This design comes from an exercise in tuning for a short achievable clock period and few clock cycles on the open sky130 flow, not from production work. RTL that was checked went through simulation tests only; none was proved equivalent to the original. The series may have gaps, and a smaller design here may also do less where the tests do not look. Function not checked in runs 5 to 7: the RTL went through the layout flow alone. Power is estimated from default activity; no workload was simulated.

==> flow/design.v <==
module ARM(
	input clk, rst,
	output [31:0] imem_addr,
	input [31:0] imem_data,
	output [31:0] dmem_addr,
	output [31:0] dmem_wdata,
	output dmem_read,
	output dmem_write,
	input [31:0] dmem_rdata,
	input dmem_ready
);
	reg [29:0] pc;           
	reg [31:0] ir;           
	reg        ir_v;
	reg        ir_pred;      
	reg [29:0] pc_d;         
	reg        btb_v;
	reg [29:0] btb_pc, btb_tgt;
	reg        bt_ins;       
	reg [29:0] bt_pc, bt_tgt;
	reg        x_wen, x_fwe, x_ld;
	reg [3:0]  x_dest;
	reg [31:0] x_a, x_b;     
	reg        x_arith, x_and, x_orr, x_eor;   
	reg        x_ci1, x_cin;                   
	reg        x_csub, x_ccmp, x_vq;           
	reg [3:0]  x_ldflags;    
	reg [31:0] m_addr, m_wdata;
	reg        m_rd, m_wr;
	reg [31:0] lr;
	reg        w_wen;
	reg [3:0]  w_dest;
	reg [3:0]  flags;        
	wire [31:0] rf [0:15];
	reg  [15:0] wr;
	genvar gi;
	generate
		for (gi = 0; gi < 16; gi = gi + 1) begin : g_rf
			reg [31:0] r;
			always @(posedge clk)
				if (w_wen && w_dest == gi) r <= lr;
			assign rf[gi] = wr[gi] ? r : gi;
		end
	endgenerate
	always @(posedge clk or posedge rst)
		if (rst) wr <= 16'd0;
		else if (w_wen) wr[w_dest] <= 1'b1;
	assign imem_addr = {pc, 2'b00};
	assign dmem_addr = m_addr;
	assign dmem_wdata = m_wdata;
	assign dmem_read = m_rd;
	assign dmem_write = m_wr;
	wire add_cin = x_ci1 | (x_cin & flags[1]);   
	wire [32:0] sum = {1'b0, x_a} + {1'b0, x_b} + {32'd0, add_cin};
	wire [31:0] alu = x_arith ? sum[31:0] :
	                  x_and ? (x_a & x_b) :
	                  x_orr ? (x_a | x_b) :
	                  x_eor ? (x_a ^ x_b) : x_b;
	wire z_sum = &(~((x_a ^ x_b) ^ {x_a[30:0] | x_b[30:0], add_cin}));
	wire z_log = (alu == 32'd0);
	wire c_arith = x_ccmp ? (x_a[31] ^ x_b[31] ^ sum[32]) : (sum[32] ^ x_csub);
	wire v_arith = ((x_a[31] == x_b[31]) ^ x_vq) & (sum[31] != x_a[31]);
	wire [3:0] alu_flags = x_arith ? {z_sum, c_arith, sum[31], v_arith}
	                               : {z_log, 1'b0, alu[31], 1'b0};
	wire [3:0] x_flags = x_ld ? x_ldflags : alu_flags;
	wire [31:0] x_res = x_ld ? dmem_rdata : alu;
	wire [3:0] cond = ir[31:28];
	wire [1:0] mode = ir[27:26];
	wire       d_i = ir[25];
	wire [3:0] opc = ir[24:21];
	wire       d_s = ir[20];
	wire [3:0] rn = ir[19:16];
	wire [3:0] rd = ir[15:12];
	wire [3:0] rm = ir[3:0];
	wire is_dp = (mode == 2'b00);
	wire is_mem = (mode == 2'b01);
	wire is_br = (mode == 2'b10);
	wire is_ld = is_mem & d_s;
	wire is_st = is_mem & ~d_s;
	wire o_and = (opc == 4'b0000), o_eor = (opc == 4'b0001), o_sub = (opc == 4'b0010);
	wire o_add = (opc == 4'b0100), o_adc = (opc == 4'b0101), o_sbc = (opc == 4'b0110);
	wire o_tst = (opc == 4'b1000), o_cmp = (opc == 4'b1010), o_orr = (opc == 4'b1100);
	wire o_mov = (opc == 4'b1101), o_mvn = (opc == 4'b1111);
	wire o_arith = o_add | o_adc | o_sub | o_sbc | o_cmp;
	wire o_nowb = o_tst | o_cmp;
	wire dp_ok = is_dp & (o_arith | o_and | o_eor | o_tst | o_orr | o_mov | o_mvn);
	wire d_wen = (dp_ok & ~o_nowb) | is_ld;
	wire d_fwe = (dp_ok & (d_s | o_nowb)) | is_ld;
	wire use_rn = (dp_ok & ~o_mov & ~o_mvn) | is_mem;
	wire use_rm = dp_ok & ~d_i & ~ir[4];
	wire [3:0] srcb = is_st ? rd : rm;
	wire [31:0] rfa = rf[rn];
	wire [31:0] rfb = rf[srcb];
	wire [31:0] bya = (w_wen && w_dest == rn) ? lr : rfa;
	wire [31:0] byb = (w_wen && w_dest == srcb) ? lr : rfb;
	wire [4:0] sha = ir[11:7];
	wire [63:0] b_rr = {byb, byb} >> sha;
	reg  [31:0] b_sh;
	always @(*) begin
		case (ir[6:5])
			2'b00: b_sh = byb << sha;
			2'b11: b_sh = b_rr[31:0];
			default: b_sh = byb >> sha;       
		endcase
	end
	wire [63:0] imm_rr = {24'd0, ir[7:0], 24'd0, ir[7:0]} >> {ir[11:8], 1'b0};
	wire [31:0] op2 = d_i ? imm_rr[31:0] : (ir[4] ? 32'd0 : b_sh);
	wire d_inv = o_sub | o_sbc | o_cmp | o_mvn;
	wire [31:0] off = {{20{ir[11]}}, ir[11:0]};
	wire [32:0] asum = {1'b0, bya} + {1'b0, off};
	wire z_asum = &(~((bya ^ off) ^ {bya[30:0] | off[30:0], 1'b0}));
	wire [3:0] d_ldflags = {z_asum, asum[32], asum[31],
	                        (bya[31] == off[31]) & (asum[31] != bya[31])};
	wire [31:0] d_wdata = (x_wen && x_dest == rd) ? x_res : byb;
	wire [3:0] ff = x_fwe ? x_flags : flags;
	wire fz = ff[3], fc = ff[2], fn = ff[1], fv = ff[0];
	reg cpass;
	always @(*) begin
		case (cond)
			4'b0000: cpass = fz;
			4'b0001: cpass = ~fz;
			4'b0010: cpass = fc;
			4'b0011: cpass = ~fc;
			4'b0100: cpass = fn;
			4'b0101: cpass = ~fn;
			4'b0110: cpass = fv;
			4'b0111: cpass = ~fv;
			4'b1000: cpass = fc & ~fz;
			4'b1001: cpass = ~fc | fz;
			4'b1010: cpass = (fn == fv);
			4'b1011: cpass = (fn != fv);
			4'b1100: cpass = ~fz & (fn == fv);
			4'b1101: cpass = fz | ~fv;        
			4'b1110: cpass = 1'b1;
			default: cpass = 1'b0;
		endcase
	end
	wire stall_mem = (m_rd | m_wr) & ~dmem_ready;
	wire stall_dep = ir_v & x_wen & ((use_rn & (x_dest == rn)) | (use_rm & (x_dest == rm)));
	wire hold = stall_mem | stall_dep;
	wire go = ir_v & ~stall_dep;
	wire exe = go & cpass;
	wire br_far = (ir[23:0] != 24'd0);
	wire br_taken = ir_v & is_br & cpass & br_far;
	wire [29:0] pc_d1 = pc_d + 30'd1;
	wire [29:0] br_target = pc_d1 + {{6{ir[23]}}, ir[23:0]};
	wire pred_ok = (pc == br_target);
	wire redir_t = br_taken & ~(ir_pred & pred_ok);
	wire redir_f = ir_v & ir_pred & ~br_taken;
	wire f_hit = btb_v && (pc == btb_pc);
	wire [29:0] f_next = f_hit ? btb_tgt : pc + 30'd1;
	always @(posedge clk or posedge rst) begin
		if (rst) begin
			pc <= 30'd0;
			ir_v <= 1'b0;
			btb_v <= 1'b0;
			bt_ins <= 1'b0;
		end else begin
			if (!hold) begin
				pc <= redir_t ? br_target : (redir_f ? pc_d1 : f_next);
				ir_v <= ~(redir_t | redir_f);
			end
			bt_ins <= ~hold & redir_t & ir[23];
			if (bt_ins)
				btb_v <= 1'b1;
			else if (~hold & redir_f & ~is_br)
				btb_v <= 1'b0;
		end
	end
	always @(posedge clk) begin
		if (!hold) begin
			ir <= imem_data;
			pc_d <= pc;
			ir_pred <= f_hit;
		end
		bt_pc <= pc_d;
		bt_tgt <= br_target;
		if (bt_ins) begin
			btb_pc <= bt_pc;
			btb_tgt <= bt_tgt;
		end
	end
	always @(posedge clk or posedge rst) begin
		if (rst) begin
			x_wen <= 1'b0;
			x_fwe <= 1'b0;
			m_rd <= 1'b0;
			m_wr <= 1'b0;
		end else if (!stall_mem) begin
			x_wen <= exe & d_wen;
			x_fwe <= exe & d_fwe;
			m_rd <= exe & is_ld;
			m_wr <= exe & is_st;
		end
	end
	always @(posedge clk) begin
		if (!stall_mem) begin
			x_ld <= is_ld;
			x_dest <= rd;
			x_a <= bya;
			x_b <= d_inv ? ~op2 : op2;
			x_arith <= o_arith;
			x_and <= o_and | o_tst;
			x_orr <= o_orr;
			x_eor <= o_eor;
			x_ci1 <= o_sub | o_cmp;
			x_cin <= o_adc | o_sbc;
			x_csub <= o_sub | o_sbc;
			x_ccmp <= o_cmp;
			x_vq <= o_sbc;
			x_ldflags <= d_ldflags;
			m_addr <= asum[31:0];
			m_wdata <= d_wdata;
		end
	end
	always @(posedge clk or posedge rst) begin
		if (rst) begin
			w_wen <= 1'b0;
			flags <= 4'd0;
		end else if (!stall_mem) begin
			w_wen <= x_wen;
			if (x_fwe) flags <= x_flags;
		end
	end
	always @(posedge clk) begin
		if (!stall_mem) begin
			w_dest <= x_dest;
			lr <= x_res;
		end
	end
endmodule
==> flow/flow/run.sh <==
#!/bin/bash
# Layout flow: the standard ORFS flow, with timing repair (floorplan,
# CTS and global-route repair_timing) aiming for a setup slack of
# SETUP_SLACK_MARGIN ns instead of 0, so the layout is optimised for the
# shortest period it can reach. Constraints (constraint.sdc) are unchanged.
set -uo pipefail
cd "$(dirname "$0")/.."
export SETUP_SLACK_MARGIN=15
bash standard.sh > flow_make.log 2>&1
==> flow/standard.sh <==
#!/bin/bash
# synth_recipe.tcl (not shown) runs the flow's synth.tcl, then flattens the netlist and writes it again
# the make line also repeats each setting of config.mk as NAME=value (left out here)
make -C /OpenROAD-flow-scripts/flow DESIGN_CONFIG=/design/flow/config.mk WORK_HOME=/design/flow/orfs CLKGATE_MAP_FILE= SYNTH_SCRIPT=/design/flow/synth_recipe.tcl "${@:-finish}"
==> flow/config.mk <==
export PLATFORM = sky130hd
export DESIGN_NAME = ARM
export DESIGN_NICKNAME = ARM
export VERILOG_FILES = /design/flow/design.v
export SDC_FILE = /design/flow/constraint.sdc
export NUM_CORES = 4
export LEC_CHECK = 0
export CAP_MARGIN = 20
export CORE_MARGIN = 2
export CORE_UTILIZATION = 40
export SLEW_MARGIN = 20
==> flow/constraint.sdc <==
create_clock -name core_clock -period 20.0 [get_ports {clk}]
set_input_delay 4.0000 -clock core_clock [delete_from_list [all_inputs] [get_ports {clk}]]
set_output_delay 4.0000 -clock core_clock [all_outputs]
set_load 0.01 [all_outputs]
Run 1, a small window of the routed layout:
Region (176, 176) to (206, 206) um. Cells in gray, sequential cells in the stronger gray; small squares are vias.
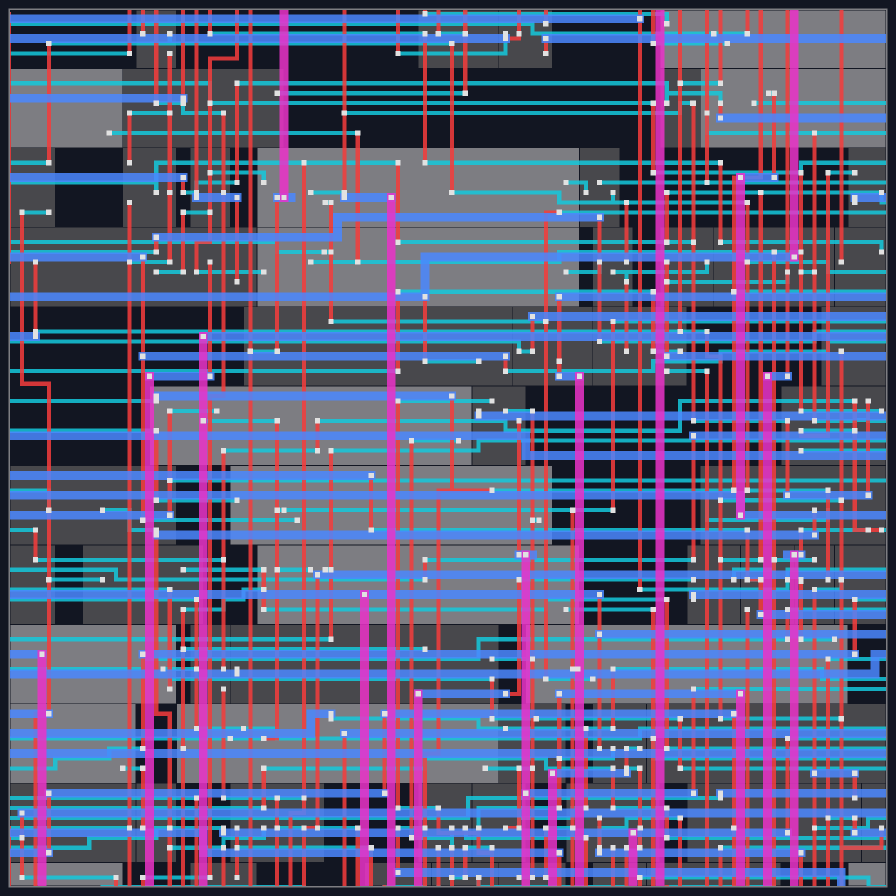
magenta -> met4
blue -> met3
cyan -> met1
red -> met2
cells with their middle in the window = 46
most frequent = edfxtp_1 (10), nand2_1 (6), a21oi_1 (5)
sequential cells in the window = 10
netlist names of flops here include = g_rf.r (9), x_a (1)

Run 1, top view of the die:
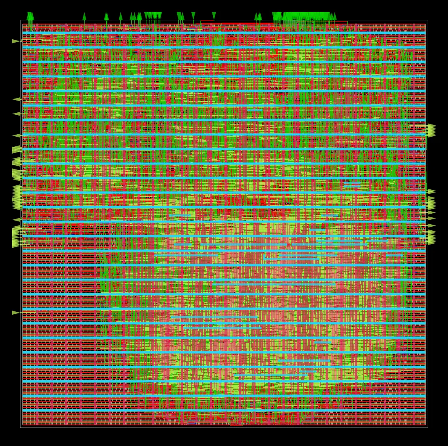
Detailed Route WL: 306 mm
chip height: 382 um
Final Instance Area: 74,900 um^2
Finished Layout Cells: 8,282
post-layout util: 52.9%

Run 1, sequential cells grouped by signal name:
Bar = 100 um. Other sequential cells in the stronger gray, the rest of the logic in the fainter gray.
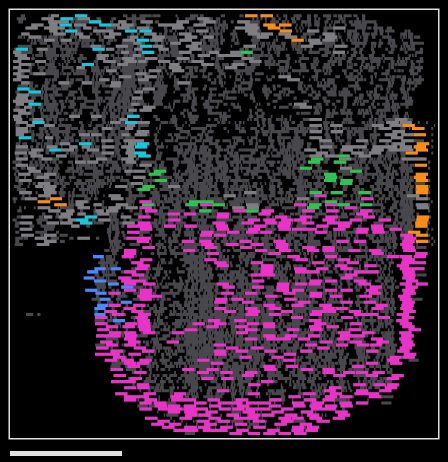
orange -> m_addr  # sequential cells 31
blue -> wr  # sequential cells 16
cyan -> btb_pc  # sequential cells 30, where upper left
green -> lr  # sequential cells 32
magenta -> g_rf.r  # sequential cells 512
not colored = 313

Run 1, cell classes on the final placement:
Bar = 100 um. Fill, decap, tap and diode cells in gray.
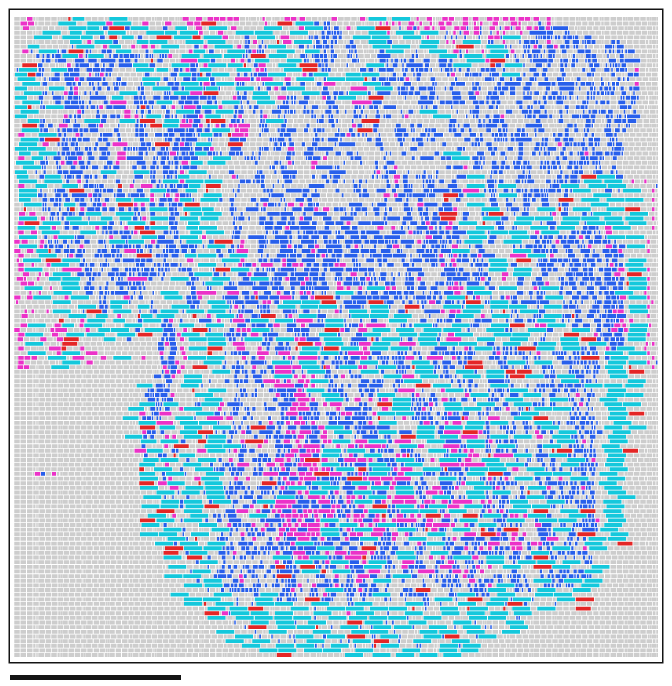
cyan -> flip-flops  # cells 934
blue -> all other logic  # cells 4,373
red -> clock drivers and dummy loads  # cells 192
magenta -> other buffers and delay cells  # cells 877

==> results by group, run 1 <==
Run status
  – Run status: timing/DRC/antenna clean

Setup path
  – Critical Path Sink: x_ldflags[2]
  – Reg2reg end: x_ldflags[2]
  – Setup crit start kind: flip-flop
  – R2R Setup Slk: 13.96 ns
  – Endpoint class of the critical path: flip-flop
  – Worst Path Required: 20.51 ns
  – Critical path class: reg2reg
  – Critical path fanouts, max: 9
  – Max incr delay on CP: just over 0.8 ns

Timing
  – Final Cycle Share: 30.2%
  – Hold WS: 0.397 ns
  – Slew HR: between 10% and 20%
  – Hold Vio Cnt, Final: 0
  – Clock skew: 0.0923 ns
  – Setup TNS: 0 ns
  – Worst-margin pin slew: 1.32 ns
  – Final Worst Setup Slack: around 14 ns
  – Setup-failing EPs final: 0

Place
  – HPWL Detailed: 186 mm
  – Placed inst area: 61,300 um^2
  – Port bufs: 162

Routing
  – Routed Antenna Nets: 0
  – DRC Markers: 0
  – DR pass1 iterations: 17
  – DR vias: 58,144

Yosys
  – Post-synthesis compound-gate area fraction: 16.2%
  – Top_reg_cell synth: edfxtp_1
  – Xor and xnor area share after synthesis: 4.76%
  – Post-synthesis mux area share: under 10%
  – Synth top area cells: edfxtp_1 (43%), nand3_1 (4.4%), nand2_1 (4.1%), ha_1 (3.6%), xnor2_1 (3.1%)
  – Cell taking the most area after synthesis: edfxtp_1
  – Seq/Total Area, Yosys: 47.5%
  – Netlist cell types: 117
  – Post-synth EDFFs: 816

Power and ir drop
  – Total power: roughly 13 mW
  – LEAKAGE: approximately 27 nW
  – Worst VDD drop: 0.100 mV

Clock network
  – Total CTS buffers: between 100 and 150
  – CTS tree: yes
  – Clk pin slew, worst setup/hold paths: 0.06 ns
  – Clock Root Buffer: clkbuf_16
  – # hold bufs at CTS: 0
  – Clock Sinks: 934

GRT
  – Met2 usage: a little under three fifths
  – Largest net degree at the start of global routing: 75
  – First-pass GRT wire length: 412 mm
  – Total global routing overflow: 0
  – Met1 Use GR: about half
  – Vias in the first global route: 52,518

Layout
  – Synth-to-layout area growth: 31.1%
  – Nets@finish: 6,523
  – Most common cell after layout, fill and taps aside: edfxtp_1

Floorplan
  – Core box area: 142,000 um^2
  – Horiz. Die Dim: 382 um
  – Die ar.: about 150,000 um^2

Worst hold path
  – Hold path depth: 0
  – Hold_sp: bt_pc[19]
Testbench counts for the RTL of run 1, summed over its fixed seeds: cycles 28,788.
-- run 1: repair_timing --
item / in CTS / in global routing
pin swaps: 161 / 231
resized for setup: 1125 / 446
cloned: 31 / 5
buffers inserted: 332 / 164
endpoints found under the setup margin: 410 / 299
-- run 1: metal layers --
layer	wire length (um)	up-vias
li1	-	22848
met1	109000	27987
met2	119000	5453
met3	48800	1812
met4	27800	44
met5	889	-
-- run 1: state kept, by name, indices dropped and copies added, names as in the netlist, 31 cells and up --
register / count
m_addr: 31
lr: 32
m_wdata: 32
x_a: 32
x_b: 32
g_rf.r: 512
ir: 32
-- run 1: area by class of cell --
cell class / count / area (um^2)
flip-flops and latches: 934 / 27200
diodes: 16 / 40.0
clock inverters: 64 / 821
repair buffers: 877 / 9080
repair inverters: 1 / 8.76
clock buffers: 128 / 2740
multi-input cells: 4198 / 31900
inverters: 174 / 687
fillers: 12444 / 66700
well taps: 1890 / 2360
-- run 1: power breakdown --
group / internal, mW / leakage (nW) / switching [mW] / total (mW)
logic: 2.76 / 16.5 / 4.89 / 7.65
clock network: 1.15 / 1.72 / 0.895 / 2.05
registers: 2.83 / 8.98 / 0.549 / 3.38
total: 6.75 / 27.2 / 6.33 / 13.1
Run 1, cell density map:
The die is cut into 38 by 38 equal tiles; dark blue is low, red is high, 0 to 100% covered.
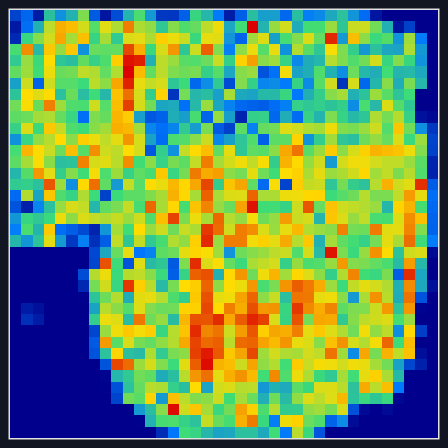

--- run 2 (diff from run 1) ---
--- a/flow/design.v
+++ b/flow/design.v
@@ -14,10 +14,15 @@
 	reg        ir_v;
 	reg        ir_pred;      
 	reg [29:0] pc_d;         
+	reg [29:0] pc_d1;        
+	reg [23:0] ir_poff;      
+	reg [15:0] rn_oh, sb_oh;  
 	reg        btb_v;
 	reg [29:0] btb_pc, btb_tgt;
+	reg [23:0] btb_off;
 	reg        bt_ins;       
 	reg [29:0] bt_pc, bt_tgt;
+	reg [23:0] bt_off;
 	reg        x_wen, x_fwe, x_ld;
 	reg [3:0]  x_dest;
 	reg [31:0] x_a, x_b;     
@@ -25,7 +30,8 @@
 	reg        x_ci1, x_cin;                   
 	reg        x_csub, x_ccmp, x_vq;           
 	reg [3:0]  x_ldflags;    
-	reg [31:0] m_addr, m_wdata;
+	reg [31:0] m_addr, m_wdata;     
+	reg [31:0] m_addr_s, m_wdata_s;  
 	reg        m_rd, m_wr;
 	reg [31:0] lr;
 	reg        w_wen;
@@ -89,8 +95,16 @@
 	wire use_rn = (dp_ok & ~o_mov & ~o_mvn) | is_mem;
 	wire use_rm = dp_ok & ~d_i & ~ir[4];
 	wire [3:0] srcb = is_st ? rd : rm;
-	wire [31:0] rfa = rf[rn];
-	wire [31:0] rfb = rf[srcb];
+	reg [31:0] rfa, rfb;
+	integer k;
+	always @(*) begin
+		rfa = 32'd0;
+		rfb = 32'd0;
+		for (k = 0; k < 16; k = k + 1) begin
+			rfa = rfa | ({32{rn_oh[k]}} & rf[k]);
+			rfb = rfb | ({32{sb_oh[k]}} & rf[k]);
+		end
+	end
 	wire [31:0] bya = (w_wen && w_dest == rn) ? lr : rfa;
 	wire [31:0] byb = (w_wen && w_dest == srcb) ? lr : rfb;
 	wire [4:0] sha = ir[11:7];
@@ -107,9 +121,11 @@
 	wire [31:0] op2 = d_i ? imm_rr[31:0] : (ir[4] ? 32'd0 : b_sh);
 	wire d_inv = o_sub | o_sbc | o_cmp | o_mvn;
 	wire [31:0] off = {{20{ir[11]}}, ir[11:0]};
-	wire [32:0] asum = {1'b0, bya} + {1'b0, off};
+	wire [31:0] asum;
+	wire a_cout;
+	ks_add #(32) u_aadd (.a(bya), .b(off), .cin(1'b0), .sum(asum), .cout(a_cout));
 	wire z_asum = &(~((bya ^ off) ^ {bya[30:0] | off[30:0], 1'b0}));
-	wire [3:0] d_ldflags = {z_asum, asum[32], asum[31],
+	wire [3:0] d_ldflags = {z_asum, a_cout, asum[31],
 	                        (bya[31] == off[31]) & (asum[31] != bya[31])};
 	wire [31:0] d_wdata = (x_wen && x_dest == rd) ? x_res : byb;
 	wire [3:0] ff = x_fwe ? x_flags : flags;
@@ -142,13 +158,15 @@
 	wire exe = go & cpass;
 	wire br_far = (ir[23:0] != 24'd0);
 	wire br_taken = ir_v & is_br & cpass & br_far;
-	wire [29:0] pc_d1 = pc_d + 30'd1;
-	wire [29:0] br_target = pc_d1 + {{6{ir[23]}}, ir[23:0]};
-	wire pred_ok = (pc == br_target);
+	wire [29:0] br_target;
+	wire br_co;
+	ks_add #(30) u_badd (.a(pc_d1), .b({{6{ir[23]}}, ir[23:0]}), .cin(1'b0), .sum(br_target), .cout(br_co));
+	wire pred_ok = (ir[23:0] == ir_poff);
 	wire redir_t = br_taken & ~(ir_pred & pred_ok);
 	wire redir_f = ir_v & ir_pred & ~br_taken;
 	wire f_hit = btb_v && (pc == btb_pc);
-	wire [29:0] f_next = f_hit ? btb_tgt : pc + 30'd1;
+	wire [29:0] pc_1 = pc + 30'd1;
+	wire [29:0] f_next = f_hit ? btb_tgt : pc_1;
 	always @(posedge clk or posedge rst) begin
 		if (rst) begin
 			pc <= 30'd0;
@@ -170,14 +188,20 @@
 	always @(posedge clk) begin
 		if (!hold) begin
 			ir <= imem_data;
+			rn_oh <= 16'd1 << imem_data[19:16];
+			sb_oh <= 16'd1 << ((imem_data[27:26] == 2'b01 && !imem_data[20]) ? imem_data[15:12] : imem_data[3:0]);
 			pc_d <= pc;
+			pc_d1 <= pc_1;
 			ir_pred <= f_hit;
+			ir_poff <= btb_off;
 		end
 		bt_pc <= pc_d;
 		bt_tgt <= br_target;
+		bt_off <= ir[23:0];
 		if (bt_ins) begin
 			btb_pc <= bt_pc;
 			btb_tgt <= bt_tgt;
+			btb_off <= bt_off;
 		end
 	end
 	always @(posedge clk or posedge rst) begin
@@ -209,8 +233,17 @@
 			x_ccmp <= o_cmp;
 			x_vq <= o_sbc;
 			x_ldflags <= d_ldflags;
-			m_addr <= asum[31:0];
-			m_wdata <= d_wdata;
+			m_addr_s <= asum;
+			m_wdata_s <= d_wdata;
+		end
+	end
+	always @(posedge clk or posedge rst) begin
+		if (rst) begin
+			m_addr <= 32'd0;
+			m_wdata <= 32'd0;
+		end else begin
+			m_addr <= stall_mem ? m_addr_s : asum;
+			m_wdata <= stall_mem ? m_wdata_s : d_wdata;
 		end
 	end
 	always @(posedge clk or posedge rst) begin
@@ -229,3 +262,31 @@
 		end
 	end
 endmodule
+module ks_add #(parameter W = 32, parameter L = 5) (
+	input  [W-1:0] a, b,
+	input          cin,
+	output [W-1:0] sum,
+	output         cout
+);
+	wire [W-1:0] p0 = a ^ b;
+	wire [W-1:0] g [0:L];
+	wire [W-1:0] p [0:L];
+	assign g[0] = (a & b) | {{(W-1){1'b0}}, p0[0] & cin};
+	assign p[0] = p0;
+	genvar l, i;
+	generate
+		for (l = 0; l < L; l = l + 1) begin : lv
+			for (i = 0; i < W; i = i + 1) begin : bt
+				if (i >= (1 << l)) begin : c
+					assign g[l+1][i] = g[l][i] | (p[l][i] & g[l][i-(1<<l)]);
+					assign p[l+1][i] = p[l][i] & p[l][i-(1<<l)];
+				end else begin : n
+					assign g[l+1][i] = g[l][i];
+					assign p[l+1][i] = p[l][i];
+				end
+			end
+		end
+	endgenerate
+	assign sum = p0 ^ {g[L][W-2:0], cin};
+	assign cout = g[L][W-1];
+endmodule
Run 2, cell density map:
The die is cut into 38 by 38 equal tiles; dark blue is low, red is high, 0 to 100% covered.
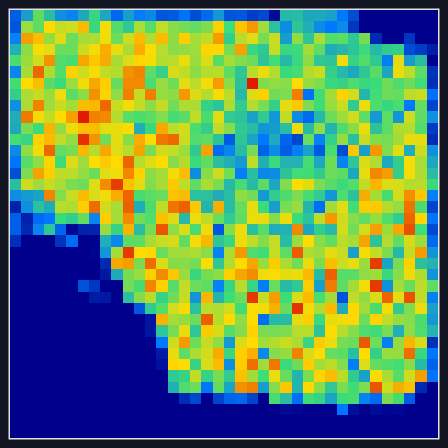
nearly empty tiles = 21%
emptiest ninth of the die = lower left
fullest tile = 97%
mean over tiles = 45%
tiles over 75% full = 13%
densest ninth of the die = upper left

Run 2, cell classes on the final placement:
Bar = 100 um. Fill, decap, tap and diode cells in gray.
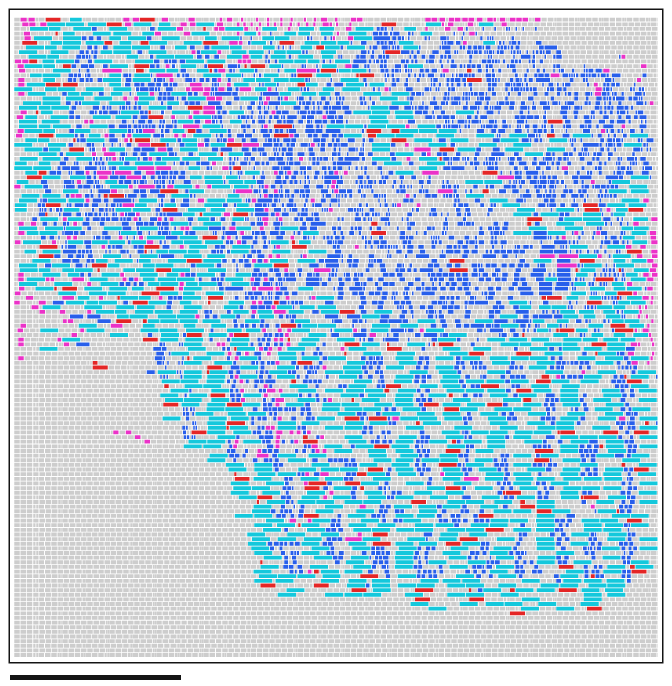
cyan -> flip-flops  # cells 1,133
blue -> all other logic  # cells 3,427
red -> clock drivers and dummy loads  # cells 224
magenta -> other buffers and delay cells  # cells 435

Run 2, top view of the die:
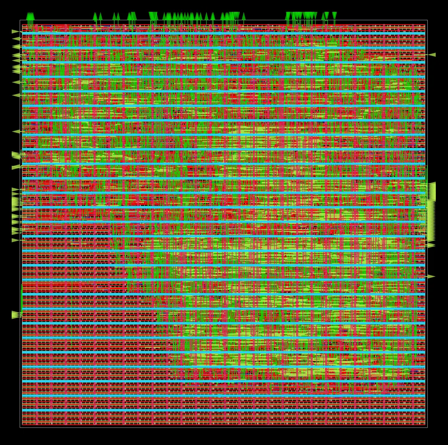
Horiz. Die Dim: 382 um
# IOs: 165
post-layout util: 48.1%
Finished Layout Cells: 7,116
Detailed Route WL: 221 mm

Run 2, sequential cells grouped by signal name:
Bar = 100 um. Other sequential cells in the stronger gray, the rest of the logic in the fainter gray.
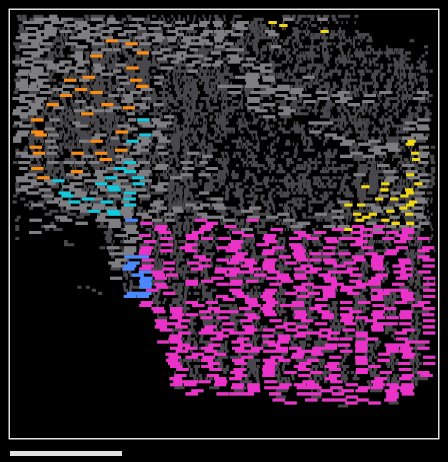
blue -> rn_oh  # sequential cells 16
orange -> pc_d1  # sequential cells 30, where upper left
magenta -> g_rf.r  # sequential cells 512
cyan -> btb_off  # sequential cells 24, where middle left
yellow -> m_wdata_s  # sequential cells 32, where middle right
not colored = 519

==> run 2 against run 1 <==
Net effect: combinational power down 22%; maximum frequency increased by 11%; clock power grew 16%; count of clock-buffer cells in the layout rose by 21; non-clock buffer count fell by 442; hold slack worse by 0.059 ns; wire length is 28% lower; clock skew rose by 0.0043 ns; design area shrank 9.0%; largest cell class is now sequential cells.
==> results by group, run 2 <==
GRT
  – Total global routing overflow: 0 (unchanged)
  – Initial antenna violation count: 4 (was 27)
  – Vias in the first global route: 43,509 (was 52,518)
  – Largest net degree at the start of global routing: 73 (was 75)
  – First-pass GRT wire length: 309 mm (was 412 mm)

Layout
  – Plain + repair buffers: 435 (was 877)
  – Comb_multi_in: 3,236 (was 4,198)
  – # diodes: 7 (was 16)
  – Inverters: 191 (was 175)
  – Synth-to-layout area growth: 19.1% (was 31.1%)
  – Sequential portion of the cell area: 46.9% (was 36.3%)
  – Max reg flops: 512 (unchanged)
  – Multi-input gate area: 24,500 um^2 (was 31,900 um^2)
  – Largest reg by FF count: g_rf.r (unchanged)
  – Seq cells: 1,133 (was 934)
  – Multi-input combinational area share: 35.9% (was 42.6%)
  – Most common cell after layout, fill and taps aside: edfxtp_1 (unchanged)
  – Clock-cell share of area: 6.16% (was 4.76%)
  – CLK BUF: 149 (was 128)
  – Nets@finish: 5,347 (was 6,523)

Power and ir drop
  – Total power: 12.2 mW (was 13.1 mW)
  – Worst VDD drop: 0.0989 mV (was 0.100 mV)
  – LEAKAGE: 25.4 nW (was 27.2 nW)

Yosys
  – Cell taking the most area after synthesis: edfxtp_1 (unchanged)
  – Post-synth EDFFs: 863 (was 816)
  – Seq/Total Area, Yosys: 55.8% (was 47.5%)
  – Synth top area cells: edfxtp_1 (45%), dfrtp_1 (5.3%), dfxtp_1 (5.2%), mux2i_1 (3.9%), a22oi_1 (3.7%) (was edfxtp_1 (43%), nand3_1 (4.4%), nand2_1 (4.1%), ha_1 (3.6%), xnor2_1 (3.1%))
  – Seq cells post-synth: 1,133 (was 934)
  – Xor and xnor area share after synthesis: 3.95% (was 4.76%)
  – Post-synthesis mux area share: 6.40% (was 5.75%)
  – Netlist cell types: 96 (was 117)
  – Top_reg_cell synth: edfxtp_1 (unchanged)

Place
  – HPWL Detailed: 133 mm (was 186 mm)
  – Port bufs: 162 (unchanged)
  – Placed inst area: 61,100 um^2 (was 61,300 um^2)

Setup path
  – Setup crit start kind: flip-flop (unchanged)
  – Endpoint class of the critical path: output port (was flip-flop)
  – Reg2Reg Launch Point: x_a[3] (was ir[18])
  – Reg2reg end: pc[19] (was x_ldflags[2])
  – Critical path fanouts, max: 3 (was 9)
  – Worst Path Required: 16.00 ns (was 20.51 ns)
  – Critical Path Sink: imem_addr[20] (was x_ldflags[2])
  – Critical path class: reg2out (was reg2reg)
  – Max incr delay on CP: 0.49 ns (was 0.82 ns)

Clock network
  – Post-CTS Repair Setup Buffers: 79 (was 332)
  – CTS tree: yes (unchanged)
  – Post-CTS Resized: 633 (was 1,125)
  – Clock Sinks: 1,133 (was 934)
  – Buffer levels on the longest clock path: 3 (unchanged)
  – Clock Root Buffer: clkbuf_16 (unchanged)
  – Total CTS buffers: 117 (was 103)
  – Clk pin slew, worst setup/hold paths: 0.07 ns (was 0.06 ns)
  – # hold bufs at CTS: 0 (unchanged)

Timing
  – Clock skew: 0.0966 ns (was 0.0923 ns)
  – Final Worst Setup Slack: 14.57 ns (was 13.96 ns)
  – Hold Vio Cnt, Final: 0 (unchanged)
  – Worst-margin pin slew: 1.14 ns (was 1.32 ns)
  – Setup TNS: 0 ns (unchanged)
  – Hold WS: 0.338 ns (was 0.397 ns)
  – Setup-failing EPs final: 0 (unchanged)
  – Fin crit period: 5.43 ns (was 6.04 ns)
  – Final Cycle Share: 27.2% (was 30.2%)
  – Slew HR: 23.3% (was 10.8%)

Routing
  – DR vias: 45,451 (was 58,144)
  – DRC Markers: 0 (unchanged)
  – Vias per std cell: 6.39 (was 7.02)

Run status
  – Run status: timing/DRC/antenna clean (unchanged)

Floorplan
  – Num tapcells: 1,890 (unchanged)
  – Core box area: 142,000 um^2 (about the same)
  – Die ar.: 146,000 um^2 (about the same)
Testbench counts for the RTL of run 2, summed over its fixed seeds: cycles 28,788.
==> run 2: cell types whose count changed after synthesis, moves of 82 or more <==
cell / change
mux2_2: -82
nor2_1: -117
nand2_1: -233
nand3_1: -420
a221oi_1: +117
a22oi_1: +245
clkbuf_1: -94
dfxtp_1: +88
a22o_1: +123
==> run 2: report_power, final <==
group | switching [mW] | total (mW) | internal, mW | leakage, nW
Combinational | 3.74 | 5.94 | 2.20 | 12.3
Clock | 1.01 | 2.37 | 1.35 | 2.02
Sequential | 0.486 | 3.87 | 3.38 | 11.1
==> run 2: worst min-delay path by stage <==
stage / startpoint / endpoint / slack [ns] / cells past startpoint
finish: pc_d[7] / bt_pc[7] / 0.34 / 0
global route: pc_d[18] / bt_pc[18] / 0.35 / 0
CTS: pc_d[7] / bt_pc[7] / 0.34 / 0
detailed placement: pc_d[11] / bt_pc[11] / 0.33 / 0
global placement: pc_d[8] / bt_pc[8] / 0.32 / 0
floorplan: pc_d[0] / bt_pc[0] / 0.32 / 0
==> run 2: metal layers <==
metal  track usage [%]  part of all wire (%)
met1              39.9                    40
met2              43.1                    43
met3              6.36                    12
met4              15.2                   6.2
met5                 0                     0
Run 2, a small window of the routed layout:
Region (176, 176) to (206, 206) um. Cells in gray, sequential cells in the stronger gray; small squares are vias.
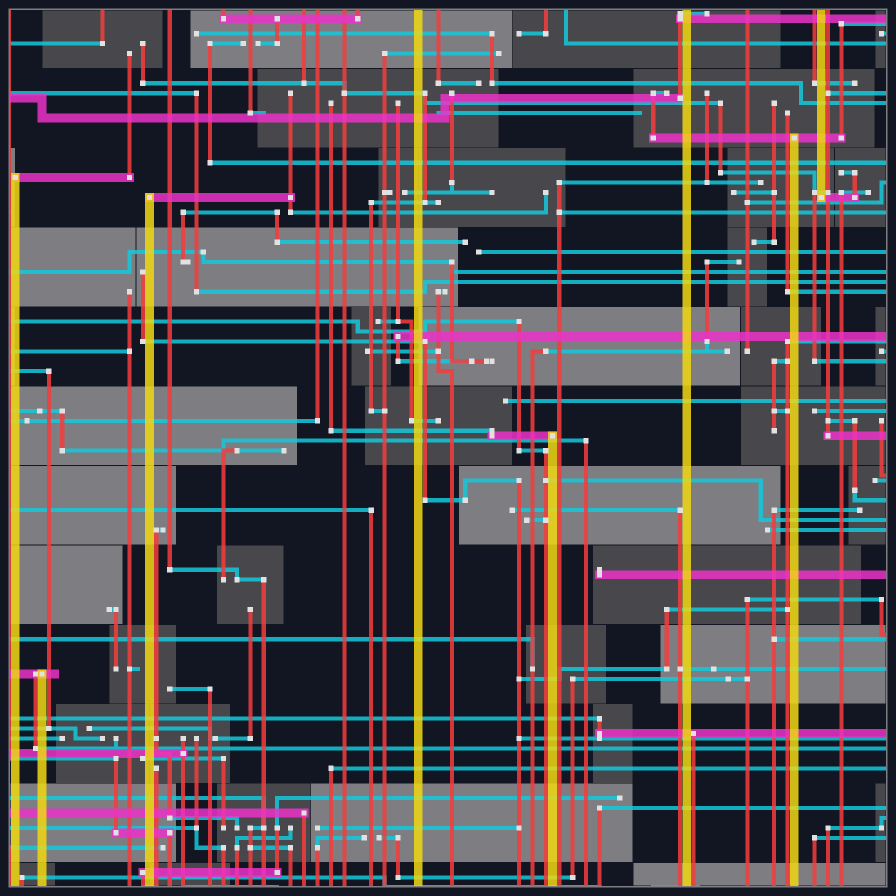

--- run 3 (diff from run 2) ---
--- a/flow/design.v
+++ b/flow/design.v
@@ -26,6 +26,8 @@
 	reg        x_wen, x_fwe, x_ld;
 	reg [3:0]  x_dest;
 	reg [31:0] x_a, x_b;     
+	reg        x_fa;         
+	reg [31:0] lr;           
 	reg        x_arith, x_and, x_orr, x_eor;   
 	reg        x_ci1, x_cin;                   
 	reg        x_csub, x_ccmp, x_vq;           
@@ -33,9 +35,6 @@
 	reg [31:0] m_addr, m_wdata;     
 	reg [31:0] m_addr_s, m_wdata_s;  
 	reg        m_rd, m_wr;
-	reg [31:0] lr;
-	reg        w_wen;
-	reg [3:0]  w_dest;
 	reg [3:0]  flags;        
 	wire [31:0] rf [0:15];
 	reg  [15:0] wr;
@@ -44,28 +43,29 @@
 		for (gi = 0; gi < 16; gi = gi + 1) begin : g_rf
 			reg [31:0] r;
 			always @(posedge clk)
-				if (w_wen && w_dest == gi) r <= lr;
+				if (x_wen && x_dest == gi) r <= x_res;
 			assign rf[gi] = wr[gi] ? r : gi;
 		end
 	endgenerate
 	always @(posedge clk or posedge rst)
 		if (rst) wr <= 16'd0;
-		else if (w_wen) wr[w_dest] <= 1'b1;
+		else if (x_wen) wr[x_dest] <= 1'b1;
 	assign imem_addr = {pc, 2'b00};
 	assign dmem_addr = m_addr;
 	assign dmem_wdata = m_wdata;
 	assign dmem_read = m_rd;
 	assign dmem_write = m_wr;
 	wire add_cin = x_ci1 | (x_cin & flags[1]);   
-	wire [32:0] sum = {1'b0, x_a} + {1'b0, x_b} + {32'd0, add_cin};
+	wire [31:0] xa = x_fa ? lr : x_a;
+	wire [32:0] sum = {1'b0, xa} + {1'b0, x_b} + {32'd0, add_cin};
 	wire [31:0] alu = x_arith ? sum[31:0] :
-	                  x_and ? (x_a & x_b) :
-	                  x_orr ? (x_a | x_b) :
-	                  x_eor ? (x_a ^ x_b) : x_b;
-	wire z_sum = &(~((x_a ^ x_b) ^ {x_a[30:0] | x_b[30:0], add_cin}));
+	                  x_and ? (xa & x_b) :
+	                  x_orr ? (xa | x_b) :
+	                  x_eor ? (xa ^ x_b) : x_b;
+	wire z_sum = &(~((xa ^ x_b) ^ {xa[30:0] | x_b[30:0], add_cin}));
 	wire z_log = (alu == 32'd0);
-	wire c_arith = x_ccmp ? (x_a[31] ^ x_b[31] ^ sum[32]) : (sum[32] ^ x_csub);
-	wire v_arith = ((x_a[31] == x_b[31]) ^ x_vq) & (sum[31] != x_a[31]);
+	wire c_arith = x_ccmp ? (xa[31] ^ x_b[31] ^ sum[32]) : (sum[32] ^ x_csub);
+	wire v_arith = ((xa[31] == x_b[31]) ^ x_vq) & (sum[31] != xa[31]);
 	wire [3:0] alu_flags = x_arith ? {z_sum, c_arith, sum[31], v_arith}
 	                               : {z_log, 1'b0, alu[31], 1'b0};
 	wire [3:0] x_flags = x_ld ? x_ldflags : alu_flags;
@@ -105,8 +105,8 @@
 			rfb = rfb | ({32{sb_oh[k]}} & rf[k]);
 		end
 	end
-	wire [31:0] bya = (w_wen && w_dest == rn) ? lr : rfa;
-	wire [31:0] byb = (w_wen && w_dest == srcb) ? lr : rfb;
+	wire [31:0] bya = rfa;
+	wire [31:0] byb = rfb;
 	wire [4:0] sha = ir[11:7];
 	wire [63:0] b_rr = {byb, byb} >> sha;
 	reg  [31:0] b_sh;
@@ -152,7 +152,8 @@
 		endcase
 	end
 	wire stall_mem = (m_rd | m_wr) & ~dmem_ready;
-	wire stall_dep = ir_v & x_wen & ((use_rn & (x_dest == rn)) | (use_rm & (x_dest == rm)));
+	wire fwda = x_wen & (x_dest == rn);
+	wire stall_dep = ir_v & x_wen & (((use_rn & ~dp_ok) & (x_dest == rn)) | (use_rm & (x_dest == rm)));
 	wire hold = stall_mem | stall_dep;
 	wire go = ir_v & ~stall_dep;
 	wire exe = go & cpass;
@@ -222,6 +223,7 @@
 			x_ld <= is_ld;
 			x_dest <= rd;
 			x_a <= bya;
+			x_fa <= fwda;
 			x_b <= d_inv ? ~op2 : op2;
 			x_arith <= o_arith;
 			x_and <= o_and | o_tst;
@@ -248,18 +250,14 @@
 	end
 	always @(posedge clk or posedge rst) begin
 		if (rst) begin
-			w_wen <= 1'b0;
 			flags <= 4'd0;
 		end else if (!stall_mem) begin
-			w_wen <= x_wen;
 			if (x_fwe) flags <= x_flags;
 		end
 	end
 	always @(posedge clk) begin
-		if (!stall_mem) begin
-			w_dest <= x_dest;
+		if (!stall_mem)
 			lr <= x_res;
-		end
 	end
 endmodule
 module ks_add #(parameter W = 32, parameter L = 5) (
--- a/flow/config.mk
+++ b/flow/config.mk
@@ -7,5 +7,5 @@
 export LEC_CHECK = 0
 export CAP_MARGIN = 20
 export CORE_MARGIN = 2
-export CORE_UTILIZATION = 40
+export CORE_UTILIZATION = 65
 export SLEW_MARGIN = 20
Run 3, a small window of the routed layout:
Region (134, 134) to (164, 164) um. Cells in gray, sequential cells in the stronger gray; small squares are vias.
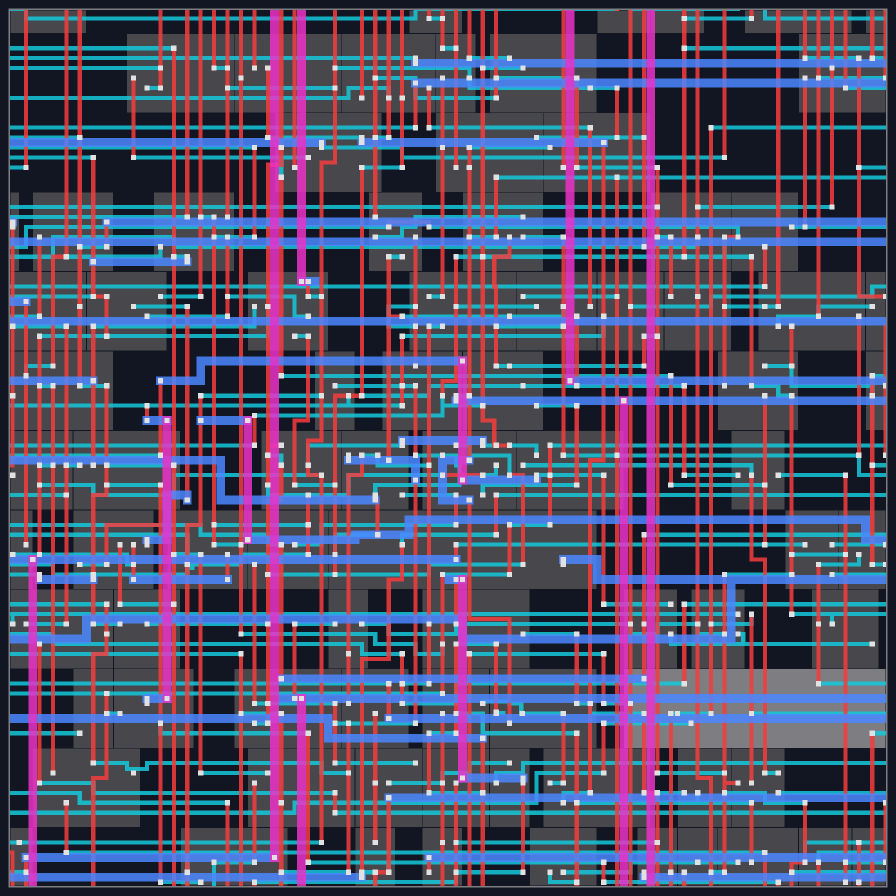
cyan -> met1
magenta -> met4
blue -> met3
red -> met2
most frequent = mux2i_1 (21), a211oi_1 (10)
sequential cells in the window = 1
netlist names of flops here include = g_rf.r (1)
cells with their middle in the window = 73

Run 3, sequential cells grouped by signal name:
Bar = 100 um. Other sequential cells in the stronger gray, the rest of the logic in the fainter gray.
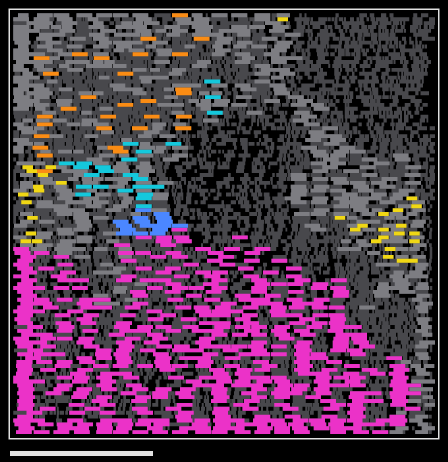
cyan -> btb_off  # sequential cells 24
blue -> rn_oh  # sequential cells 16
magenta -> g_rf.r  # sequential cells 512
orange -> pc_d1  # sequential cells 30
yellow -> m_wdata_s  # sequential cells 32, where a band across the middle
not colored = 515

==> run 3 against run 2 <==
Net effect: still clean; synthesized area decreased by 1.3%; wire length increased by 0.57%; sequential power about the same; clock power decreased by 11%; global-route usage increased by 19 points; die area decreased by 39%; total power increased by 1.9%; sequential cell count decreased by 4; setup slack got worse by 0.014 ns; design area decreased by 0.27%; clock skew decreased by 0.024 ns; critical path type is now reg2reg; highest routed layer is now met5.
==> results by group, run 3 <==
Yosys
  – Netlist cell types: 100 (was 96)
  – Post-synthesis compound-gate area fraction: 16.2% (was 16.7%)
  – Yosys top cell area share: 45.7% (was 45.2%)
  – Synth top area cells: edfxtp_1 (46%), dfrtp_1 (5.4%), dfxtp_1 (5.2%), a22oi_1 (4.8%), ha_1 (3.6%) (was edfxtp_1 (45%), dfrtp_1 (5.3%), dfxtp_1 (5.2%), mux2i_1 (3.9%), a22oi_1 (3.7%))
  – Synth Area in Adders: 3.73% (was 3.68%)
  – Post-synthesis mux area share: 4.24% (was 6.40%)
  – Seq/Total Area, Yosys: 56.3% (was 55.8%)
  – Post-synth EDFFs: 860 (was 863)
  – Top_reg_cell synth: edfxtp_1 (unchanged)
  – Seq cells post-synth: 1,129 (was 1,133)
  – Most common cell in the netlist: edfxtp_1 (unchanged)
  – Cell taking the most area after synthesis: edfxtp_1 (unchanged)
  – Xor and xnor area share after synthesis: 3.84% (was 3.95%)

Place
  – HPWL Detailed: 131 mm (was 133 mm)
  – Placed inst area: 59,900 um^2 (was 61,100 um^2)
  – Port bufs: 162 (unchanged)
  – GPL Wtd Cong: 1.00 (was 0.983)

Layout
  – Multi-input combinational area share: 36.9% (was 35.9%)
  – Non-clock buffer share: 7.68% (was 6.31%)
  – Inverters: 164 (was 191)
  – Nets@finish: 5,606 (was 5,347)
  – Multi-input gate area: 25,100 um^2 (was 24,500 um^2)
  – Plain + repair buffers: 540 (was 435)
  – Clock-cell share of area: 5.40% (was 6.16%)
  – Filler Cell Count: 5,197 (was 12,564)
  – Seq cells: 1,129 (was 1,133)
  – Most frequent cells in the layout: edfxtp_1 (860), nand2_1 (442), a22oi_1 (350) (was edfxtp_1 (863), nand2_1 (388), a22oi_1 (284))
  – Sequential portion of the cell area: 46.8% (was 46.9%)
  – Largest reg by FF count: g_rf.r (unchanged)
  – Comb_multi_in: 3,431 (was 3,236)
  – Storage cell area: 31,900 um^2 (was 32,000 um^2)
  – Max reg flops: 512 (unchanged)
  – Dominant kind of cell: sequential cells (unchanged)
  – Final Instance Area: 68,000 um^2 (was 68,200 um^2)
  – Most common cell after layout, fill and taps aside: edfxtp_1 (unchanged)
  – Synth-to-layout area growth: 20.4% (was 19.1%)
  – CLK BUF: 141 (was 149)
  – # diodes: 6 (was 7)
  – Layout cells sized above 1: 19.9% (was 17.1%)

Timing
  – Worst-margin pin slew: 1.27 ns (was 1.14 ns)
  – Unrepaired setup endpoints after global routing: yes (unchanged)
  – Clock skew: 0.0730 ns (was 0.0966 ns)
  – Slew HR: 15.3% (was 23.3%)
  – Setup TNS: 0 ns (unchanged)
  – Pins Over Slew Limit: 0 (unchanged)
  – Max Fclk: 184 MHz (about the same)
  – Hold Vio Cnt, Final: 0 (unchanged)
  – Setup-failing EPs final: 0 (unchanged)
  – Fin crit period: 5.45 ns (was 5.43 ns)
  – Final Cycle Share: 27.2% (about the same)

Routing
  – DRC Markers: 0 (unchanged)
  – Routed Antenna Nets: 0 (unchanged)
  – Metal2 WL: 91.7 mm (was 94.4 mm)
  – DR pass1 iterations: 7 (was 8)
  – DR vias: 48,990 (was 45,451)
  – Metal-1 WL: 75.2 mm (was 87.4 mm)
  – DR top layer: met5 (was met4)
  – Vias per std cell: 7.39 (was 6.39)
  – Routed met3 length: 37.5 mm (was 25.5 mm)

Setup path
  – Max incr delay on CP: 0.58 ns (was 0.49 ns)
  – Endpoint class of the critical path: flip-flop (was output port)
  – Critical path class: reg2reg (was reg2out)
  – CP Launch Point: x_fa (was pc[18])
  – R2R Setup Slk: 14.55 ns (was 14.84 ns)
  – R2r worst-path depth: 25 (was 16)
  – Critical Path Sink: pc[16] (was imem_addr[20])
  – Crit-path slowest cell: or4b_4 (was dfrtp_2)
  – Reg2Reg Launch Point: x_fa (was x_a[3])
  – Worst Path Required: 20.62 ns (was 16.00 ns)
  – Critical path fanouts, max: 7 (was 3)
  – Setup crit start kind: flip-flop (unchanged)
  – Reg2reg end: pc[16] (was pc[19])

Floorplan
  – Die ar.: 89,300 um^2 (was 146,000 um^2)
  – # IOs: 165 (unchanged)
  – Num tapcells: 1,155 (was 1,890)
  – Core box area: 86,500 um^2 (was 142,000 um^2)

Clock network
  – Clk pin slew, worst setup/hold paths: 0.07 ns (about the same)
  – Post-CTS Repair Setup Buffers: 156 (was 79)
  – Buffer levels on the longest clock path: 3 (unchanged)
  – H-tree depth: 3 (unchanged)
  – # hold bufs at CTS: 0 (unchanged)
  – Clk Latency, worst-skew pair: 0.74 ns (was 0.80 ns)
  – Clock Sinks: 1,129 (was 1,133)
  – Clock Root Buffer: clkbuf_16 (unchanged)
  – Total CTS buffers: 107 (was 117)
  – Post-CTS Resized: 774 (was 633)
  – CTS tree: yes (unchanged)

GRT
  – Largest net degree at the start of global routing: 75 (was 73)
  – First-pass GRT wire length: 311 mm (was 309 mm)
  – Total GRT Usage: 47.9% (was 29.1%)
  – GRT busiest layer: met2 (unchanged)
  – Met3 Use GR: 16.6% (was 6.36%)
  – Total global routing overflow: 0 (unchanged)
  – Vias in the first global route: 45,746 (was 43,509)
  – Met1 Use GR: 63.3% (was 39.9%)
  – Met2 usage: 68.7% (was 43.1%)
  – Initial antenna violation count: 8 (was 4)

Worst hold path
  – Hold_sp: pc_d[14] (was pc_d[7])
  – Hold path depth: 0 (unchanged)
  – Hold endpoint: bt_pc[14] (was bt_pc[7])

Run status
  – Run status: timing/DRC/antenna clean (unchanged)

Power and ir drop
  – Worst VDD drop: 0.127 mV (was 0.0989 mV)
  – LEAKAGE: 25.9 nW (was 25.4 nW)

Run
  – Max capacitance violation total: 0 (unchanged)
Testbench counts for the RTL of run 3, summed over its fixed seeds: cycles 28,192.
Run 3, top view of the die:
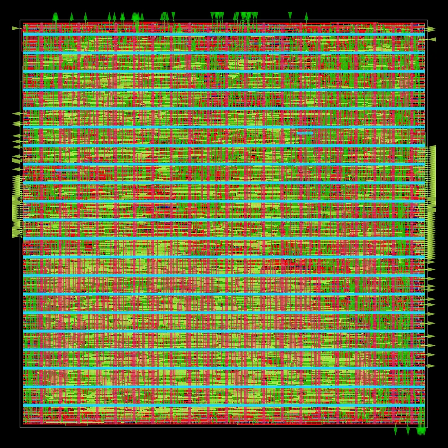
# rows: 108
Horiz. Die Dim: 299 um
Detailed Route WL: 222 mm
post-layout util: 78.6%

Run 3, cell density map:
The die is cut into 30 by 30 equal tiles; dark blue is low, red is high, 0 to 100% covered.
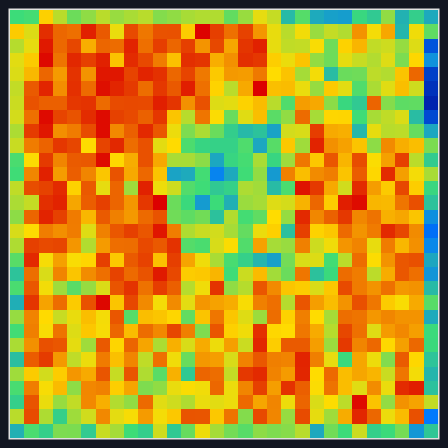
mean over tiles = 75%
fullest tile = 100%
tiles over 75% full = 56%

## run 3: cell types whose count changed after synthesis, sizes merged, moves of 54 or more
cell,delta
nand3,+158
a22o,-87
a221oi,-86
a22oi,+73
a21oi,+69
nand2,+56
nor2,+54
## run 3: critical path: cells and delay by family (launching register included)
family	cells	cell delay, ns
flip-flops	1	0.52
adder cells (fa/ha/maj)	2	0.74
AND/OR/NAND/NOR	5	1.21
buffers and inverters	7	1.10
multiplexers	2	0.46
AO/OA/AOI/OAI	9	1.33
## run 3: per-stage QoR
stage | worst slack [ns] | cells | util [%] | power [mW] | hold WS [ns]
global placement | 11.93 | 6188 | 69.3 | 8.96 | 0.324
CTS | 14.63 | 6574 | 77.0 | 11.7 | 0.344
floorplan | 14.52 | 5044 | - | 6.95 | 0.323
finish | 14.55 | 6627 | 78.6 | 12.4 | 0.344
global route | 14.41 | 6621 | 78.6 | 12.7 | 0.348
detailed placement | 11.84 | 6188 | 69.3 | 9.05 | 0.329
## run 3: report_power, final
group	leakage (nW)	internal [mW]	switching, mW
clock network	1.76	1.18	0.945
logic	13.2	2.25	4.17
registers	11.0	3.52	0.340
total	25.9	6.95	5.46
Run 3, cell classes on the final placement:
Bar = 100 um. Fill, decap, tap and diode cells in gray.
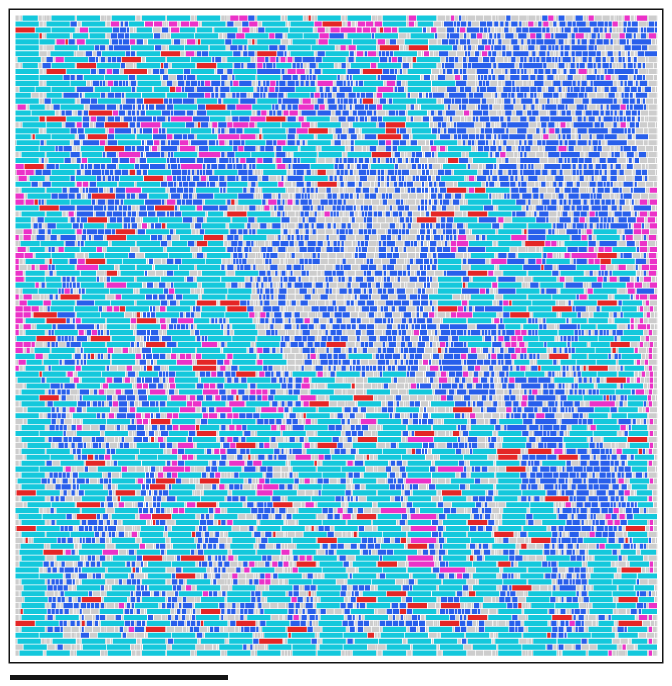

==> run 4: a larger rewrite; changed files in full <==
==> flow/design.v <==
module ARM(
	input clk, rst,
	output [31:0] imem_addr,
	input [31:0] imem_data,
	output [31:0] dmem_addr,
	output [31:0] dmem_wdata,
	output dmem_read,
	output dmem_write,
	input [31:0] dmem_rdata,
	input dmem_ready
);
	reg [29:0] pc;           
	reg [29:0] fa_q;         
	reg        started;      
	reg [31:0] ir;           
	reg        ir_v;
	reg        ir_pred;      
	reg [29:0] pc_d;         
	reg [29:0] pc_d1;        
	reg [23:0] ir_poff;      
	reg [15:0] rn_oh, sb_oh;  
	reg        btb_v;
	reg [29:0] btb_pc, btb_tgt;
	reg [23:0] btb_off;
	reg        bt_ins;       
	reg [29:0] bt_pc, bt_tgt;
	reg [23:0] bt_off;
	reg        x_wen, x_fwe, x_ld;
	reg [3:0]  x_dest;
	reg [31:0] x_a, x_b;     
	reg        x_arith, x_and, x_orr, x_eor;   
	reg        x_addcin;                       
	reg        x_csub, x_ccmp, x_vq;           
	reg [3:0]  x_ldflags;    
	reg [31:0] m_addr, m_wdata;     
	reg [31:0] m_addr_s, m_wdata_s;  
	reg        m_rd, m_wr;
	reg [3:0]  flags;        
	wire [31:0] rf [0:15];
	reg  [15:0] wr;
	genvar gi;
	generate
		for (gi = 0; gi < 16; gi = gi + 1) begin : g_rf
			reg [31:0] r;
			always @(posedge clk)
				if (x_wen && x_dest == gi) r <= x_res;
			assign rf[gi] = wr[gi] ? r : gi;
		end
	endgenerate
	always @(posedge clk or posedge rst)
		if (rst) wr <= 16'd0;
		else if (x_wen) wr[x_dest] <= 1'b1;
	assign imem_addr = {fa_q, 2'b00};
	assign dmem_addr = m_addr;
	assign dmem_wdata = m_wdata;
	assign dmem_read = m_rd;
	assign dmem_write = m_wr;
	wire add_cin = x_addcin;
	wire [31:0] xa = x_a;
	wire [31:0] xb = x_b;
	wire [32:0] sum = {1'b0, xa} + {1'b0, xb} + {32'd0, add_cin};
	wire [31:0] alu = x_arith ? sum[31:0] :
	                  x_and ? (xa & xb) :
	                  x_orr ? (xa | xb) :
	                  x_eor ? (xa ^ xb) : xb;
	wire z_sum = &(~((xa ^ xb) ^ {xa[30:0] | xb[30:0], add_cin}));
	wire z_log = (alu == 32'd0);
	wire c_arith = x_ccmp ? (xa[31] ^ xb[31] ^ sum[32]) : (sum[32] ^ x_csub);
	wire v_arith = ((xa[31] == xb[31]) ^ x_vq) & (sum[31] != xa[31]);
	wire [3:0] alu_flags = x_arith ? {z_sum, c_arith, sum[31], v_arith}
	                               : {z_log, 1'b0, alu[31], 1'b0};
	wire [3:0] x_flags = x_ld ? x_ldflags : alu_flags;
	wire [31:0] x_res = x_ld ? dmem_rdata : alu;
	wire [3:0] cond = ir[31:28];
	wire [1:0] mode = ir[27:26];
	wire       d_i = ir[25];
	wire [3:0] opc = ir[24:21];
	wire       d_s = ir[20];
	wire [3:0] rn = ir[19:16];
	wire [3:0] rd = ir[15:12];
	wire [3:0] rm = ir[3:0];
	wire is_dp = (mode == 2'b00);
	wire is_mem = (mode == 2'b01);
	wire is_br = (mode == 2'b10);
	wire is_ld = is_mem & d_s;
	wire is_st = is_mem & ~d_s;
	wire o_and = (opc == 4'b0000), o_eor = (opc == 4'b0001), o_sub = (opc == 4'b0010);
	wire o_add = (opc == 4'b0100), o_adc = (opc == 4'b0101), o_sbc = (opc == 4'b0110);
	wire o_tst = (opc == 4'b1000), o_cmp = (opc == 4'b1010), o_orr = (opc == 4'b1100);
	wire o_mov = (opc == 4'b1101), o_mvn = (opc == 4'b1111);
	wire o_arith = o_add | o_adc | o_sub | o_sbc | o_cmp;
	wire o_nowb = o_tst | o_cmp;
	wire dp_ok = is_dp & (o_arith | o_and | o_eor | o_tst | o_orr | o_mov | o_mvn);
	wire d_wen = (dp_ok & ~o_nowb) | is_ld;
	wire d_fwe = (dp_ok & (d_s | o_nowb)) | is_ld;
	wire use_rn = (dp_ok & ~o_mov & ~o_mvn) | is_mem;
	wire use_rm = dp_ok & ~d_i & ~ir[4];
	wire [3:0] srcb = is_st ? rd : rm;
	reg [31:0] rfa, rfb;
	integer k;
	always @(*) begin
		rfa = 32'd0;
		rfb = 32'd0;
		for (k = 0; k < 16; k = k + 1) begin
			rfa = rfa | ({32{rn_oh[k]}} & rf[k]);
			rfb = rfb | ({32{sb_oh[k]}} & rf[k]);
		end
	end
	wire [31:0] bya = rfa;
	wire [31:0] byb = rfb;
	wire [4:0] sha = ir[11:7];
	wire [63:0] b_rr = {byb, byb} >> sha;
	reg  [31:0] b_sh;
	always @(*) begin
		case (ir[6:5])
			2'b00: b_sh = byb << sha;
			2'b11: b_sh = b_rr[31:0];
			default: b_sh = byb >> sha;       
		endcase
	end
	wire [63:0] imm_rr = {24'd0, ir[7:0], 24'd0, ir[7:0]} >> {ir[11:8], 1'b0};
	wire [31:0] op2 = d_i ? imm_rr[31:0] : (ir[4] ? 32'd0 : b_sh);
	wire [63:0] f_rr = {alu, alu} >> sha;
	reg  [31:0] f_sh;
	always @(*) begin
		case (ir[6:5])
			2'b00: f_sh = alu << sha;
			2'b11: f_sh = f_rr[31:0];
			default: f_sh = alu >> sha;
		endcase
	end
	wire d_inv = o_sub | o_sbc | o_cmp | o_mvn;
	wire [31:0] off = {{20{ir[11]}}, ir[11:0]};
	wire [31:0] asum;
	wire a_cout;
	ks_add #(32) u_aadd (.a(bya), .b(off), .cin(1'b0), .sum(asum), .cout(a_cout));
	wire z_asum = &(~((bya ^ off) ^ {bya[30:0] | off[30:0], 1'b0}));
	wire [3:0] d_ldflags = {z_asum, a_cout, asum[31],
	                        (bya[31] == off[31]) & (asum[31] != bya[31])};
	wire [31:0] d_wdata = (x_wen && x_dest == rd) ? x_res : byb;
	wire fz = flags[3], fc = flags[2], fn = flags[1], fv = flags[0];
	wire az = x_flags[3], ac = x_flags[2], an = x_flags[1], av = x_flags[0];
	reg cp_r;
	always @(*) begin
		case (cond)
			4'b0000: cp_r = fz;
			4'b0001: cp_r = ~fz;
			4'b0010: cp_r = fc;
			4'b0011: cp_r = ~fc;
			4'b0100: cp_r = fn;
			4'b0101: cp_r = ~fn;
			4'b0110: cp_r = fv;
			4'b0111: cp_r = ~fv;
			4'b1000: cp_r = fc & ~fz;
			4'b1001: cp_r = ~fc | fz;
			4'b1010: cp_r = (fn == fv);
			4'b1011: cp_r = (fn != fv);
			4'b1100: cp_r = ~fz & (fn == fv);
			4'b1101: cp_r = fz | ~fv;        
			4'b1110: cp_r = 1'b1;
			default: cp_r = 1'b0;
		endcase
	end
	reg cp_x;
	always @(*) begin
		case (cond)
			4'b0000: cp_x = az;
			4'b0001: cp_x = ~az;
			4'b0010: cp_x = ac;
			4'b0011: cp_x = ~ac;
			4'b0100: cp_x = an;
			4'b0101: cp_x = ~an;
			4'b0110: cp_x = av;
			4'b0111: cp_x = ~av;
			4'b1000: cp_x = ac & ~az;
			4'b1001: cp_x = ~ac | az;
			4'b1010: cp_x = (an == av);
			4'b1011: cp_x = (an != av);
			4'b1100: cp_x = ~az & (an == av);
			4'b1101: cp_x = az | ~av;        
			4'b1110: cp_x = 1'b1;
			default: cp_x = 1'b0;
		endcase
	end
	wire cpass = x_fwe ? cp_x : cp_r;
	wire stall_mem = (m_rd | m_wr) & ~dmem_ready;
	wire fwda = x_wen & (x_dest == rn);
	wire fwdb = x_wen & ~x_ld & (x_dest == rm) & use_rm;
	wire stall_dep = ir_v & x_wen & ((use_rn & ~dp_ok & (x_dest == rn)) | (x_ld & use_rm & (x_dest == rm)));
	wire hold = stall_mem | stall_dep;
	wire hold_f = hold | ~started;
	wire go = ir_v & ~stall_dep;
	wire exe = go & cpass;
	wire br_far = (ir[23:0] != 24'd0);
	wire br_taken = ir_v & is_br & cpass & br_far;
	wire [29:0] br_target;
	wire br_co;
	ks_add #(30) u_badd (.a(pc_d1), .b({{6{ir[23]}}, ir[23:0]}), .cin(1'b0), .sum(br_target), .cout(br_co));
	wire pred_ok = (ir[23:0] == ir_poff);
	wire redir_t = br_taken & ~(ir_pred & pred_ok);
	wire redir_f = ir_v & ir_pred & ~br_taken;
	wire f_hit = btb_v && (pc == btb_pc);
	wire [29:0] pc_1 = pc + 30'd1;
	wire [29:0] f_next = f_hit ? btb_tgt : pc_1;
	wire br_tk = ir_v & is_br & br_far;           
	wire [29:0] nx_fall = (ir_v & ir_pred) ? pc_d1 : f_next;
	wire [29:0] nx_pass = br_tk ? ((ir_pred & pred_ok) ? f_next : br_target) : nx_fall;
	wire [29:0] pc_next = cpass ? nx_pass : nx_fall;
	always @(posedge clk or posedge rst) begin
		if (rst) begin
			pc <= 30'd0;
			ir_v <= 1'b0;
			btb_v <= 1'b0;
			bt_ins <= 1'b0;
			started <= 1'b0;
		end else begin
			started <= 1'b1;
			if (!hold_f) begin
				pc <= pc_next;
				ir_v <= ~(redir_t | redir_f);
			end
			bt_ins <= ~hold_f & redir_t & ir[23];
			if (bt_ins)
				btb_v <= 1'b1;
			else if (~hold_f & redir_f & ~is_br)
				btb_v <= 1'b0;
		end
	end
	always @(posedge clk)
		fa_q <= hold_f ? pc : pc_next;
	always @(posedge clk) begin
		if (!hold_f) begin
			ir <= imem_data;
			rn_oh <= 16'd1 << imem_data[19:16];
			sb_oh <= 16'd1 << ((imem_data[27:26] == 2'b01 && !imem_data[20]) ? imem_data[15:12] : imem_data[3:0]);
			pc_d <= pc;
			pc_d1 <= pc_1;
			ir_pred <= f_hit;
			ir_poff <= btb_off;
		end
		bt_pc <= pc_d;
		bt_tgt <= br_target;
		bt_off <= ir[23:0];
		if (bt_ins) begin
			btb_pc <= bt_pc;
			btb_tgt <= bt_tgt;
			btb_off <= bt_off;
		end
	end
	always @(posedge clk or posedge rst) begin
		if (rst) begin
			x_wen <= 1'b0;
			x_fwe <= 1'b0;
			m_rd <= 1'b0;
			m_wr <= 1'b0;
		end else if (!stall_mem) begin
			x_wen <= exe & d_wen;
			x_fwe <= exe & d_fwe;
			m_rd <= exe & is_ld;
			m_wr <= exe & is_st;
		end
	end
	always @(posedge clk) begin
		if (!stall_mem) begin
			x_ld <= is_ld;
			x_dest <= rd;
			x_a <= fwda ? x_res : bya;
			x_b <= fwdb ? (d_inv ? ~f_sh : f_sh) : (d_inv ? ~op2 : op2);
			x_arith <= o_arith;
			x_and <= o_and | o_tst;
			x_orr <= o_orr;
			x_eor <= o_eor;
			x_addcin <= o_sub | o_cmp | ((o_adc | o_sbc) & (x_fwe ? x_flags[1] : flags[1]));
			x_csub <= o_sub | o_sbc;
			x_ccmp <= o_cmp;
			x_vq <= o_sbc;
			x_ldflags <= d_ldflags;
		end
	end
	always @(posedge clk or posedge rst) begin
		if (rst) begin
			m_addr_s <= 32'd0;
			m_wdata_s <= 32'd0;
		end else if (!stall_mem) begin
			m_addr_s <= asum;
			m_wdata_s <= d_wdata;
		end
	end
	always @(posedge clk) begin
		m_addr <= stall_mem ? m_addr_s : asum;
		m_wdata <= stall_mem ? m_wdata_s : d_wdata;
	end
	always @(posedge clk or posedge rst) begin
		if (rst) begin
			flags <= 4'd0;
		end else if (!stall_mem) begin
			if (x_fwe) flags <= x_flags;
		end
	end
endmodule
module ks_add #(parameter W = 32, parameter L = 5) (
	input  [W-1:0] a, b,
	input          cin,
	output [W-1:0] sum,
	output         cout
);
	wire [W-1:0] p0 = a ^ b;
	wire [W-1:0] g [0:L];
	wire [W-1:0] p [0:L];
	assign g[0] = (a & b) | {{(W-1){1'b0}}, p0[0] & cin};
	assign p[0] = p0;
	genvar l, i;
	generate
		for (l = 0; l < L; l = l + 1) begin : lv
			for (i = 0; i < W; i = i + 1) begin : bt
				if (i >= (1 << l)) begin : c
					assign g[l+1][i] = g[l][i] | (p[l][i] & g[l][i-(1<<l)]);
					assign p[l+1][i] = p[l][i] & p[l][i-(1<<l)];
				end else begin : n
					assign g[l+1][i] = g[l][i];
					assign p[l+1][i] = p[l][i];
				end
			end
		end
	endgenerate
	assign sum = p0 ^ {g[L][W-2:0], cin};
	assign cout = g[L][W-1];
endmodule
Run 4, cell classes on the final placement:
Bar = 100 um. Fill, decap, tap and diode cells in gray.
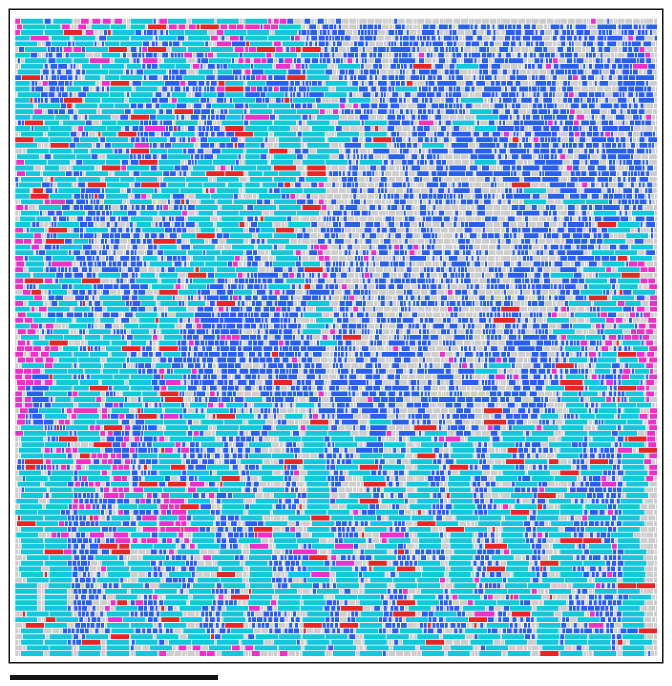
core box area: 95,200 um^2
# rows: 113
sequential portion of the cell area: 43.7%
post-layout util: 76.0%

Run 4, cell density map:
The die is cut into 31 by 31 equal tiles; dark blue is low, red is high, 0 to 100% covered.
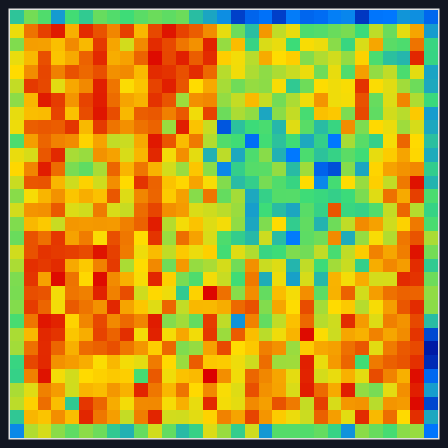
mean over tiles = 72%
fullest tile = 100%
tiles over 75% full = 50%

Run 4, a small window of the routed layout:
Region (142, 142) to (172, 172) um. Cells in gray, sequential cells in the stronger gray; small squares are vias.
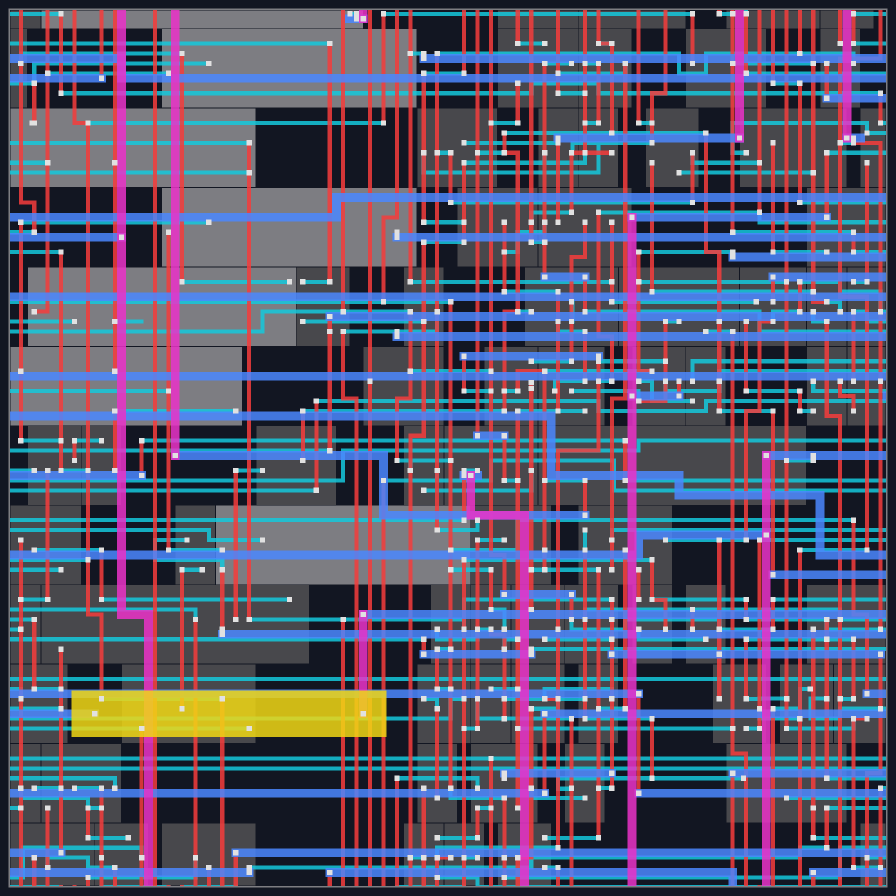

Run 4, sequential cells grouped by signal name:
Bar = 100 um. Other sequential cells in the stronger gray, the rest of the logic in the fainter gray.
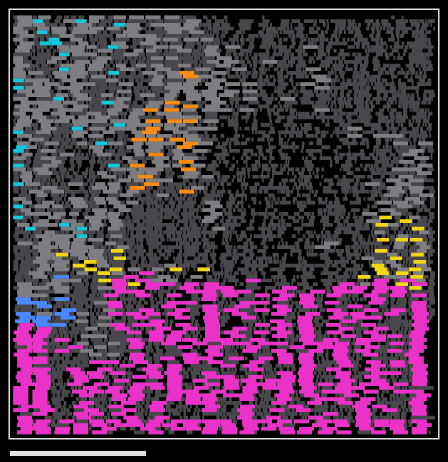
Seq group: 3.64 mW
Storage cell area: 31,600 um^2

==> run 4 against run 3 <==
Net effect: still clean on timing, DRC and antenna; non-clock buffer count fell by 83; maximum frequency rose by 2.9%; design area rose by 6.3%; global-route usage rose by 3.8 points; combinational power fell by 2%; sequential cell count fell by 3; cell count rose by 13%; critical endpoint is now dmem_addr[17]; highest routed layer unchanged.
==> results by group, run 4 <==
Run status
  – Run status: timing/DRC/antenna clean (unchanged)

Yosys
  – Seq/Total Area, Yosys: 50.3% (was 56.3%)
  – Synth Area in Adders: 3.37% (was 3.73%)
  – Yosys top cell area share: 39.7% (was 45.7%)
  – Most common cell in the netlist: edfxtp_1 (unchanged)
  – Xor and xnor area share after synthesis: 3.58% (was 3.84%)

Setup path
  – Worst Path Required: 16.00 ns (was 20.62 ns)
  – Endpoint class of the critical path: output port (was flip-flop)
  – Critical path's top delay family: flip-flops (was compound AO/OA/AOI/OAI gates)
  – Setup crit start kind: flip-flop (unchanged)
  – R2r worst-path depth: 21 (was 25)
  – R2R Setup Slk: 14.77 ns (was 14.55 ns)

Place
  – GPL Wtd Cong: 1.07 (was 1.00)
  – Placed inst area: 65,500 um^2 (was 59,900 um^2)
  – Pre-CTS WS: 11.24 ns (was 11.84 ns)
  – Placed Cells: 7,123 (was 6,188)
  – Port bufs: 162 (unchanged)

Worst hold path
  – Hold_sp: pc_d[27] (was pc_d[14])

GRT
  – Largest net degree at the start of global routing: 142 (was 75)
  – Vias in the first global route: 53,542 (was 45,746)
  – Met1 Use GR: 66.8% (was 63.3%)

Floorplan
  – Chip height: 314 um (was 299 um)
  – Horiz. Die Dim: 314 um (was 299 um)
  – Die ar.: 98,700 um^2 (was 89,300 um^2)

Layout
  – Multi-input gate area: 30,100 um^2 (was 25,100 um^2)
  – Layout cells sized above 1: 17.6% (was 19.9%)
  – Synth-to-layout area growth: 15.6% (was 20.4%)

Clock network
  – # hold bufs at CTS: 0 (unchanged)
  – Post-CTS Resized: 746 (was 774)

Power and ir drop
  – Share of power burned in combinational logic: 52.2% (was 51.7%)
  – Worst VDD drop: 0.133 mV (was 0.127 mV)
  – Main power group: combinational cells (unchanged)
  – Clock group: 2.15 mW (was 2.12 mW)

Routing
  – DRC Markers: 0 (unchanged)
  – Vias per std cell: 7.75 (was 7.39)
  – DR pass1 iterations: 15 (was 7)
  – DR vias: 57,896 (was 48,990)

Timing
  – Fin crit period: 5.29 ns (was 5.45 ns)
  – Setup-failing EPs final: 0 (unchanged)
  – Clock skew: 0.0675 ns (was 0.0730 ns)
  – Setup TNS: 0 ns (unchanged)

Run
  – Max capacitance violation total: 0 (unchanged)
Testbench counts for the RTL of run 4, summed over its fixed seeds: cycles 27,989.
==> run 4: cell types whose count changed after synthesis, sizes merged, moves of 64 or more <==
cell    change
o21ai      +73
mux4       +70
nand4      +81
clkbuf     +82
nor2      +180
mux2i      +64
a22oi     -180
nand3     +352
==> run 4: worst max-delay path by stage <==
stage / startpoint / endpoint / slack [ns] / depth (start not counted)
2_1_floorplan: dmem_ready / bt_ins / 12.82 / 7
3_3_place_gp: dmem_ready / pc[22] / 11.34 / 11
3_5_place_dp: dmem_ready / pc[22] / 11.24 / 11
4_1_cts: m_wr / dmem_write / 14.70 / 1
5_1_grt: m_wr / dmem_write / 14.71 / 1
6_report: m_addr[17] / dmem_addr[17] / 14.71 / 1
==> run 4: final cells by class <==
cell class,instances,area share [%]
Multi-Input combinational cell,4247,41.6
Sequential cell,1126,43.7
Clock inverter,57,0.831
Timing Repair Buffer,457,6.41
Antenna cell,10,0.0346
Inverter,157,0.883
Tap cell,1265,2.19
Timing Repair inverter,3,0.0363
Clock buffer,145,4.31
==> run 4: routing by layer <==
layer / vias to the layer above / share of wire [%]
li1: 22926 / -
met1: 27072 / 33
met2: 6258 / 39
met3: 1630 / 19
met4: 10 / 8.4
met5: - / 0.026
Run 4, top view of the die:
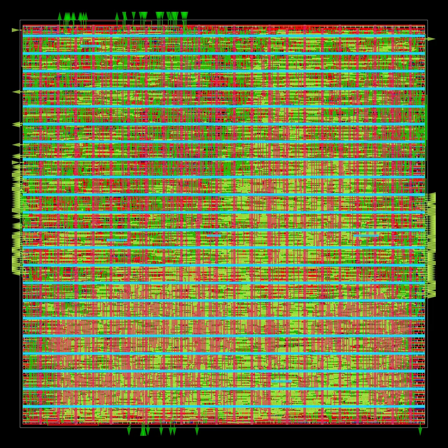

==> run 5: a larger rewrite; changed files in full <==
removed: flow/flow/run.sh
removed: flow/standard.sh
==> flow/design.v <==
module ARM(
	input clk, rst,
	output [31:0] imem_addr,
	input [31:0] imem_data,
	output [31:0] dmem_addr,
	output [31:0] dmem_wdata,
	output dmem_read,
	output dmem_write,
	input [31:0] dmem_rdata,
	input dmem_ready
);
	reg [29:0] pc;           
	reg [31:0] ir;           
	reg        ir_v;
	reg [29:0] pc_d;         
	reg        x_wen, x_fwe, x_ld;
	reg [3:0]  x_dest;
	reg [3:0]  x_op;
	reg [31:0] x_a, x_b, x_imm;
	reg        x_fa, x_fb;   
	reg        x_isimm, x_zero;
	reg [1:0]  x_sht;
	reg [4:0]  x_sha;
	reg [3:0]  x_ldflags;    
	reg [31:0] m_addr, m_wdata;
	reg        m_rd, m_wr;
	reg [31:0] lr;
	reg        w_wen;
	reg [3:0]  w_dest;
	reg [3:0]  flags;        
	wire [31:0] rf [0:15];
	genvar gi;
	generate
		for (gi = 0; gi < 16; gi = gi + 1) begin : g_rf
			reg [31:0] r;
			always @(posedge clk or posedge rst)
				if (rst) r <= gi;
				else if (w_wen && w_dest == gi) r <= lr;
			assign rf[gi] = r;
		end
	endgenerate
	assign imem_addr = {pc, 2'b00};
	assign dmem_addr = m_addr;
	assign dmem_wdata = m_wdata;
	assign dmem_read = m_rd;
	assign dmem_write = m_wr;
	wire [31:0] xa = x_fa ? lr : x_a;
	wire [31:0] xbs = x_fb ? lr : x_b;
	wire [63:0] x_rr = {xbs, xbs} >> x_sha;
	reg  [31:0] x_sh;
	always @(*) begin
		case (x_sht)
			2'b00: x_sh = xbs << x_sha;
			2'b11: x_sh = x_rr[31:0];
			default: x_sh = xbs >> x_sha;
		endcase
	end
	wire [31:0] xb = x_isimm ? x_imm : (x_zero ? 32'd0 : x_sh);
	wire cin = flags[1];    
	wire op_add = (x_op == 4'b0100);
	wire op_adc = (x_op == 4'b0101);
	wire op_sub = (x_op == 4'b0010);
	wire op_sbc = (x_op == 4'b0110);
	wire op_cmp = (x_op == 4'b1010);
	wire inv_b = op_sub | op_sbc | op_cmp;
	wire add_cin = op_sub | op_cmp | ((op_adc | op_sbc) & cin);
	wire [31:0] xbx = inv_b ? ~xb : xb;
	wire [32:0] sum = {1'b0, xa} + {1'b0, xbx} + {32'd0, add_cin};
	reg [31:0] alu;
	reg c_out, v_out;
	always @(*) begin
		c_out = 1'b0;
		v_out = 1'b0;
		case (x_op)
			4'b1101: alu = xb;
			4'b1111: alu = ~xb;
			4'b0100, 4'b0101: begin
				alu = sum[31:0];
				c_out = sum[32];
				v_out = (xa[31] == xb[31]) & (sum[31] != xa[31]);
			end
			4'b0010: begin
				alu = sum[31:0];
				c_out = ~sum[32];
				v_out = (xa[31] != xb[31]) & (sum[31] != xa[31]);
			end
			4'b0110: begin
				alu = sum[31:0];
				c_out = ~sum[32];
				v_out = (xa[31] == xb[31]) & (sum[31] != xa[31]);
			end
			4'b1010: begin
				alu = sum[31:0];
				c_out = ~(xa[31] ^ xb[31] ^ sum[32]);
				v_out = (xa[31] != xb[31]) & (sum[31] != xa[31]);
			end
			4'b0000, 4'b1000: alu = xa & xb;
			4'b1100: alu = xa | xb;
			4'b0001: alu = xa ^ xb;
			default: alu = 32'd0;
		endcase
	end
	wire [3:0] alu_flags = {alu == 32'd0, c_out, alu[31], v_out};
	wire [3:0] x_flags = x_ld ? x_ldflags : alu_flags;
	wire [31:0] x_res = x_ld ? dmem_rdata : alu;
	wire [3:0] cond = ir[31:28];
	wire [1:0] mode = ir[27:26];
	wire       d_i = ir[25];
	wire [3:0] opc = ir[24:21];
	wire       d_s = ir[20];
	wire [3:0] rn = ir[19:16];
	wire [3:0] rd = ir[15:12];
	wire is_dp = (mode == 2'b00);
	wire is_mem = (mode == 2'b01);
	wire is_br = (mode == 2'b10);
	wire is_ld = is_mem & d_s;
	wire is_st = is_mem & ~d_s;
	reg dp_ok, dp_nowb;
	always @(*) begin
		dp_ok = 1'b0;
		dp_nowb = 1'b0;
		case (opc)
			4'b1101, 4'b1111, 4'b0100, 4'b0101, 4'b0010, 4'b0110,
			4'b0000, 4'b1100, 4'b0001: dp_ok = 1'b1;
			4'b1010, 4'b1000: begin dp_ok = 1'b1; dp_nowb = 1'b1; end
			default: ;
		endcase
	end
	wire d_wen = (is_dp & dp_ok & ~dp_nowb) | is_ld;
	wire d_fwe = (is_dp & dp_ok & (d_s | dp_nowb)) | is_ld;
	wire [3:0] srcb = is_st ? rd : ir[3:0];
	wire [31:0] rfa = rf[rn];
	wire [31:0] rfb = rf[srcb];
	wire [31:0] bya = (w_wen && w_dest == rn) ? lr : rfa;
	wire [31:0] byb = (w_wen && w_dest == srcb) ? lr : rfb;
	wire fwda = x_wen && (x_dest == rn);
	wire fwdb = x_wen && (x_dest == srcb);
	wire [31:0] off = {{20{ir[11]}}, ir[11:0]};
	wire [32:0] asum = {1'b0, bya} + {1'b0, off};
	wire [3:0] d_ldflags = {asum[31:0] == 32'd0, asum[32], asum[31],
	                        (bya[31] == off[31]) & (asum[31] != bya[31])};
	wire [31:0] d_wdata = fwdb ? x_res : byb;
	wire [63:0] imm_rr = {24'd0, ir[7:0], 24'd0, ir[7:0]} >> {ir[11:8], 1'b0};
	wire [3:0] ff = x_fwe ? x_flags : flags;
	wire fz = ff[3], fc = ff[2], fn = ff[1], fv = ff[0];
	reg cpass;
	always @(*) begin
		case (cond)
			4'b0000: cpass = fz;
			4'b0001: cpass = ~fz;
			4'b0010: cpass = fc;
			4'b0011: cpass = ~fc;
			4'b0100: cpass = fn;
			4'b0101: cpass = ~fn;
			4'b0110: cpass = fv;
			4'b0111: cpass = ~fv;
			4'b1000: cpass = fc & ~fz;
			4'b1001: cpass = ~fc | fz;
			4'b1010: cpass = (fn == fv);
			4'b1011: cpass = (fn != fv);
			4'b1100: cpass = ~fz & (fn == fv);
			4'b1101: cpass = fz | ~fv;
			4'b1110: cpass = 1'b1;
			default: cpass = 1'b0;
		endcase
	end
	wire stall_mem = (m_rd | m_wr) & ~dmem_ready;
	wire stall_dep = ir_v & is_mem & fwda;
	wire hold = stall_mem | stall_dep;
	wire go = ir_v & ~stall_dep;           
	wire exe = go & cpass;
	wire br_taken = ir_v & is_br & cpass;
	wire [29:0] br_target = pc_d + 30'd1 + {{6{ir[23]}}, ir[23:0]};
	always @(posedge clk or posedge rst) begin
		if (rst) begin
			pc <= 30'd0;
			ir <= 32'd0;
			ir_v <= 1'b0;
			pc_d <= 30'd0;
		end else if (!hold) begin
			pc <= br_taken ? br_target : pc + 30'd1;
			ir <= imem_data;
			ir_v <= ~br_taken;
			pc_d <= pc;
		end
	end
	always @(posedge clk or posedge rst) begin
		if (rst) begin
			x_wen <= 1'b0;
			x_fwe <= 1'b0;
			x_ld <= 1'b0;
			m_rd <= 1'b0;
			m_wr <= 1'b0;
		end else if (!stall_mem) begin
			x_wen <= exe & d_wen;
			x_fwe <= exe & d_fwe;
			x_ld <= is_ld;
			m_rd <= exe & is_ld;
			m_wr <= exe & is_st;
		end
	end
	always @(posedge clk) begin
		if (!stall_mem) begin
			x_dest <= rd;
			x_op <= is_dp ? opc : 4'b0100;
			x_a <= bya;
			x_b <= byb;
			x_fa <= fwda;
			x_fb <= fwdb;
			x_imm <= imm_rr[31:0];
			x_isimm <= d_i;
			x_zero <= ir[4];
			x_sht <= ir[6:5];
			x_sha <= ir[11:7];
			x_ldflags <= d_ldflags;
			m_addr <= asum[31:0];
			m_wdata <= d_wdata;
		end
	end
	always @(posedge clk or posedge rst) begin
		if (rst) begin
			w_wen <= 1'b0;
			w_dest <= 4'd0;
			lr <= 32'd0;
			flags <= 4'd0;
		end else if (!stall_mem) begin
			w_wen <= x_wen;
			w_dest <= x_dest;
			lr <= x_res;
			if (x_fwe) flags <= x_flags;
		end
	end
endmodule
==> flow/run.sh <==
#!/bin/bash
# synth_recipe.tcl (not shown) runs the flow's synth.tcl, then flattens the netlist and writes it again
# the make line also repeats each setting of config.mk as NAME=value (left out here)
make -C /OpenROAD-flow-scripts/flow DESIGN_CONFIG=/design/flow/config.mk WORK_HOME=/design/flow/orfs CLKGATE_MAP_FILE= SYNTH_SCRIPT=/design/flow/synth_recipe.tcl finish
==> flow/config.mk <==
export PLATFORM = sky130hd
export DESIGN_NAME = ARM
export DESIGN_NICKNAME = ARM
export VERILOG_FILES = /design/flow/design.v
export SDC_FILE = /design/flow/constraint.sdc
export NUM_CORES = 4
export LEC_CHECK = 0
export CAP_MARGIN = 20
export CORE_MARGIN = 2
export CORE_UTILIZATION = 40
export SLEW_MARGIN = 20
Run 5, top view of the die:
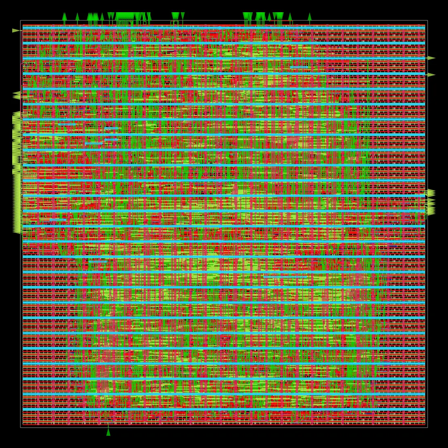
post-layout util: 45.7%
Detailed Route WL: 224 mm

Run 5, a small window of the routed layout:
Region (166, 166) to (196, 196) um. Cells in gray, sequential cells in the stronger gray; small squares are vias.
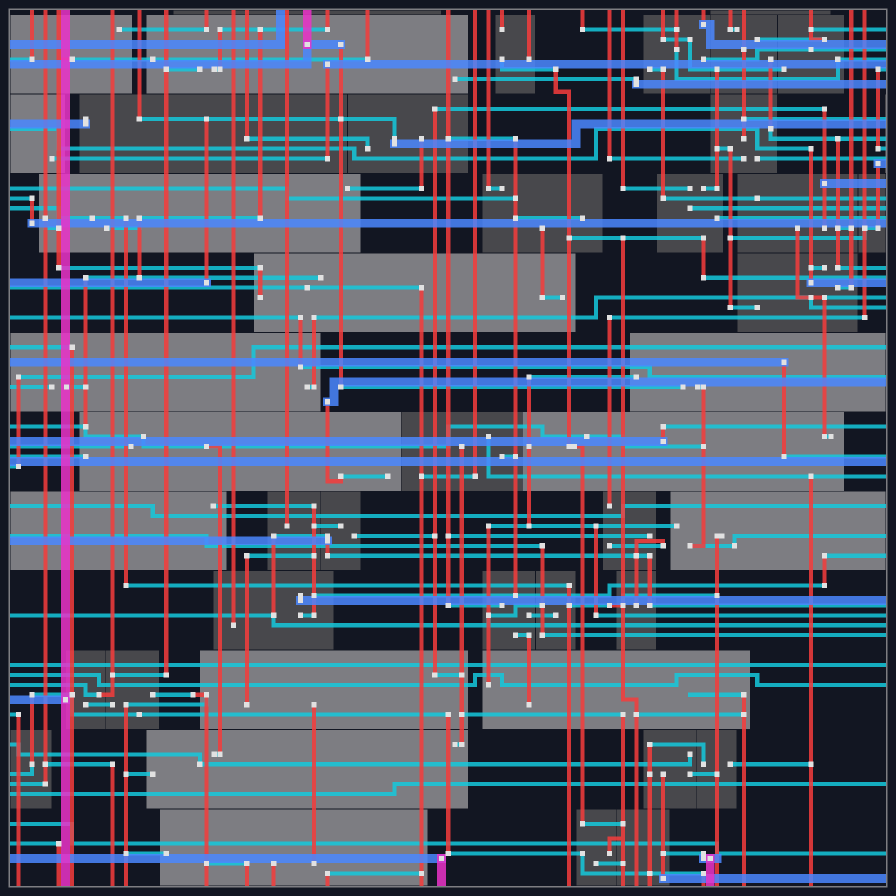

Run 5, cell classes on the final placement:
Bar = 100 um. Fill, decap, tap and diode cells in gray.
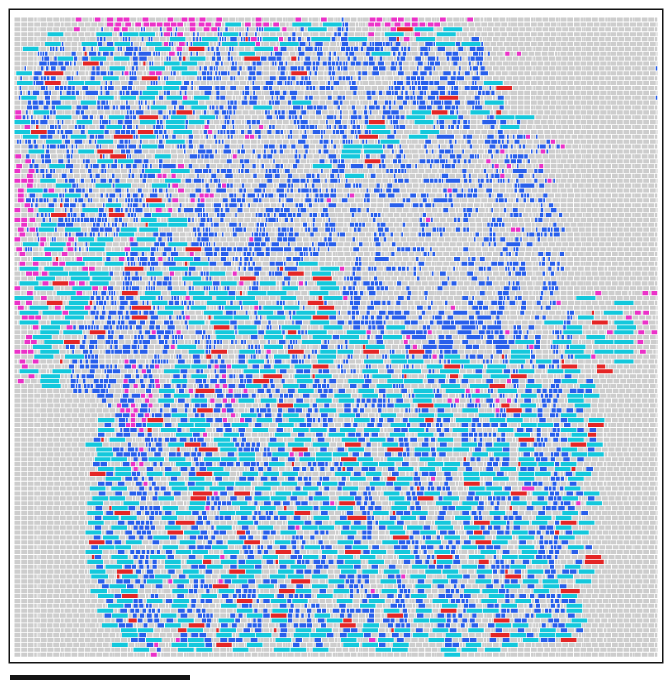
red -> clock drivers and dummy loads  # cells 174
magenta -> other buffers and delay cells  # cells 307
cyan -> flip-flops  # cells 833
blue -> all other logic  # cells 3,905

Run 5, cell density map:
The die is cut into 36 by 36 equal tiles; dark blue is low, red is high, 0 to 100% covered.
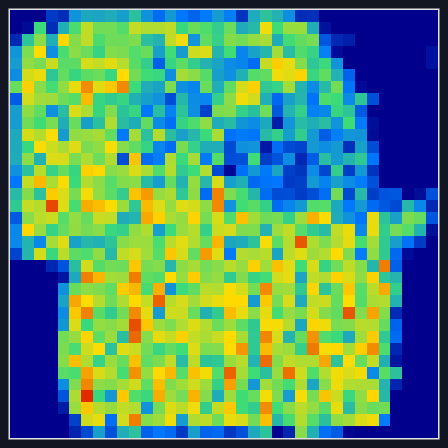
nearly empty tiles = 17%
mean over tiles = 43%
fullest tile = 95%

==> run 5 against run 4 <==
Net effect: still clean; sequential power fell by 7.7%; clock power is 13% lower; clock skew rose by 0.012 ns; die area is 34% higher; register-to-register slack worse by 4.7 ns; non-clock buffer count is 150 lower; combinational power rose by 13%; setup slack got worse by 4.7 ns; sequential cell count down 293; synthesized area shrank 18%; critical path type is now reg2reg; highest routed layer unchanged.
==> results by group, run 5 <==
Layout
  – Max reg flops: 512 (unchanged)
  – Plain + repair buffers: 307 (was 457)
  – Finished Layout Cells: 6,881 (was 7,467)
  – Synth-to-layout area growth: 13.3% (was 15.6%)
  – Dominant kind of cell: multi-input combinational cells (was sequential cells)
  – Non-clock buffer share: 4.67% (was 6.41%)
  – Multi-input combinational area share: 48.0% (was 41.6%)
  – Filler Cell Count: 11,931 (was 6,285)
  – Nets@finish: 5,367 (was 6,333)
  – Seq cells: 833 (was 1,126)
  – Multi-input gate area: 28,000 um^2 (was 30,100 um^2)
  – Clock-cell share of area: 5.67% (was 5.14%)
  – Layout cells sized above 1: 19.9% (was 17.6%)
  – Largest reg by FF count: g_rf.r (unchanged)

Place
  – HPWL Detailed: 145 mm (was 159 mm)
  – Pre-CTS WS: 10.62 ns (was 11.24 ns)
  – Placed inst area: 55,100 um^2 (was 65,500 um^2)

Clock network
  – Post-CTS Repair Setup Buffers: 0 (was 56)
  – Clk Latency, worst-skew pair: 0.75 ns (was 0.76 ns)
  – Clock Sinks: 833 (was 1,126)
  – H-tree depth: 3 (unchanged)
  – Buffer levels on the longest clock path: 3 (unchanged)
  – Total CTS buffers: 92 (was 108)
  – Post-CTS Resized: 0 (was 746)
  – CTS tree: yes (unchanged)
  – # hold bufs at CTS: 0 (unchanged)
  – Clk pin slew, worst setup/hold paths: 0.06 ns (was 0.07 ns)

Timing
  – Unrepaired setup endpoints after global routing: no (was yes)
  – Hold WS: 0.449 ns (was 0.341 ns)
  – Clock skew: 0.0792 ns (was 0.0675 ns)
  – Fin crit period: 9.98 ns (was 5.29 ns)
  – Worst-margin pin slew: 1.27 ns (was 1.36 ns)
  – Max Fclk: 100 MHz (was 189 MHz)

Setup path
  – Critical path fanouts, max: 58 (was 1)
  – Critical path's top delay family: compound AO/OA/AOI/OAI gates (was flip-flops)
  – Crit-path slowest cell: a211oi_1 (was dfxtp_4)
  – Worst Path Required: 20.64 ns (was 16.00 ns)
  – Endpoint class of the critical path: flip-flop (was output port)
  – Max incr delay on CP: 1.08 ns (was 0.42 ns)
  – Critical path class: reg2reg (was reg2out)

Yosys
  – Top_reg_cell synth: dfrtp_1 (was edfxtp_1)
  – Most common cell in the netlist: dfrtp_1 (was edfxtp_1)
  – Post-synthesis mux area share: 15.8% (was 7.86%)
  – Synth Area in Adders: 3.97% (was 3.37%)
  – Netlist cell types: 93 (was 116)
  – Seq/Total Area, Yosys: 42.3% (was 50.3%)
  – Xor and xnor area share after synthesis: 1.95% (was 3.58%)
  – Post-synthesis compound-gate area fraction: 19.8% (was 15.4%)

GRT
  – Total global routing overflow: 0 (unchanged)
  – Largest net degree at the start of global routing: 89 (was 142)
  – Initial antenna violation count: 14 (was 11)
  – Vias in the first global route: 44,452 (was 53,542)

Routing
  – DR pass1 iterations: 9 (was 15)
  – Routed Antenna Nets: 0 (unchanged)
  – DRC Markers: 0 (unchanged)

Run status
  – Run status: timing/DRC/antenna clean (unchanged)

Floorplan
  – Core box area: 128,000 um^2 (was 95,200 um^2)
  – Num tapcells: 1,662 (was 1,265)
  – # rows: 131 (was 113)
  – Horiz. Die Dim: 363 um (was 314 um)

Power and ir drop
  – LEAKAGE: 24.8 nW (was 26.7 nW)

Run
  – Max capacitance violation total: 0 (unchanged)
## run 5: cell count changes after synthesis, sizes merged, moves of 153 or more
cell | before | now
nor2 | 443 | 290
a22oi | 178 | 385
edfxtp | 826 | 182
mux2 | 83 | 582
dfxtp | 178 | 0
nand3 | 588 | 136
dfrtp | 122 | 619
## run 5: layer usage
layer	track usage, %	up-vias	wire [um]
met2	47.8	2993	93000
met1	45.1	23349	90200
met4	19.3	16	15000
li1	-	19484	-
met3	8.96	675	25800
met5	0.0726	-	125
## run 5: where the power goes
part           internal, mW  leakage, nW  switching, mW
clock network          1.08         1.62          0.785
registers              2.57         10.5          0.793
logic                  2.48         12.7           4.70
## run 5: path summary, 6_finish.rpt
path / slack [ns] / endpoint / startpoint / cells past startpoint
setup reg to reg: 10.02 / pc[23] / x_sha[1] / 25
setup / recovery: 10.02 / pc[23] / x_sha[1] / 25
max in group asynchronous: 12.56 / pc_d[27] / rst / 6
hold reg to reg: 0.45 / x_isimm / ir[25] / 0
hold / removal: 0.45 / x_isimm / ir[25] / 0
min in group asynchronous: 3.77 / g_rf[3].r[7] / rst / 2
Run 5, sequential cells grouped by signal name:
Bar = 100 um. Other sequential cells in the stronger gray, the rest of the logic in the fainter gray.
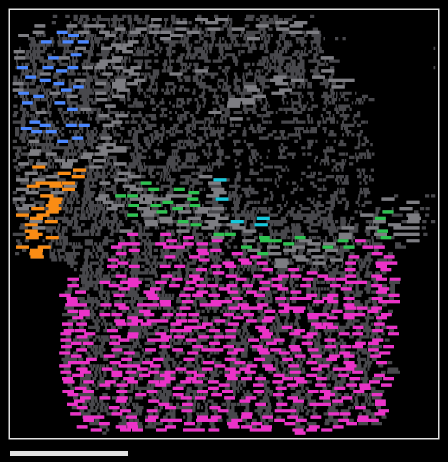

--- run 6 (diff from run 5) ---
--- a/flow/design.v
+++ b/flow/design.v
@@ -29,16 +29,19 @@
 	reg [3:0]  w_dest;
 	reg [3:0]  flags;        
 	wire [31:0] rf [0:15];
+	reg  [15:0] wr;
 	genvar gi;
 	generate
 		for (gi = 0; gi < 16; gi = gi + 1) begin : g_rf
 			reg [31:0] r;
-			always @(posedge clk or posedge rst)
-				if (rst) r <= gi;
-				else if (w_wen && w_dest == gi) r <= lr;
-			assign rf[gi] = r;
+			always @(posedge clk)
+				if (w_wen && w_dest == gi) r <= lr;
+			assign rf[gi] = wr[gi] ? r : gi;
 		end
 	endgenerate
+	always @(posedge clk or posedge rst)
+		if (rst) wr <= 16'd0;
+		else if (w_wen) wr[w_dest] <= 1'b1;
 	assign imem_addr = {pc, 2'b00};
 	assign dmem_addr = m_addr;
 	assign dmem_wdata = m_wdata;
@@ -100,7 +103,9 @@
 			default: alu = 32'd0;
 		endcase
 	end
-	wire [3:0] alu_flags = {alu == 32'd0, c_out, alu[31], v_out};
+	wire z_sum = &(~((xa ^ xbx) ^ {xa[30:0] | xbx[30:0], add_cin}));
+	wire is_arith = op_add | op_adc | op_sub | op_sbc | op_cmp;
+	wire [3:0] alu_flags = {is_arith ? z_sum : (alu == 32'd0), c_out, alu[31], v_out};
 	wire [3:0] x_flags = x_ld ? x_ldflags : alu_flags;
 	wire [31:0] x_res = x_ld ? dmem_rdata : alu;
 	wire [3:0] cond = ir[31:28];
@@ -137,7 +142,8 @@
 	wire fwdb = x_wen && (x_dest == srcb);
 	wire [31:0] off = {{20{ir[11]}}, ir[11:0]};
 	wire [32:0] asum = {1'b0, bya} + {1'b0, off};
-	wire [3:0] d_ldflags = {asum[31:0] == 32'd0, asum[32], asum[31],
+	wire z_asum = &(~((bya ^ off) ^ {bya[30:0] | off[30:0], 1'b0}));
+	wire [3:0] d_ldflags = {z_asum, asum[32], asum[31],
 	                        (bya[31] == off[31]) & (asum[31] != bya[31])};
 	wire [31:0] d_wdata = fwdb ? x_res : byb;
 	wire [63:0] imm_rr = {24'd0, ir[7:0], 24'd0, ir[7:0]} >> {ir[11:8], 1'b0};
@@ -174,13 +180,15 @@
 	always @(posedge clk or posedge rst) begin
 		if (rst) begin
 			pc <= 30'd0;
-			ir <= 32'd0;
 			ir_v <= 1'b0;
-			pc_d <= 30'd0;
 		end else if (!hold) begin
 			pc <= br_taken ? br_target : pc + 30'd1;
+			ir_v <= ~br_taken;
+		end
+	end
+	always @(posedge clk) begin
+		if (!hold) begin
 			ir <= imem_data;
-			ir_v <= ~br_taken;
 			pc_d <= pc;
 		end
 	end
@@ -220,14 +228,16 @@
 	always @(posedge clk or posedge rst) begin
 		if (rst) begin
 			w_wen <= 1'b0;
-			w_dest <= 4'd0;
-			lr <= 32'd0;
 			flags <= 4'd0;
 		end else if (!stall_mem) begin
 			w_wen <= x_wen;
+			if (x_fwe) flags <= x_flags;
+		end
+	end
+	always @(posedge clk) begin
+		if (!stall_mem) begin
 			w_dest <= x_dest;
 			lr <= x_res;
-			if (x_fwe) flags <= x_flags;
 		end
 	end
 endmodule
==> flow/flow/run.sh (new file) <==
#!/bin/bash
# Layout flow: the standard ORFS flow, with timing repair (floorplan,
# CTS and global-route repair_timing) aiming for a setup slack of
# SETUP_SLACK_MARGIN ns instead of 0, so the layout is optimised for the
# shortest period it can reach. Constraints (constraint.sdc) are unchanged.
set -uo pipefail
cd "$(dirname "$0")/.."
export SETUP_SLACK_MARGIN=15
bash standard.sh > flow_make.log 2>&1
==> flow/standard.sh (new file) <==
#!/bin/bash
# synth_recipe.tcl (not shown) runs the flow's synth.tcl, then flattens the netlist and writes it again
# the make line also repeats each setting of config.mk as NAME=value (left out here)
make -C /OpenROAD-flow-scripts/flow DESIGN_CONFIG=/design/flow/config.mk WORK_HOME=/design/flow/orfs CLKGATE_MAP_FILE= SYNTH_SCRIPT=/design/flow/synth_recipe.tcl "${@:-finish}"
removed: flow/run.sh
Run 6, sequential cells grouped by signal name:
Bar = 100 um. Other sequential cells in the stronger gray, the rest of the logic in the fainter gray.
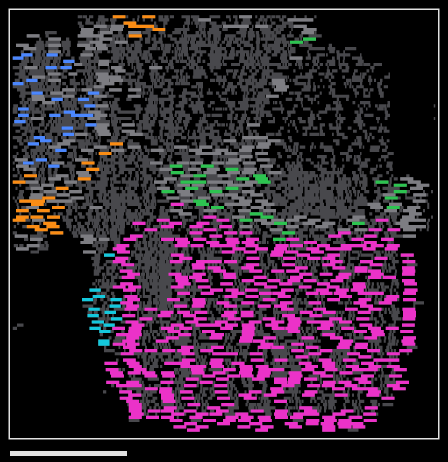
green -> lr  # sequential cells 32
orange -> m_addr  # sequential cells 31
magenta -> g_rf.r  # sequential cells 512
blue -> pc  # sequential cells 30, where upper left
cyan -> wr  # sequential cells 16
not colored = 230

Run 6, top view of the die:
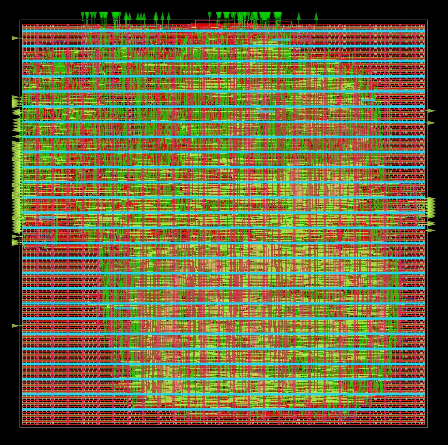
Horiz. Die Dim: 366 um
Die ar.: 134,000 um^2

Run 6, a small window of the routed layout:
Region (168, 168) to (198, 198) um. Cells in gray, sequential cells in the stronger gray; small squares are vias.
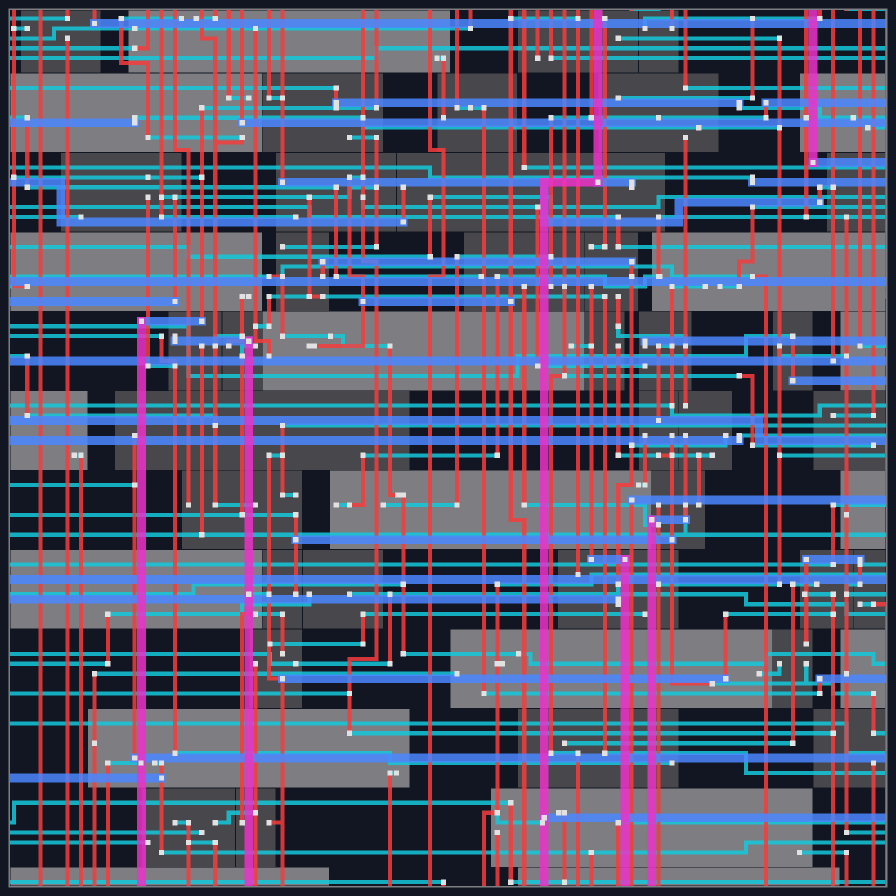

Run 6, cell classes on the final placement:
Bar = 100 um. Fill, decap, tap and diode cells in gray.
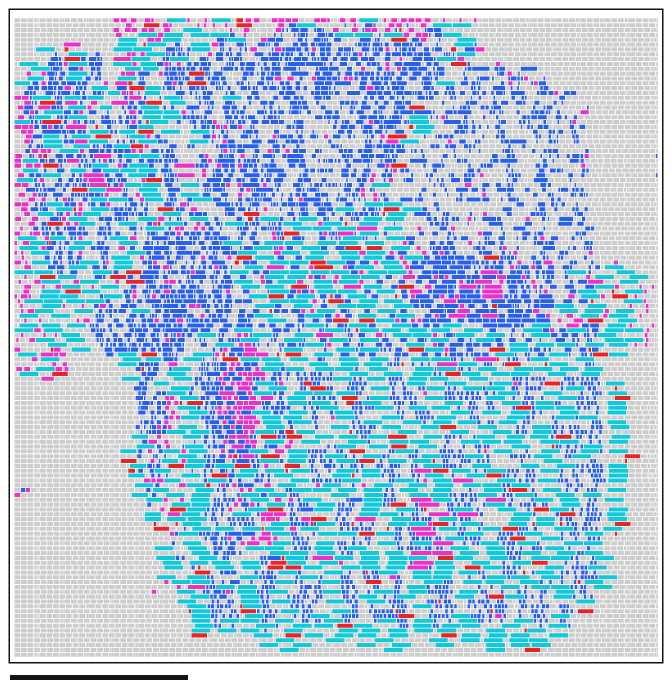
blue -> all other logic  # cells 3,921
magenta -> other buffers and delay cells  # cells 615
red -> clock drivers and dummy loads  # cells 177
cyan -> flip-flops  # cells 851

==> run 6 against run 5 <==
Net effect: highest routed layer unchanged; via count grew 8.8%; critical endpoint is now pc[3]; count of clock-buffer cells in the layout shrank 2; cell count grew 6.4%; maximum frequency grew 27%; global-route usage grew 3.3 points; utilization grew 4.7 points; sequential power shrank 11%.
==> results by group, run 6 <==
Layout
  – Synth-to-layout area growth: 24.9% (was 13.3%)
  – Finished Layout Cells: 7,319 (was 6,881)
  – Most common cell after layout, fill and taps aside: nand3_1 (was dfrtp_1)
  – Most frequent cells in the layout: nand3_1 (940), edfxtp_1 (792), buf_4 (314) (was dfrtp_1 (619), mux2_2 (582), nand2_1 (456))
  – Post-layout util: 50.5% (was 45.7%)
  – Largest reg by FF count: g_rf.r (unchanged)
  – Filler Cell Count: 11,619 (was 11,931)
  – Storage cell area: 25,300 um^2 (was 21,800 um^2)
  – Nets@finish: 5,781 (was 5,367)
  – Multi-input gate area: 27,800 um^2 (was 28,000 um^2)
  – Final Instance Area: 65,500 um^2 (was 58,400 um^2)

Timing
  – Final Cycle Share: 39.3% (was 49.9%)
  – Hold WS: 0.436 ns (was 0.449 ns)
  – Max Fclk: 127 MHz (was 100 MHz)
  – Pins Over Slew Limit: 0 (unchanged)
  – Final Worst Setup Slack: 12.15 ns (was 10.02 ns)
  – Fin crit period: 7.85 ns (was 9.98 ns)
  – Slew HR: 11.0% (was 14.6%)
  – Worst-margin pin slew: 1.32 ns (was 1.27 ns)
  – Hold Vio Cnt, Final: 0 (unchanged)
  – Setup TNS: 0 ns (unchanged)

Clock network
  – Post-CTS Resized: 836 (was 0)
  – # hold bufs at CTS: 0 (unchanged)
  – Clk pin slew, worst setup/hold paths: 0.06 ns (about the same)
  – H-tree depth: 3 (unchanged)
  – Post-CTS Repair Setup Buffers: 204 (was 0)
  – Buffer levels on the longest clock path: 3 (unchanged)

GRT
  – First-pass GRT wire length: 354 mm (was 321 mm)
  – Largest net degree at the start of global routing: 58 (was 89)
  – Total GRT Usage: 36.6% (was 33.3%)
  – Met2 usage: 51.3% (was 47.8%)
  – GRT busiest layer: met2 (unchanged)
  – Vias in the first global route: 46,744 (was 44,452)
  – Met1 Use GR: 47.7% (was 45.1%)
  – Initial antenna violation count: 14 (unchanged)

Place
  – Port bufs: 162 (unchanged)
  – Placed Cells: 6,806 (was 6,705)
  – HPWL Detailed: 151 mm (was 145 mm)
  – GPL Wtd Cong: 1.02 (was 1.05)

Yosys
  – Netlist cell types: 99 (was 93)
  – Seq cells post-synth: 851 (was 833)
  – Most common cell in the netlist: nand3_1 (was dfrtp_1)
  – Seq/Total Area, Yosys: 48.1% (was 42.3%)
  – Top_reg_cell synth: edfxtp_1 (was dfrtp_1)
  – Yosys top cell area share: 45.3% (was 30.0%)

Setup path
  – Setup crit start kind: flip-flop (unchanged)
  – Endpoint class of the critical path: flip-flop (unchanged)
  – Max incr delay on CP: 0.59 ns (was 1.08 ns)
  – Reg2Reg Launch Point: x_fb (was x_sha[1])
  – Critical path's top delay family: compound AO/OA/AOI/OAI gates (unchanged)
  – Crit-path slowest cell: mux4_2 (was a211oi_1)
  – Worst Path Required: 20.64 ns (about the same)
  – CP Launch Point: x_fb (was x_sha[1])

Routing
  – DR pass1 iterations: 10 (was 9)
  – Detailed Route WL: 256 mm (was 224 mm)
  – Vias per std cell: 6.92 (was 6.76)
  – Routed Antenna Nets: 0 (unchanged)

Floorplan
  – # IOs: 165 (unchanged)
  – Core box area: 130,000 um^2 (was 128,000 um^2)
  – # rows: 132 (was 131)

Power and ir drop
  – Logic power comb: 7.39 mW (was 7.17 mW)
  – Clock share of power: 14.5% (was 15.0%)
  – Seq group: 3.00 mW (was 3.36 mW)
  – Int Power: 6.26 mW (was 6.13 mW)
  – Total power: 12.1 mW (was 12.4 mW)
  – Seq pwr share: 24.7% (was 27.1%)
  – Share of power burned in combinational logic: 60.8% (was 57.8%)
  – Main power group: combinational cells (unchanged)
  – Worst VDD drop: 0.113 mV (was 0.104 mV)
  – Clock group: 1.76 mW (was 1.87 mW)
  – Sw Pwr: 5.88 mW (was 6.28 mW)
  – Net Sw Frac: 48.4% (was 50.6%)

Run
  – Max capacitance violation total: 0 (unchanged)

Worst hold path
  – Hold_sp: ir[25] (unchanged)

Run status
  – Run status: timing/DRC/antenna clean (unchanged)
## run 6: final timing paths
kind	cells past startpoint	slack [ns]	endpoint
min in group asynchronous	3	3.85	wr[7]
max in group asynchronous	3	15.44	pc[29]
hold reg to reg	0	0.44	x_isimm
hold / removal	0	0.44	x_isimm
setup reg to reg	30	12.15	pc[3]
setup / recovery	30	12.15	pc[3]
## run 6: cell families (layout without fill, tap and decap cells)
logic type                 Yosys count  count (layout)  share of synthesized area, %
AOI/OAI and AO/OA                  913             913                          11.9
muxes                              292             292                          6.81
adders and majority gates          229             229                          5.52
DFF                                851             851                          48.1
and+or+nand+nor                   2101            2105                          20.1
xor gates and xnor gates           185             185                          3.09
other                                1              15                       0.00715
buffers and inverters              578             987                          4.39
## run 6: cell type report
class | count | area share, %
clock inverters | 60 | 0.777
repair buffers | 615 | 9.82
multi-input cells | 3726 | 42.4
flip-flops and latches | 851 | 38.6
clock buffers | 117 | 3.90
inverters | 195 | 1.17
well taps | 1742 | 3.33
diodes | 13 | 0.0496
## run 6: per-layer routing
metal  vias to the layer above  share of wire (%)  wire length (um)
li1                      20466                  -                 -
met1                     24448                 36             91500
met2                      4591                 40            103000
met3                      1116                 16             40600
met4                        10                8.4             21400
met5                         -              0.026                66
Run 6, cell density map:
The die is cut into 37 by 37 equal tiles; dark blue is low, red is high, 0 to 100% covered.
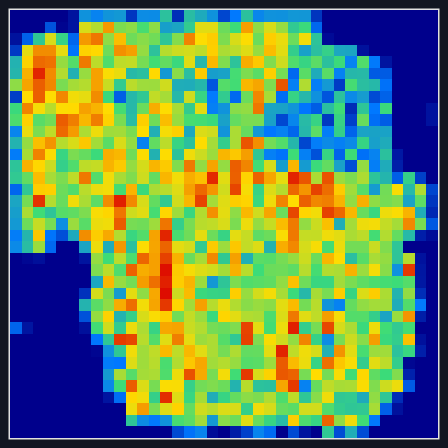

--- run 7: outline of the changes from run 6 ---
flow/design.v: 243 -> 1311 lines; modules unchanged: 0
  register: new, 17 lines
  incrementer: new, 8 lines
  mux2to1: new, 19 lines
  mux_3_to_1: new, 24 lines
  IF_Stage: new, 40 lines
  IF_Stage_Reg: new, 29 lines
  ControlUnit: new, 98 lines
  Condition_Check: new, 63 lines
  RegisterFile: new, 41 lines
  ID_Stage: new, 99 lines
  HazardDetector: new, 40 lines
  ID_Stage_Reg: new, 113 lines
  val2gen: new, 42 lines
  ALU: new, 75 lines
  EXE_Stage: new, 87 lines
  EXE_Stage_Reg: new, 51 lines
  StatusRegister: new, 21 lines
  MEM_Stage: new, 44 lines
  MEM_Stage_Reg: new, 58 lines
  WB_Stage: new, 25 lines
  Forwarding: new, 44 lines
  ARM: edited, 243 -> 273 lines
==> module IF_Stage as of run 7 <==
module IF_Stage(
    clk, 
    rst, 
    freeze, 
    branch_taken,
    branch_addr,
    instruction,
    PC,
    imem_addr,
    imem_data
);
    input clk, rst, freeze, branch_taken;
    input [32 - 1:0] branch_addr;
    output [32 - 1:0] instruction;
    output [32 - 1 : 0] PC;
    output [32 - 1 : 0] imem_addr;
    input [32 - 1:0] imem_data;
    wire[32 - 1 : 0] pc_in, pc_reg_out, pc_inc_out;
    register #(.WORD_LEN(32)) pc_reg(
        .clk(clk), 
        .rst(rst),
        .ld(~freeze), 
        .in(pc_in), 
        .out(pc_reg_out)
    );
    incrementer #(.WORD_LEN(32)) pc_inc(
        .in(pc_reg_out), 
        .out(pc_inc_out)
    );
    mux2to1 #(.WORD_LEN(32)) pc_mux(
        .a(pc_inc_out), 
        .b(branch_addr), 
        .sel_a(~branch_taken), 
        .sel_b(branch_taken), 
        .out(pc_in)
    );
    assign instruction = imem_data;
    assign imem_addr = pc_reg_out;
    assign PC = pc_inc_out;
endmodule
==> module EXE_Stage_Reg as of run 7 <==
module EXE_Stage_Reg(
	clk,
	rst,
	pc_in,
	wb_enable_in,
	mem_read_in,
	mem_write_in,
	alu_res_in,
	val_rm_in,
	dest_in,
	pc_out,
	wb_enable_out,
	mem_read_out,
	mem_write_out,
	alu_res_out,
	val_rm_out,
	dest_out,
	freeze
);
	input clk, rst;
	input [32 - 1 : 0] pc_in;
	input wb_enable_in, mem_read_in, mem_write_in;
	input [32 - 1 : 0] alu_res_in, val_rm_in;
	input [4 - 1 : 0] dest_in;
	input freeze;
	output reg[32 - 1 : 0] pc_out;
	output reg wb_enable_out, mem_read_out, mem_write_out;
	output reg [32 - 1 : 0] alu_res_out, val_rm_out;
	output reg [4 - 1 : 0] dest_out;
	always @(posedge clk, posedge rst) 
        if (rst)
		begin
            pc_out <= 32'b0;
			{wb_enable_out, mem_read_out, mem_write_out} <= {3'b0};
			{alu_res_out, val_rm_out} <= {32'b0, 32'b0};
			dest_out <= 4'b0;
		end
        else
		begin
			if (freeze)
			begin
			end
			else
			begin
				pc_out <= pc_in;
				{wb_enable_out, mem_read_out, mem_write_out} <= {wb_enable_in, mem_read_in, mem_write_in};
				{alu_res_out, val_rm_out} <= {alu_res_in, val_rm_in};
				dest_out <= dest_in;
			end
		end
endmodule
==> module incrementer as of run 7 <==
module incrementer #(parameter WORD_LEN=32)(
    in, 
    out
    );
    input [WORD_LEN - 1:0] in;
    output [WORD_LEN - 1:0] out;
    assign out = in + 4;
endmodule
==> module IF_Stage_Reg as of run 7 <==
module IF_Stage_Reg (
	input clk, rst, freeze, flush,
	input[32 - 1:0] PC_in, instruction_in,
	output reg[32 - 1:0] PC, instruction
);
	always @(posedge clk, posedge rst) begin
		if (rst)
		begin
			PC <= 32'b0;
			instruction <= 32'b0;
		end
		else begin
			if (freeze) begin
			  	PC <= PC;
				instruction <= instruction;
			end
			else if (flush)
			begin
			  	PC <= 32'b0;
				instruction <= 32'b0;
			end
			else
			begin
			  	PC <= PC_in;
				instruction <= instruction_in;
			end
		end
	end
endmodule
==> module val2gen as of run 7 <==
module val2gen(
		input [32 - 1:0] val_rm,
        input [11:0] shift_operand,
        input immediate, is_mem_command,
        output reg [32 - 1:0] val2_out
		);
    reg [2 * (32) - 1 : 0] tmp;
    integer i;
    always @(val_rm, shift_operand, immediate, is_mem_command) begin
        val2_out = 32'b0;
        tmp = 0;
        if (is_mem_command == 1'b0) begin
            if (immediate == 1'b1) begin
                val2_out = {24'b0 ,shift_operand[7 : 0]};
                tmp = {val2_out, val2_out} >> (({{2'b0},shift_operand[11 : 8]}) << 1);
                val2_out = tmp[32 - 1 : 0];
            end 
            else 
            if(immediate == 1'b0 && shift_operand[4] == 0) begin
                case(shift_operand[6:5])
                    2'b00 : begin
                        val2_out = val_rm << shift_operand[11 : 7];
                    end
                    2'b01 : begin
                        val2_out = val_rm >> shift_operand[11 : 7];
                    end
                    2'b10 : begin
                        val2_out = val_rm >>> shift_operand[11 : 7];
                    end
                    2'b11 : begin
                        tmp = {val_rm, val_rm} >> (shift_operand[11 : 7]);
                        val2_out = tmp[32 - 1 : 0];
                    end
                endcase
            end
        end 
        else  
        begin
            val2_out = { {20{shift_operand[11]}} , shift_operand[11 : 0]}; 
        end
    end
endmodule 
==> module mux2to1 as of run 7 <==
module mux2to1 #(parameter WORD_LEN=32) (
    a, 
    b, 
    sel_a, 
    sel_b, 
    out
    );
    input [WORD_LEN - 1:0] a, b;
    input sel_a, sel_b;
    output reg [WORD_LEN - 1:0] out;
    always @(a or b or sel_a or sel_b)
    begin
        out = 0;
        if (sel_a)
            out = a;
        else if (sel_b)
            out = b; 
    end
endmodule
==> flow/run.sh (new file) <==
#!/bin/bash
# synth_recipe.tcl (not shown) runs the flow's synth.tcl, then flattens the netlist and writes it again
# the make line also repeats each setting of config.mk as NAME=value (left out here)
make -C /OpenROAD-flow-scripts/flow DESIGN_CONFIG=/design/flow/config.mk WORK_HOME=/design/flow/orfs CLKGATE_MAP_FILE= SYNTH_SCRIPT=/design/flow/synth_recipe.tcl finish
removed: flow/flow/run.sh
removed: flow/standard.sh
Run 7, cell density map:
The die is cut into 38 by 38 equal tiles; dark blue is low, red is high, 0 to 100% covered.
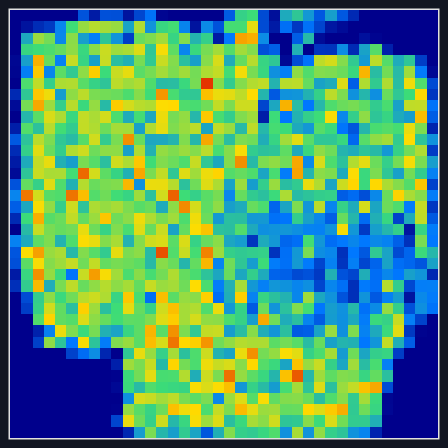
post-layout util: 45.7%
core box area: 143,000 um^2
Initial Util: 40.2%

Run 7, a small window of the routed layout:
Region (177, 177) to (207, 207) um. Cells in gray, sequential cells in the stronger gray; small squares are vias.
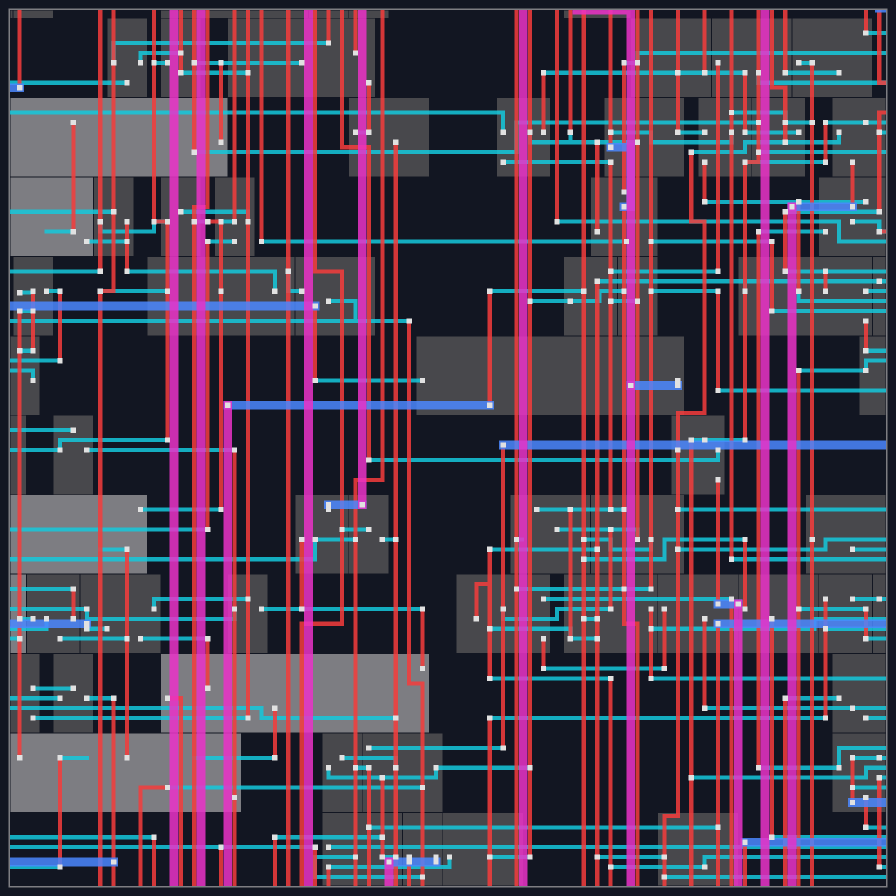
blue -> met3
cyan -> met1
red -> met2
magenta -> met4
most frequent = nand2_1 (14), buf_4 (11)
netlist names of flops here include = MEM_Stage_Reg.alu_res_out (3), ID_Stage_Reg.val_rn_out (1)
cells with their middle in the window = 54
sequential cells in the window = 4

Run 7, cell classes on the final placement:
Bar = 100 um. Fill, decap, tap and diode cells in gray.
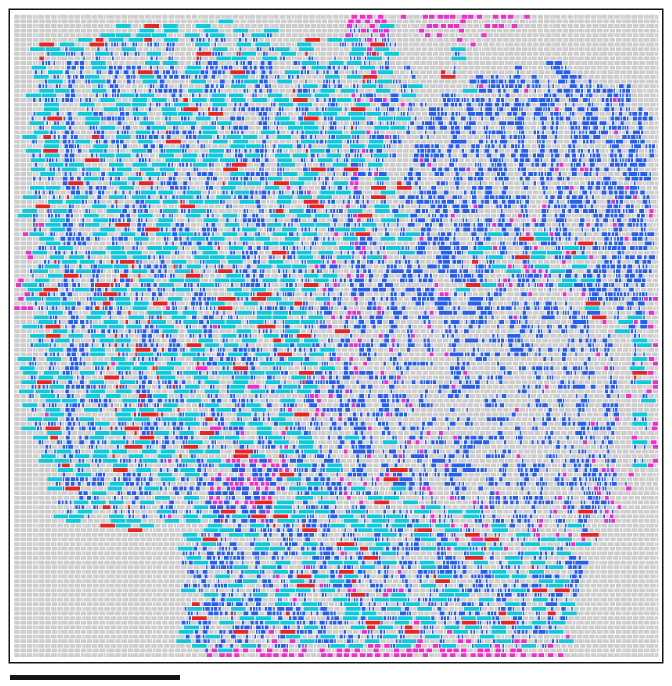
# rows: 139
Final Instance Area: 65,500 um^2
sequential portion of the cell area: 34.2%

Run 7, top view of the die:
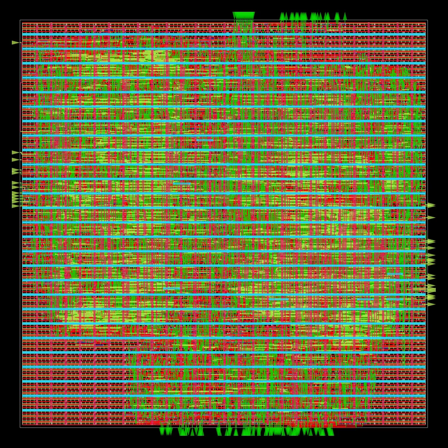
Detailed Route WL: 272 mm
Finished Layout Cells: 8,995
Die ar.: 147,000 um^2
Horiz. Die Dim: 383 um

==> run 7 against run 6 <==
Net effect: still clean on timing, DRC and antenna; count of clock-buffer cells in the layout grew 30; highest routed layer unchanged; register-to-register slack lost 12 ns; critical endpoint is now StatusRegister.out[3]; setup slack lost 12 ns; sequential power grew 13%.
==> results by group, run 7 <==
Run status
  – Run status: timing/DRC/antenna clean (unchanged)

Setup path
  – Setup crit start kind: flip-flop (unchanged)
  – Critical Path Sink: StatusRegister.out[3] (was pc[3])
  – R2R Setup Slk: 0.35 ns (was 12.15 ns)
  – WP buf/inv: 3 (was 6)
  – Reg2reg end: StatusRegister.out[3] (was pc[3])
  – Max incr delay on CP: 0.99 ns (was 0.59 ns)
  – Critical path class: reg2reg (unchanged)
  – R2r worst-path depth: 27 (was 30)
  – Number of stages on the worst setup path: 27 (was 30)
  – Worst Path Required: 10.68 ns (was 20.64 ns)

Power and ir drop
  – Seq group: 3.38 mW (was 3.00 mW)
  – Clock group: 1.98 mW (was 1.76 mW)
  – Logic power comb: 9.25 mW (was 7.39 mW)
  – Worst VDD drop: 0.175 mV (was 0.113 mV)
  – Sw Pwr: 7.83 mW (was 5.88 mW)

Place
  – Pre-CTS WS: 0.512 ns (was 10.76 ns)
  – Port bufs: 164 (was 162)
  – Placed inst area: 61,800 um^2 (was 56,400 um^2)
  – HPWL Detailed: 182 mm (was 151 mm)

Yosys
  – Largest family of logic cells by synthesized area: compound AO/OA/AOI/OAI gates (was simple AND/OR/NAND/NOR gates)
  – Post-synth EDFFs: 8 (was 792)
  – Cell taking the most area after synthesis: dfrtn_1 (was edfxtp_1)
  – Simple-gate portion of the synthesized area: 19.5% (was 20.1%)
  – Netlist cell types: 112 (was 99)
  – Xor and xnor area share after synthesis: 2.78% (was 3.09%)
  – Yosys top cell area share: 21.0% (was 45.3%)
  – Most common cell in the netlist: nand2_1 (was nand3_1)
  – Synth Area in Adders: 3.32% (was 5.52%)
  – Top_reg_cell synth: dfrtn_1 (was edfxtp_1)
  – Seq/Total Area, Yosys: 38.9% (was 48.1%)
  – Synth top area cells: dfrtn_1 (21%), dfrtp_1 (16%), nand2_1 (6.4%), a21oi_1 (5.7%), nor2_1 (5.4%) (was edfxtp_1 (45%), nand3_1 (9.0%), ha_1 (5.4%), mux2_2 (3.6%), dfrtp_1 (2.7%))

Clock network
  – # hold bufs at CTS: 0 (unchanged)
  – Clk pin slew, worst setup/hold paths: 0.06 ns (about the same)
  – H-tree depth: 3 (unchanged)
  – Post-CTS Repair Setup Buffers: 0 (was 204)
  – Clock Sinks: 892 (was 851)
  – Total CTS buffers: 100 (was 96)

Timing
  – Setup TNS: 0 ns (unchanged)
  – Hold WS: 0.444 ns (was 0.436 ns)
  – Hold Vio Cnt, Final: 0 (unchanged)
  – Setup-failing EPs final: 0 (unchanged)
  – Worst-margin pin slew: 1.23 ns (was 1.32 ns)

GRT
  – Total global routing overflow: 0 (unchanged)
  – First-pass GRT wire length: 391 mm (was 354 mm)
  – Met3 Use GR: 9.55% (was 13.0%)
  – Vias in the first global route: 55,243 (was 46,744)
  – Largest net degree at the start of global routing: 166 (was 58)

Layout
  – Most frequent cells in the layout: nand2_1 (983), nor2_1 (790), a21oi_1 (654) (was nand3_1 (940), edfxtp_1 (792), buf_4 (314))
  – Synth-to-layout area growth: 13.7% (was 24.9%)
  – Most common cell after layout, fill and taps aside: nand2_1 (was nand3_1)
  – Clock-cell share of area: 5.54% (was 4.67%)

Run
  – Max capacitance violation total: 0 (unchanged)

Floorplan
  – Num tapcells: 1,903 (was 1,742)

Routing
  – Vias per std cell: 6.52 (was 6.92)
  – Routed met3 length: 29.3 mm (was 40.6 mm)
[run 7: cell count changes in the layout (fill, tap and decap cells not counted), sizes merged, moves of 145 or more]
cell    previous run  this run
dfrtn              0       484
a21oi            205       664
o21ai            119       468
edfxtp           792         8
nor2             288       826
nand2            260       984
a22oi             23       350
dfrtp             57       368
nand3            947       237
buf              514       267
mux2             168        23
[run 7: how the worst min path moves through the flow]
stage                                       startpoint                                  to  slack [ns]  depth (start not counted)
global placement    ID_Stage.register_file.data[0][25]  ID_Stage.register_file.data[0][25]        0.44                          2
global route        ID_Stage.register_file.data[0][31]  ID_Stage.register_file.data[0][31]        0.48                          2
CTS                             ID_Stage_Reg.pc_out[0]              IF_Stage.pc_reg.out[0]        0.43                          2
detailed placement   ID_Stage.register_file.data[0][1]   ID_Stage.register_file.data[0][1]        0.45                          2
floorplan            ID_Stage.register_file.data[0][0]   ID_Stage.register_file.data[0][0]        0.43                          2
finish                          ID_Stage_Reg.pc_out[0]              IF_Stage.pc_reg.out[0]        0.44                          2
[run 7: tightest hold or removal path, stage by stage (launching register included)]
cell,delay (ns)
dfrtp_1,0.34
nand2_1,0.05
nand2_1,0.05

## separate check: timing with driven ports
Ports are ideal in the flow. The routed layouts listed here were re-timed in OpenROAD.
Step 1 assumes that a clkbuf_16 drives the clock port and a buf_2 every other input.
Step 2 moves the port delays by t, midway between the first and last clock arrival at a register: inputs arrive t later, outputs are due t later. That takes back most of the time a late clock gives input paths.
a / b / c = no drivers / after step 1 / after step 2; a / b = the first two.
run | t, ns | slack for setup (ns) | slew at the worst register clock pin (ns)
run 1 | 0.854 | 13.960 / 13.960 / 13.960 | 0.07 / 0.07
run 2 | 0.837 | 14.567 / 14.478 / 14.151 | 0.08 / 0.08
run 3 | 0.783 | 14.554 / 14.554 / 14.092 | 0.07 / 0.07
run 4 | 0.806 | 14.707 / 14.628 / 14.121 | 0.08 / 0.08
run 5 | 0.784 | 10.024 / 10.024 / 10.024 | 0.08 / 0.08
run 6 | 0.810 | 12.149 / 12.149 / 12.149 | 0.09 / 0.09
After both steps setup and hold are still met in every run listed. For run 4, which loses most, drivers alone change the setup slack by -0.079 ns; drivers and shift together by -0.586 ns.
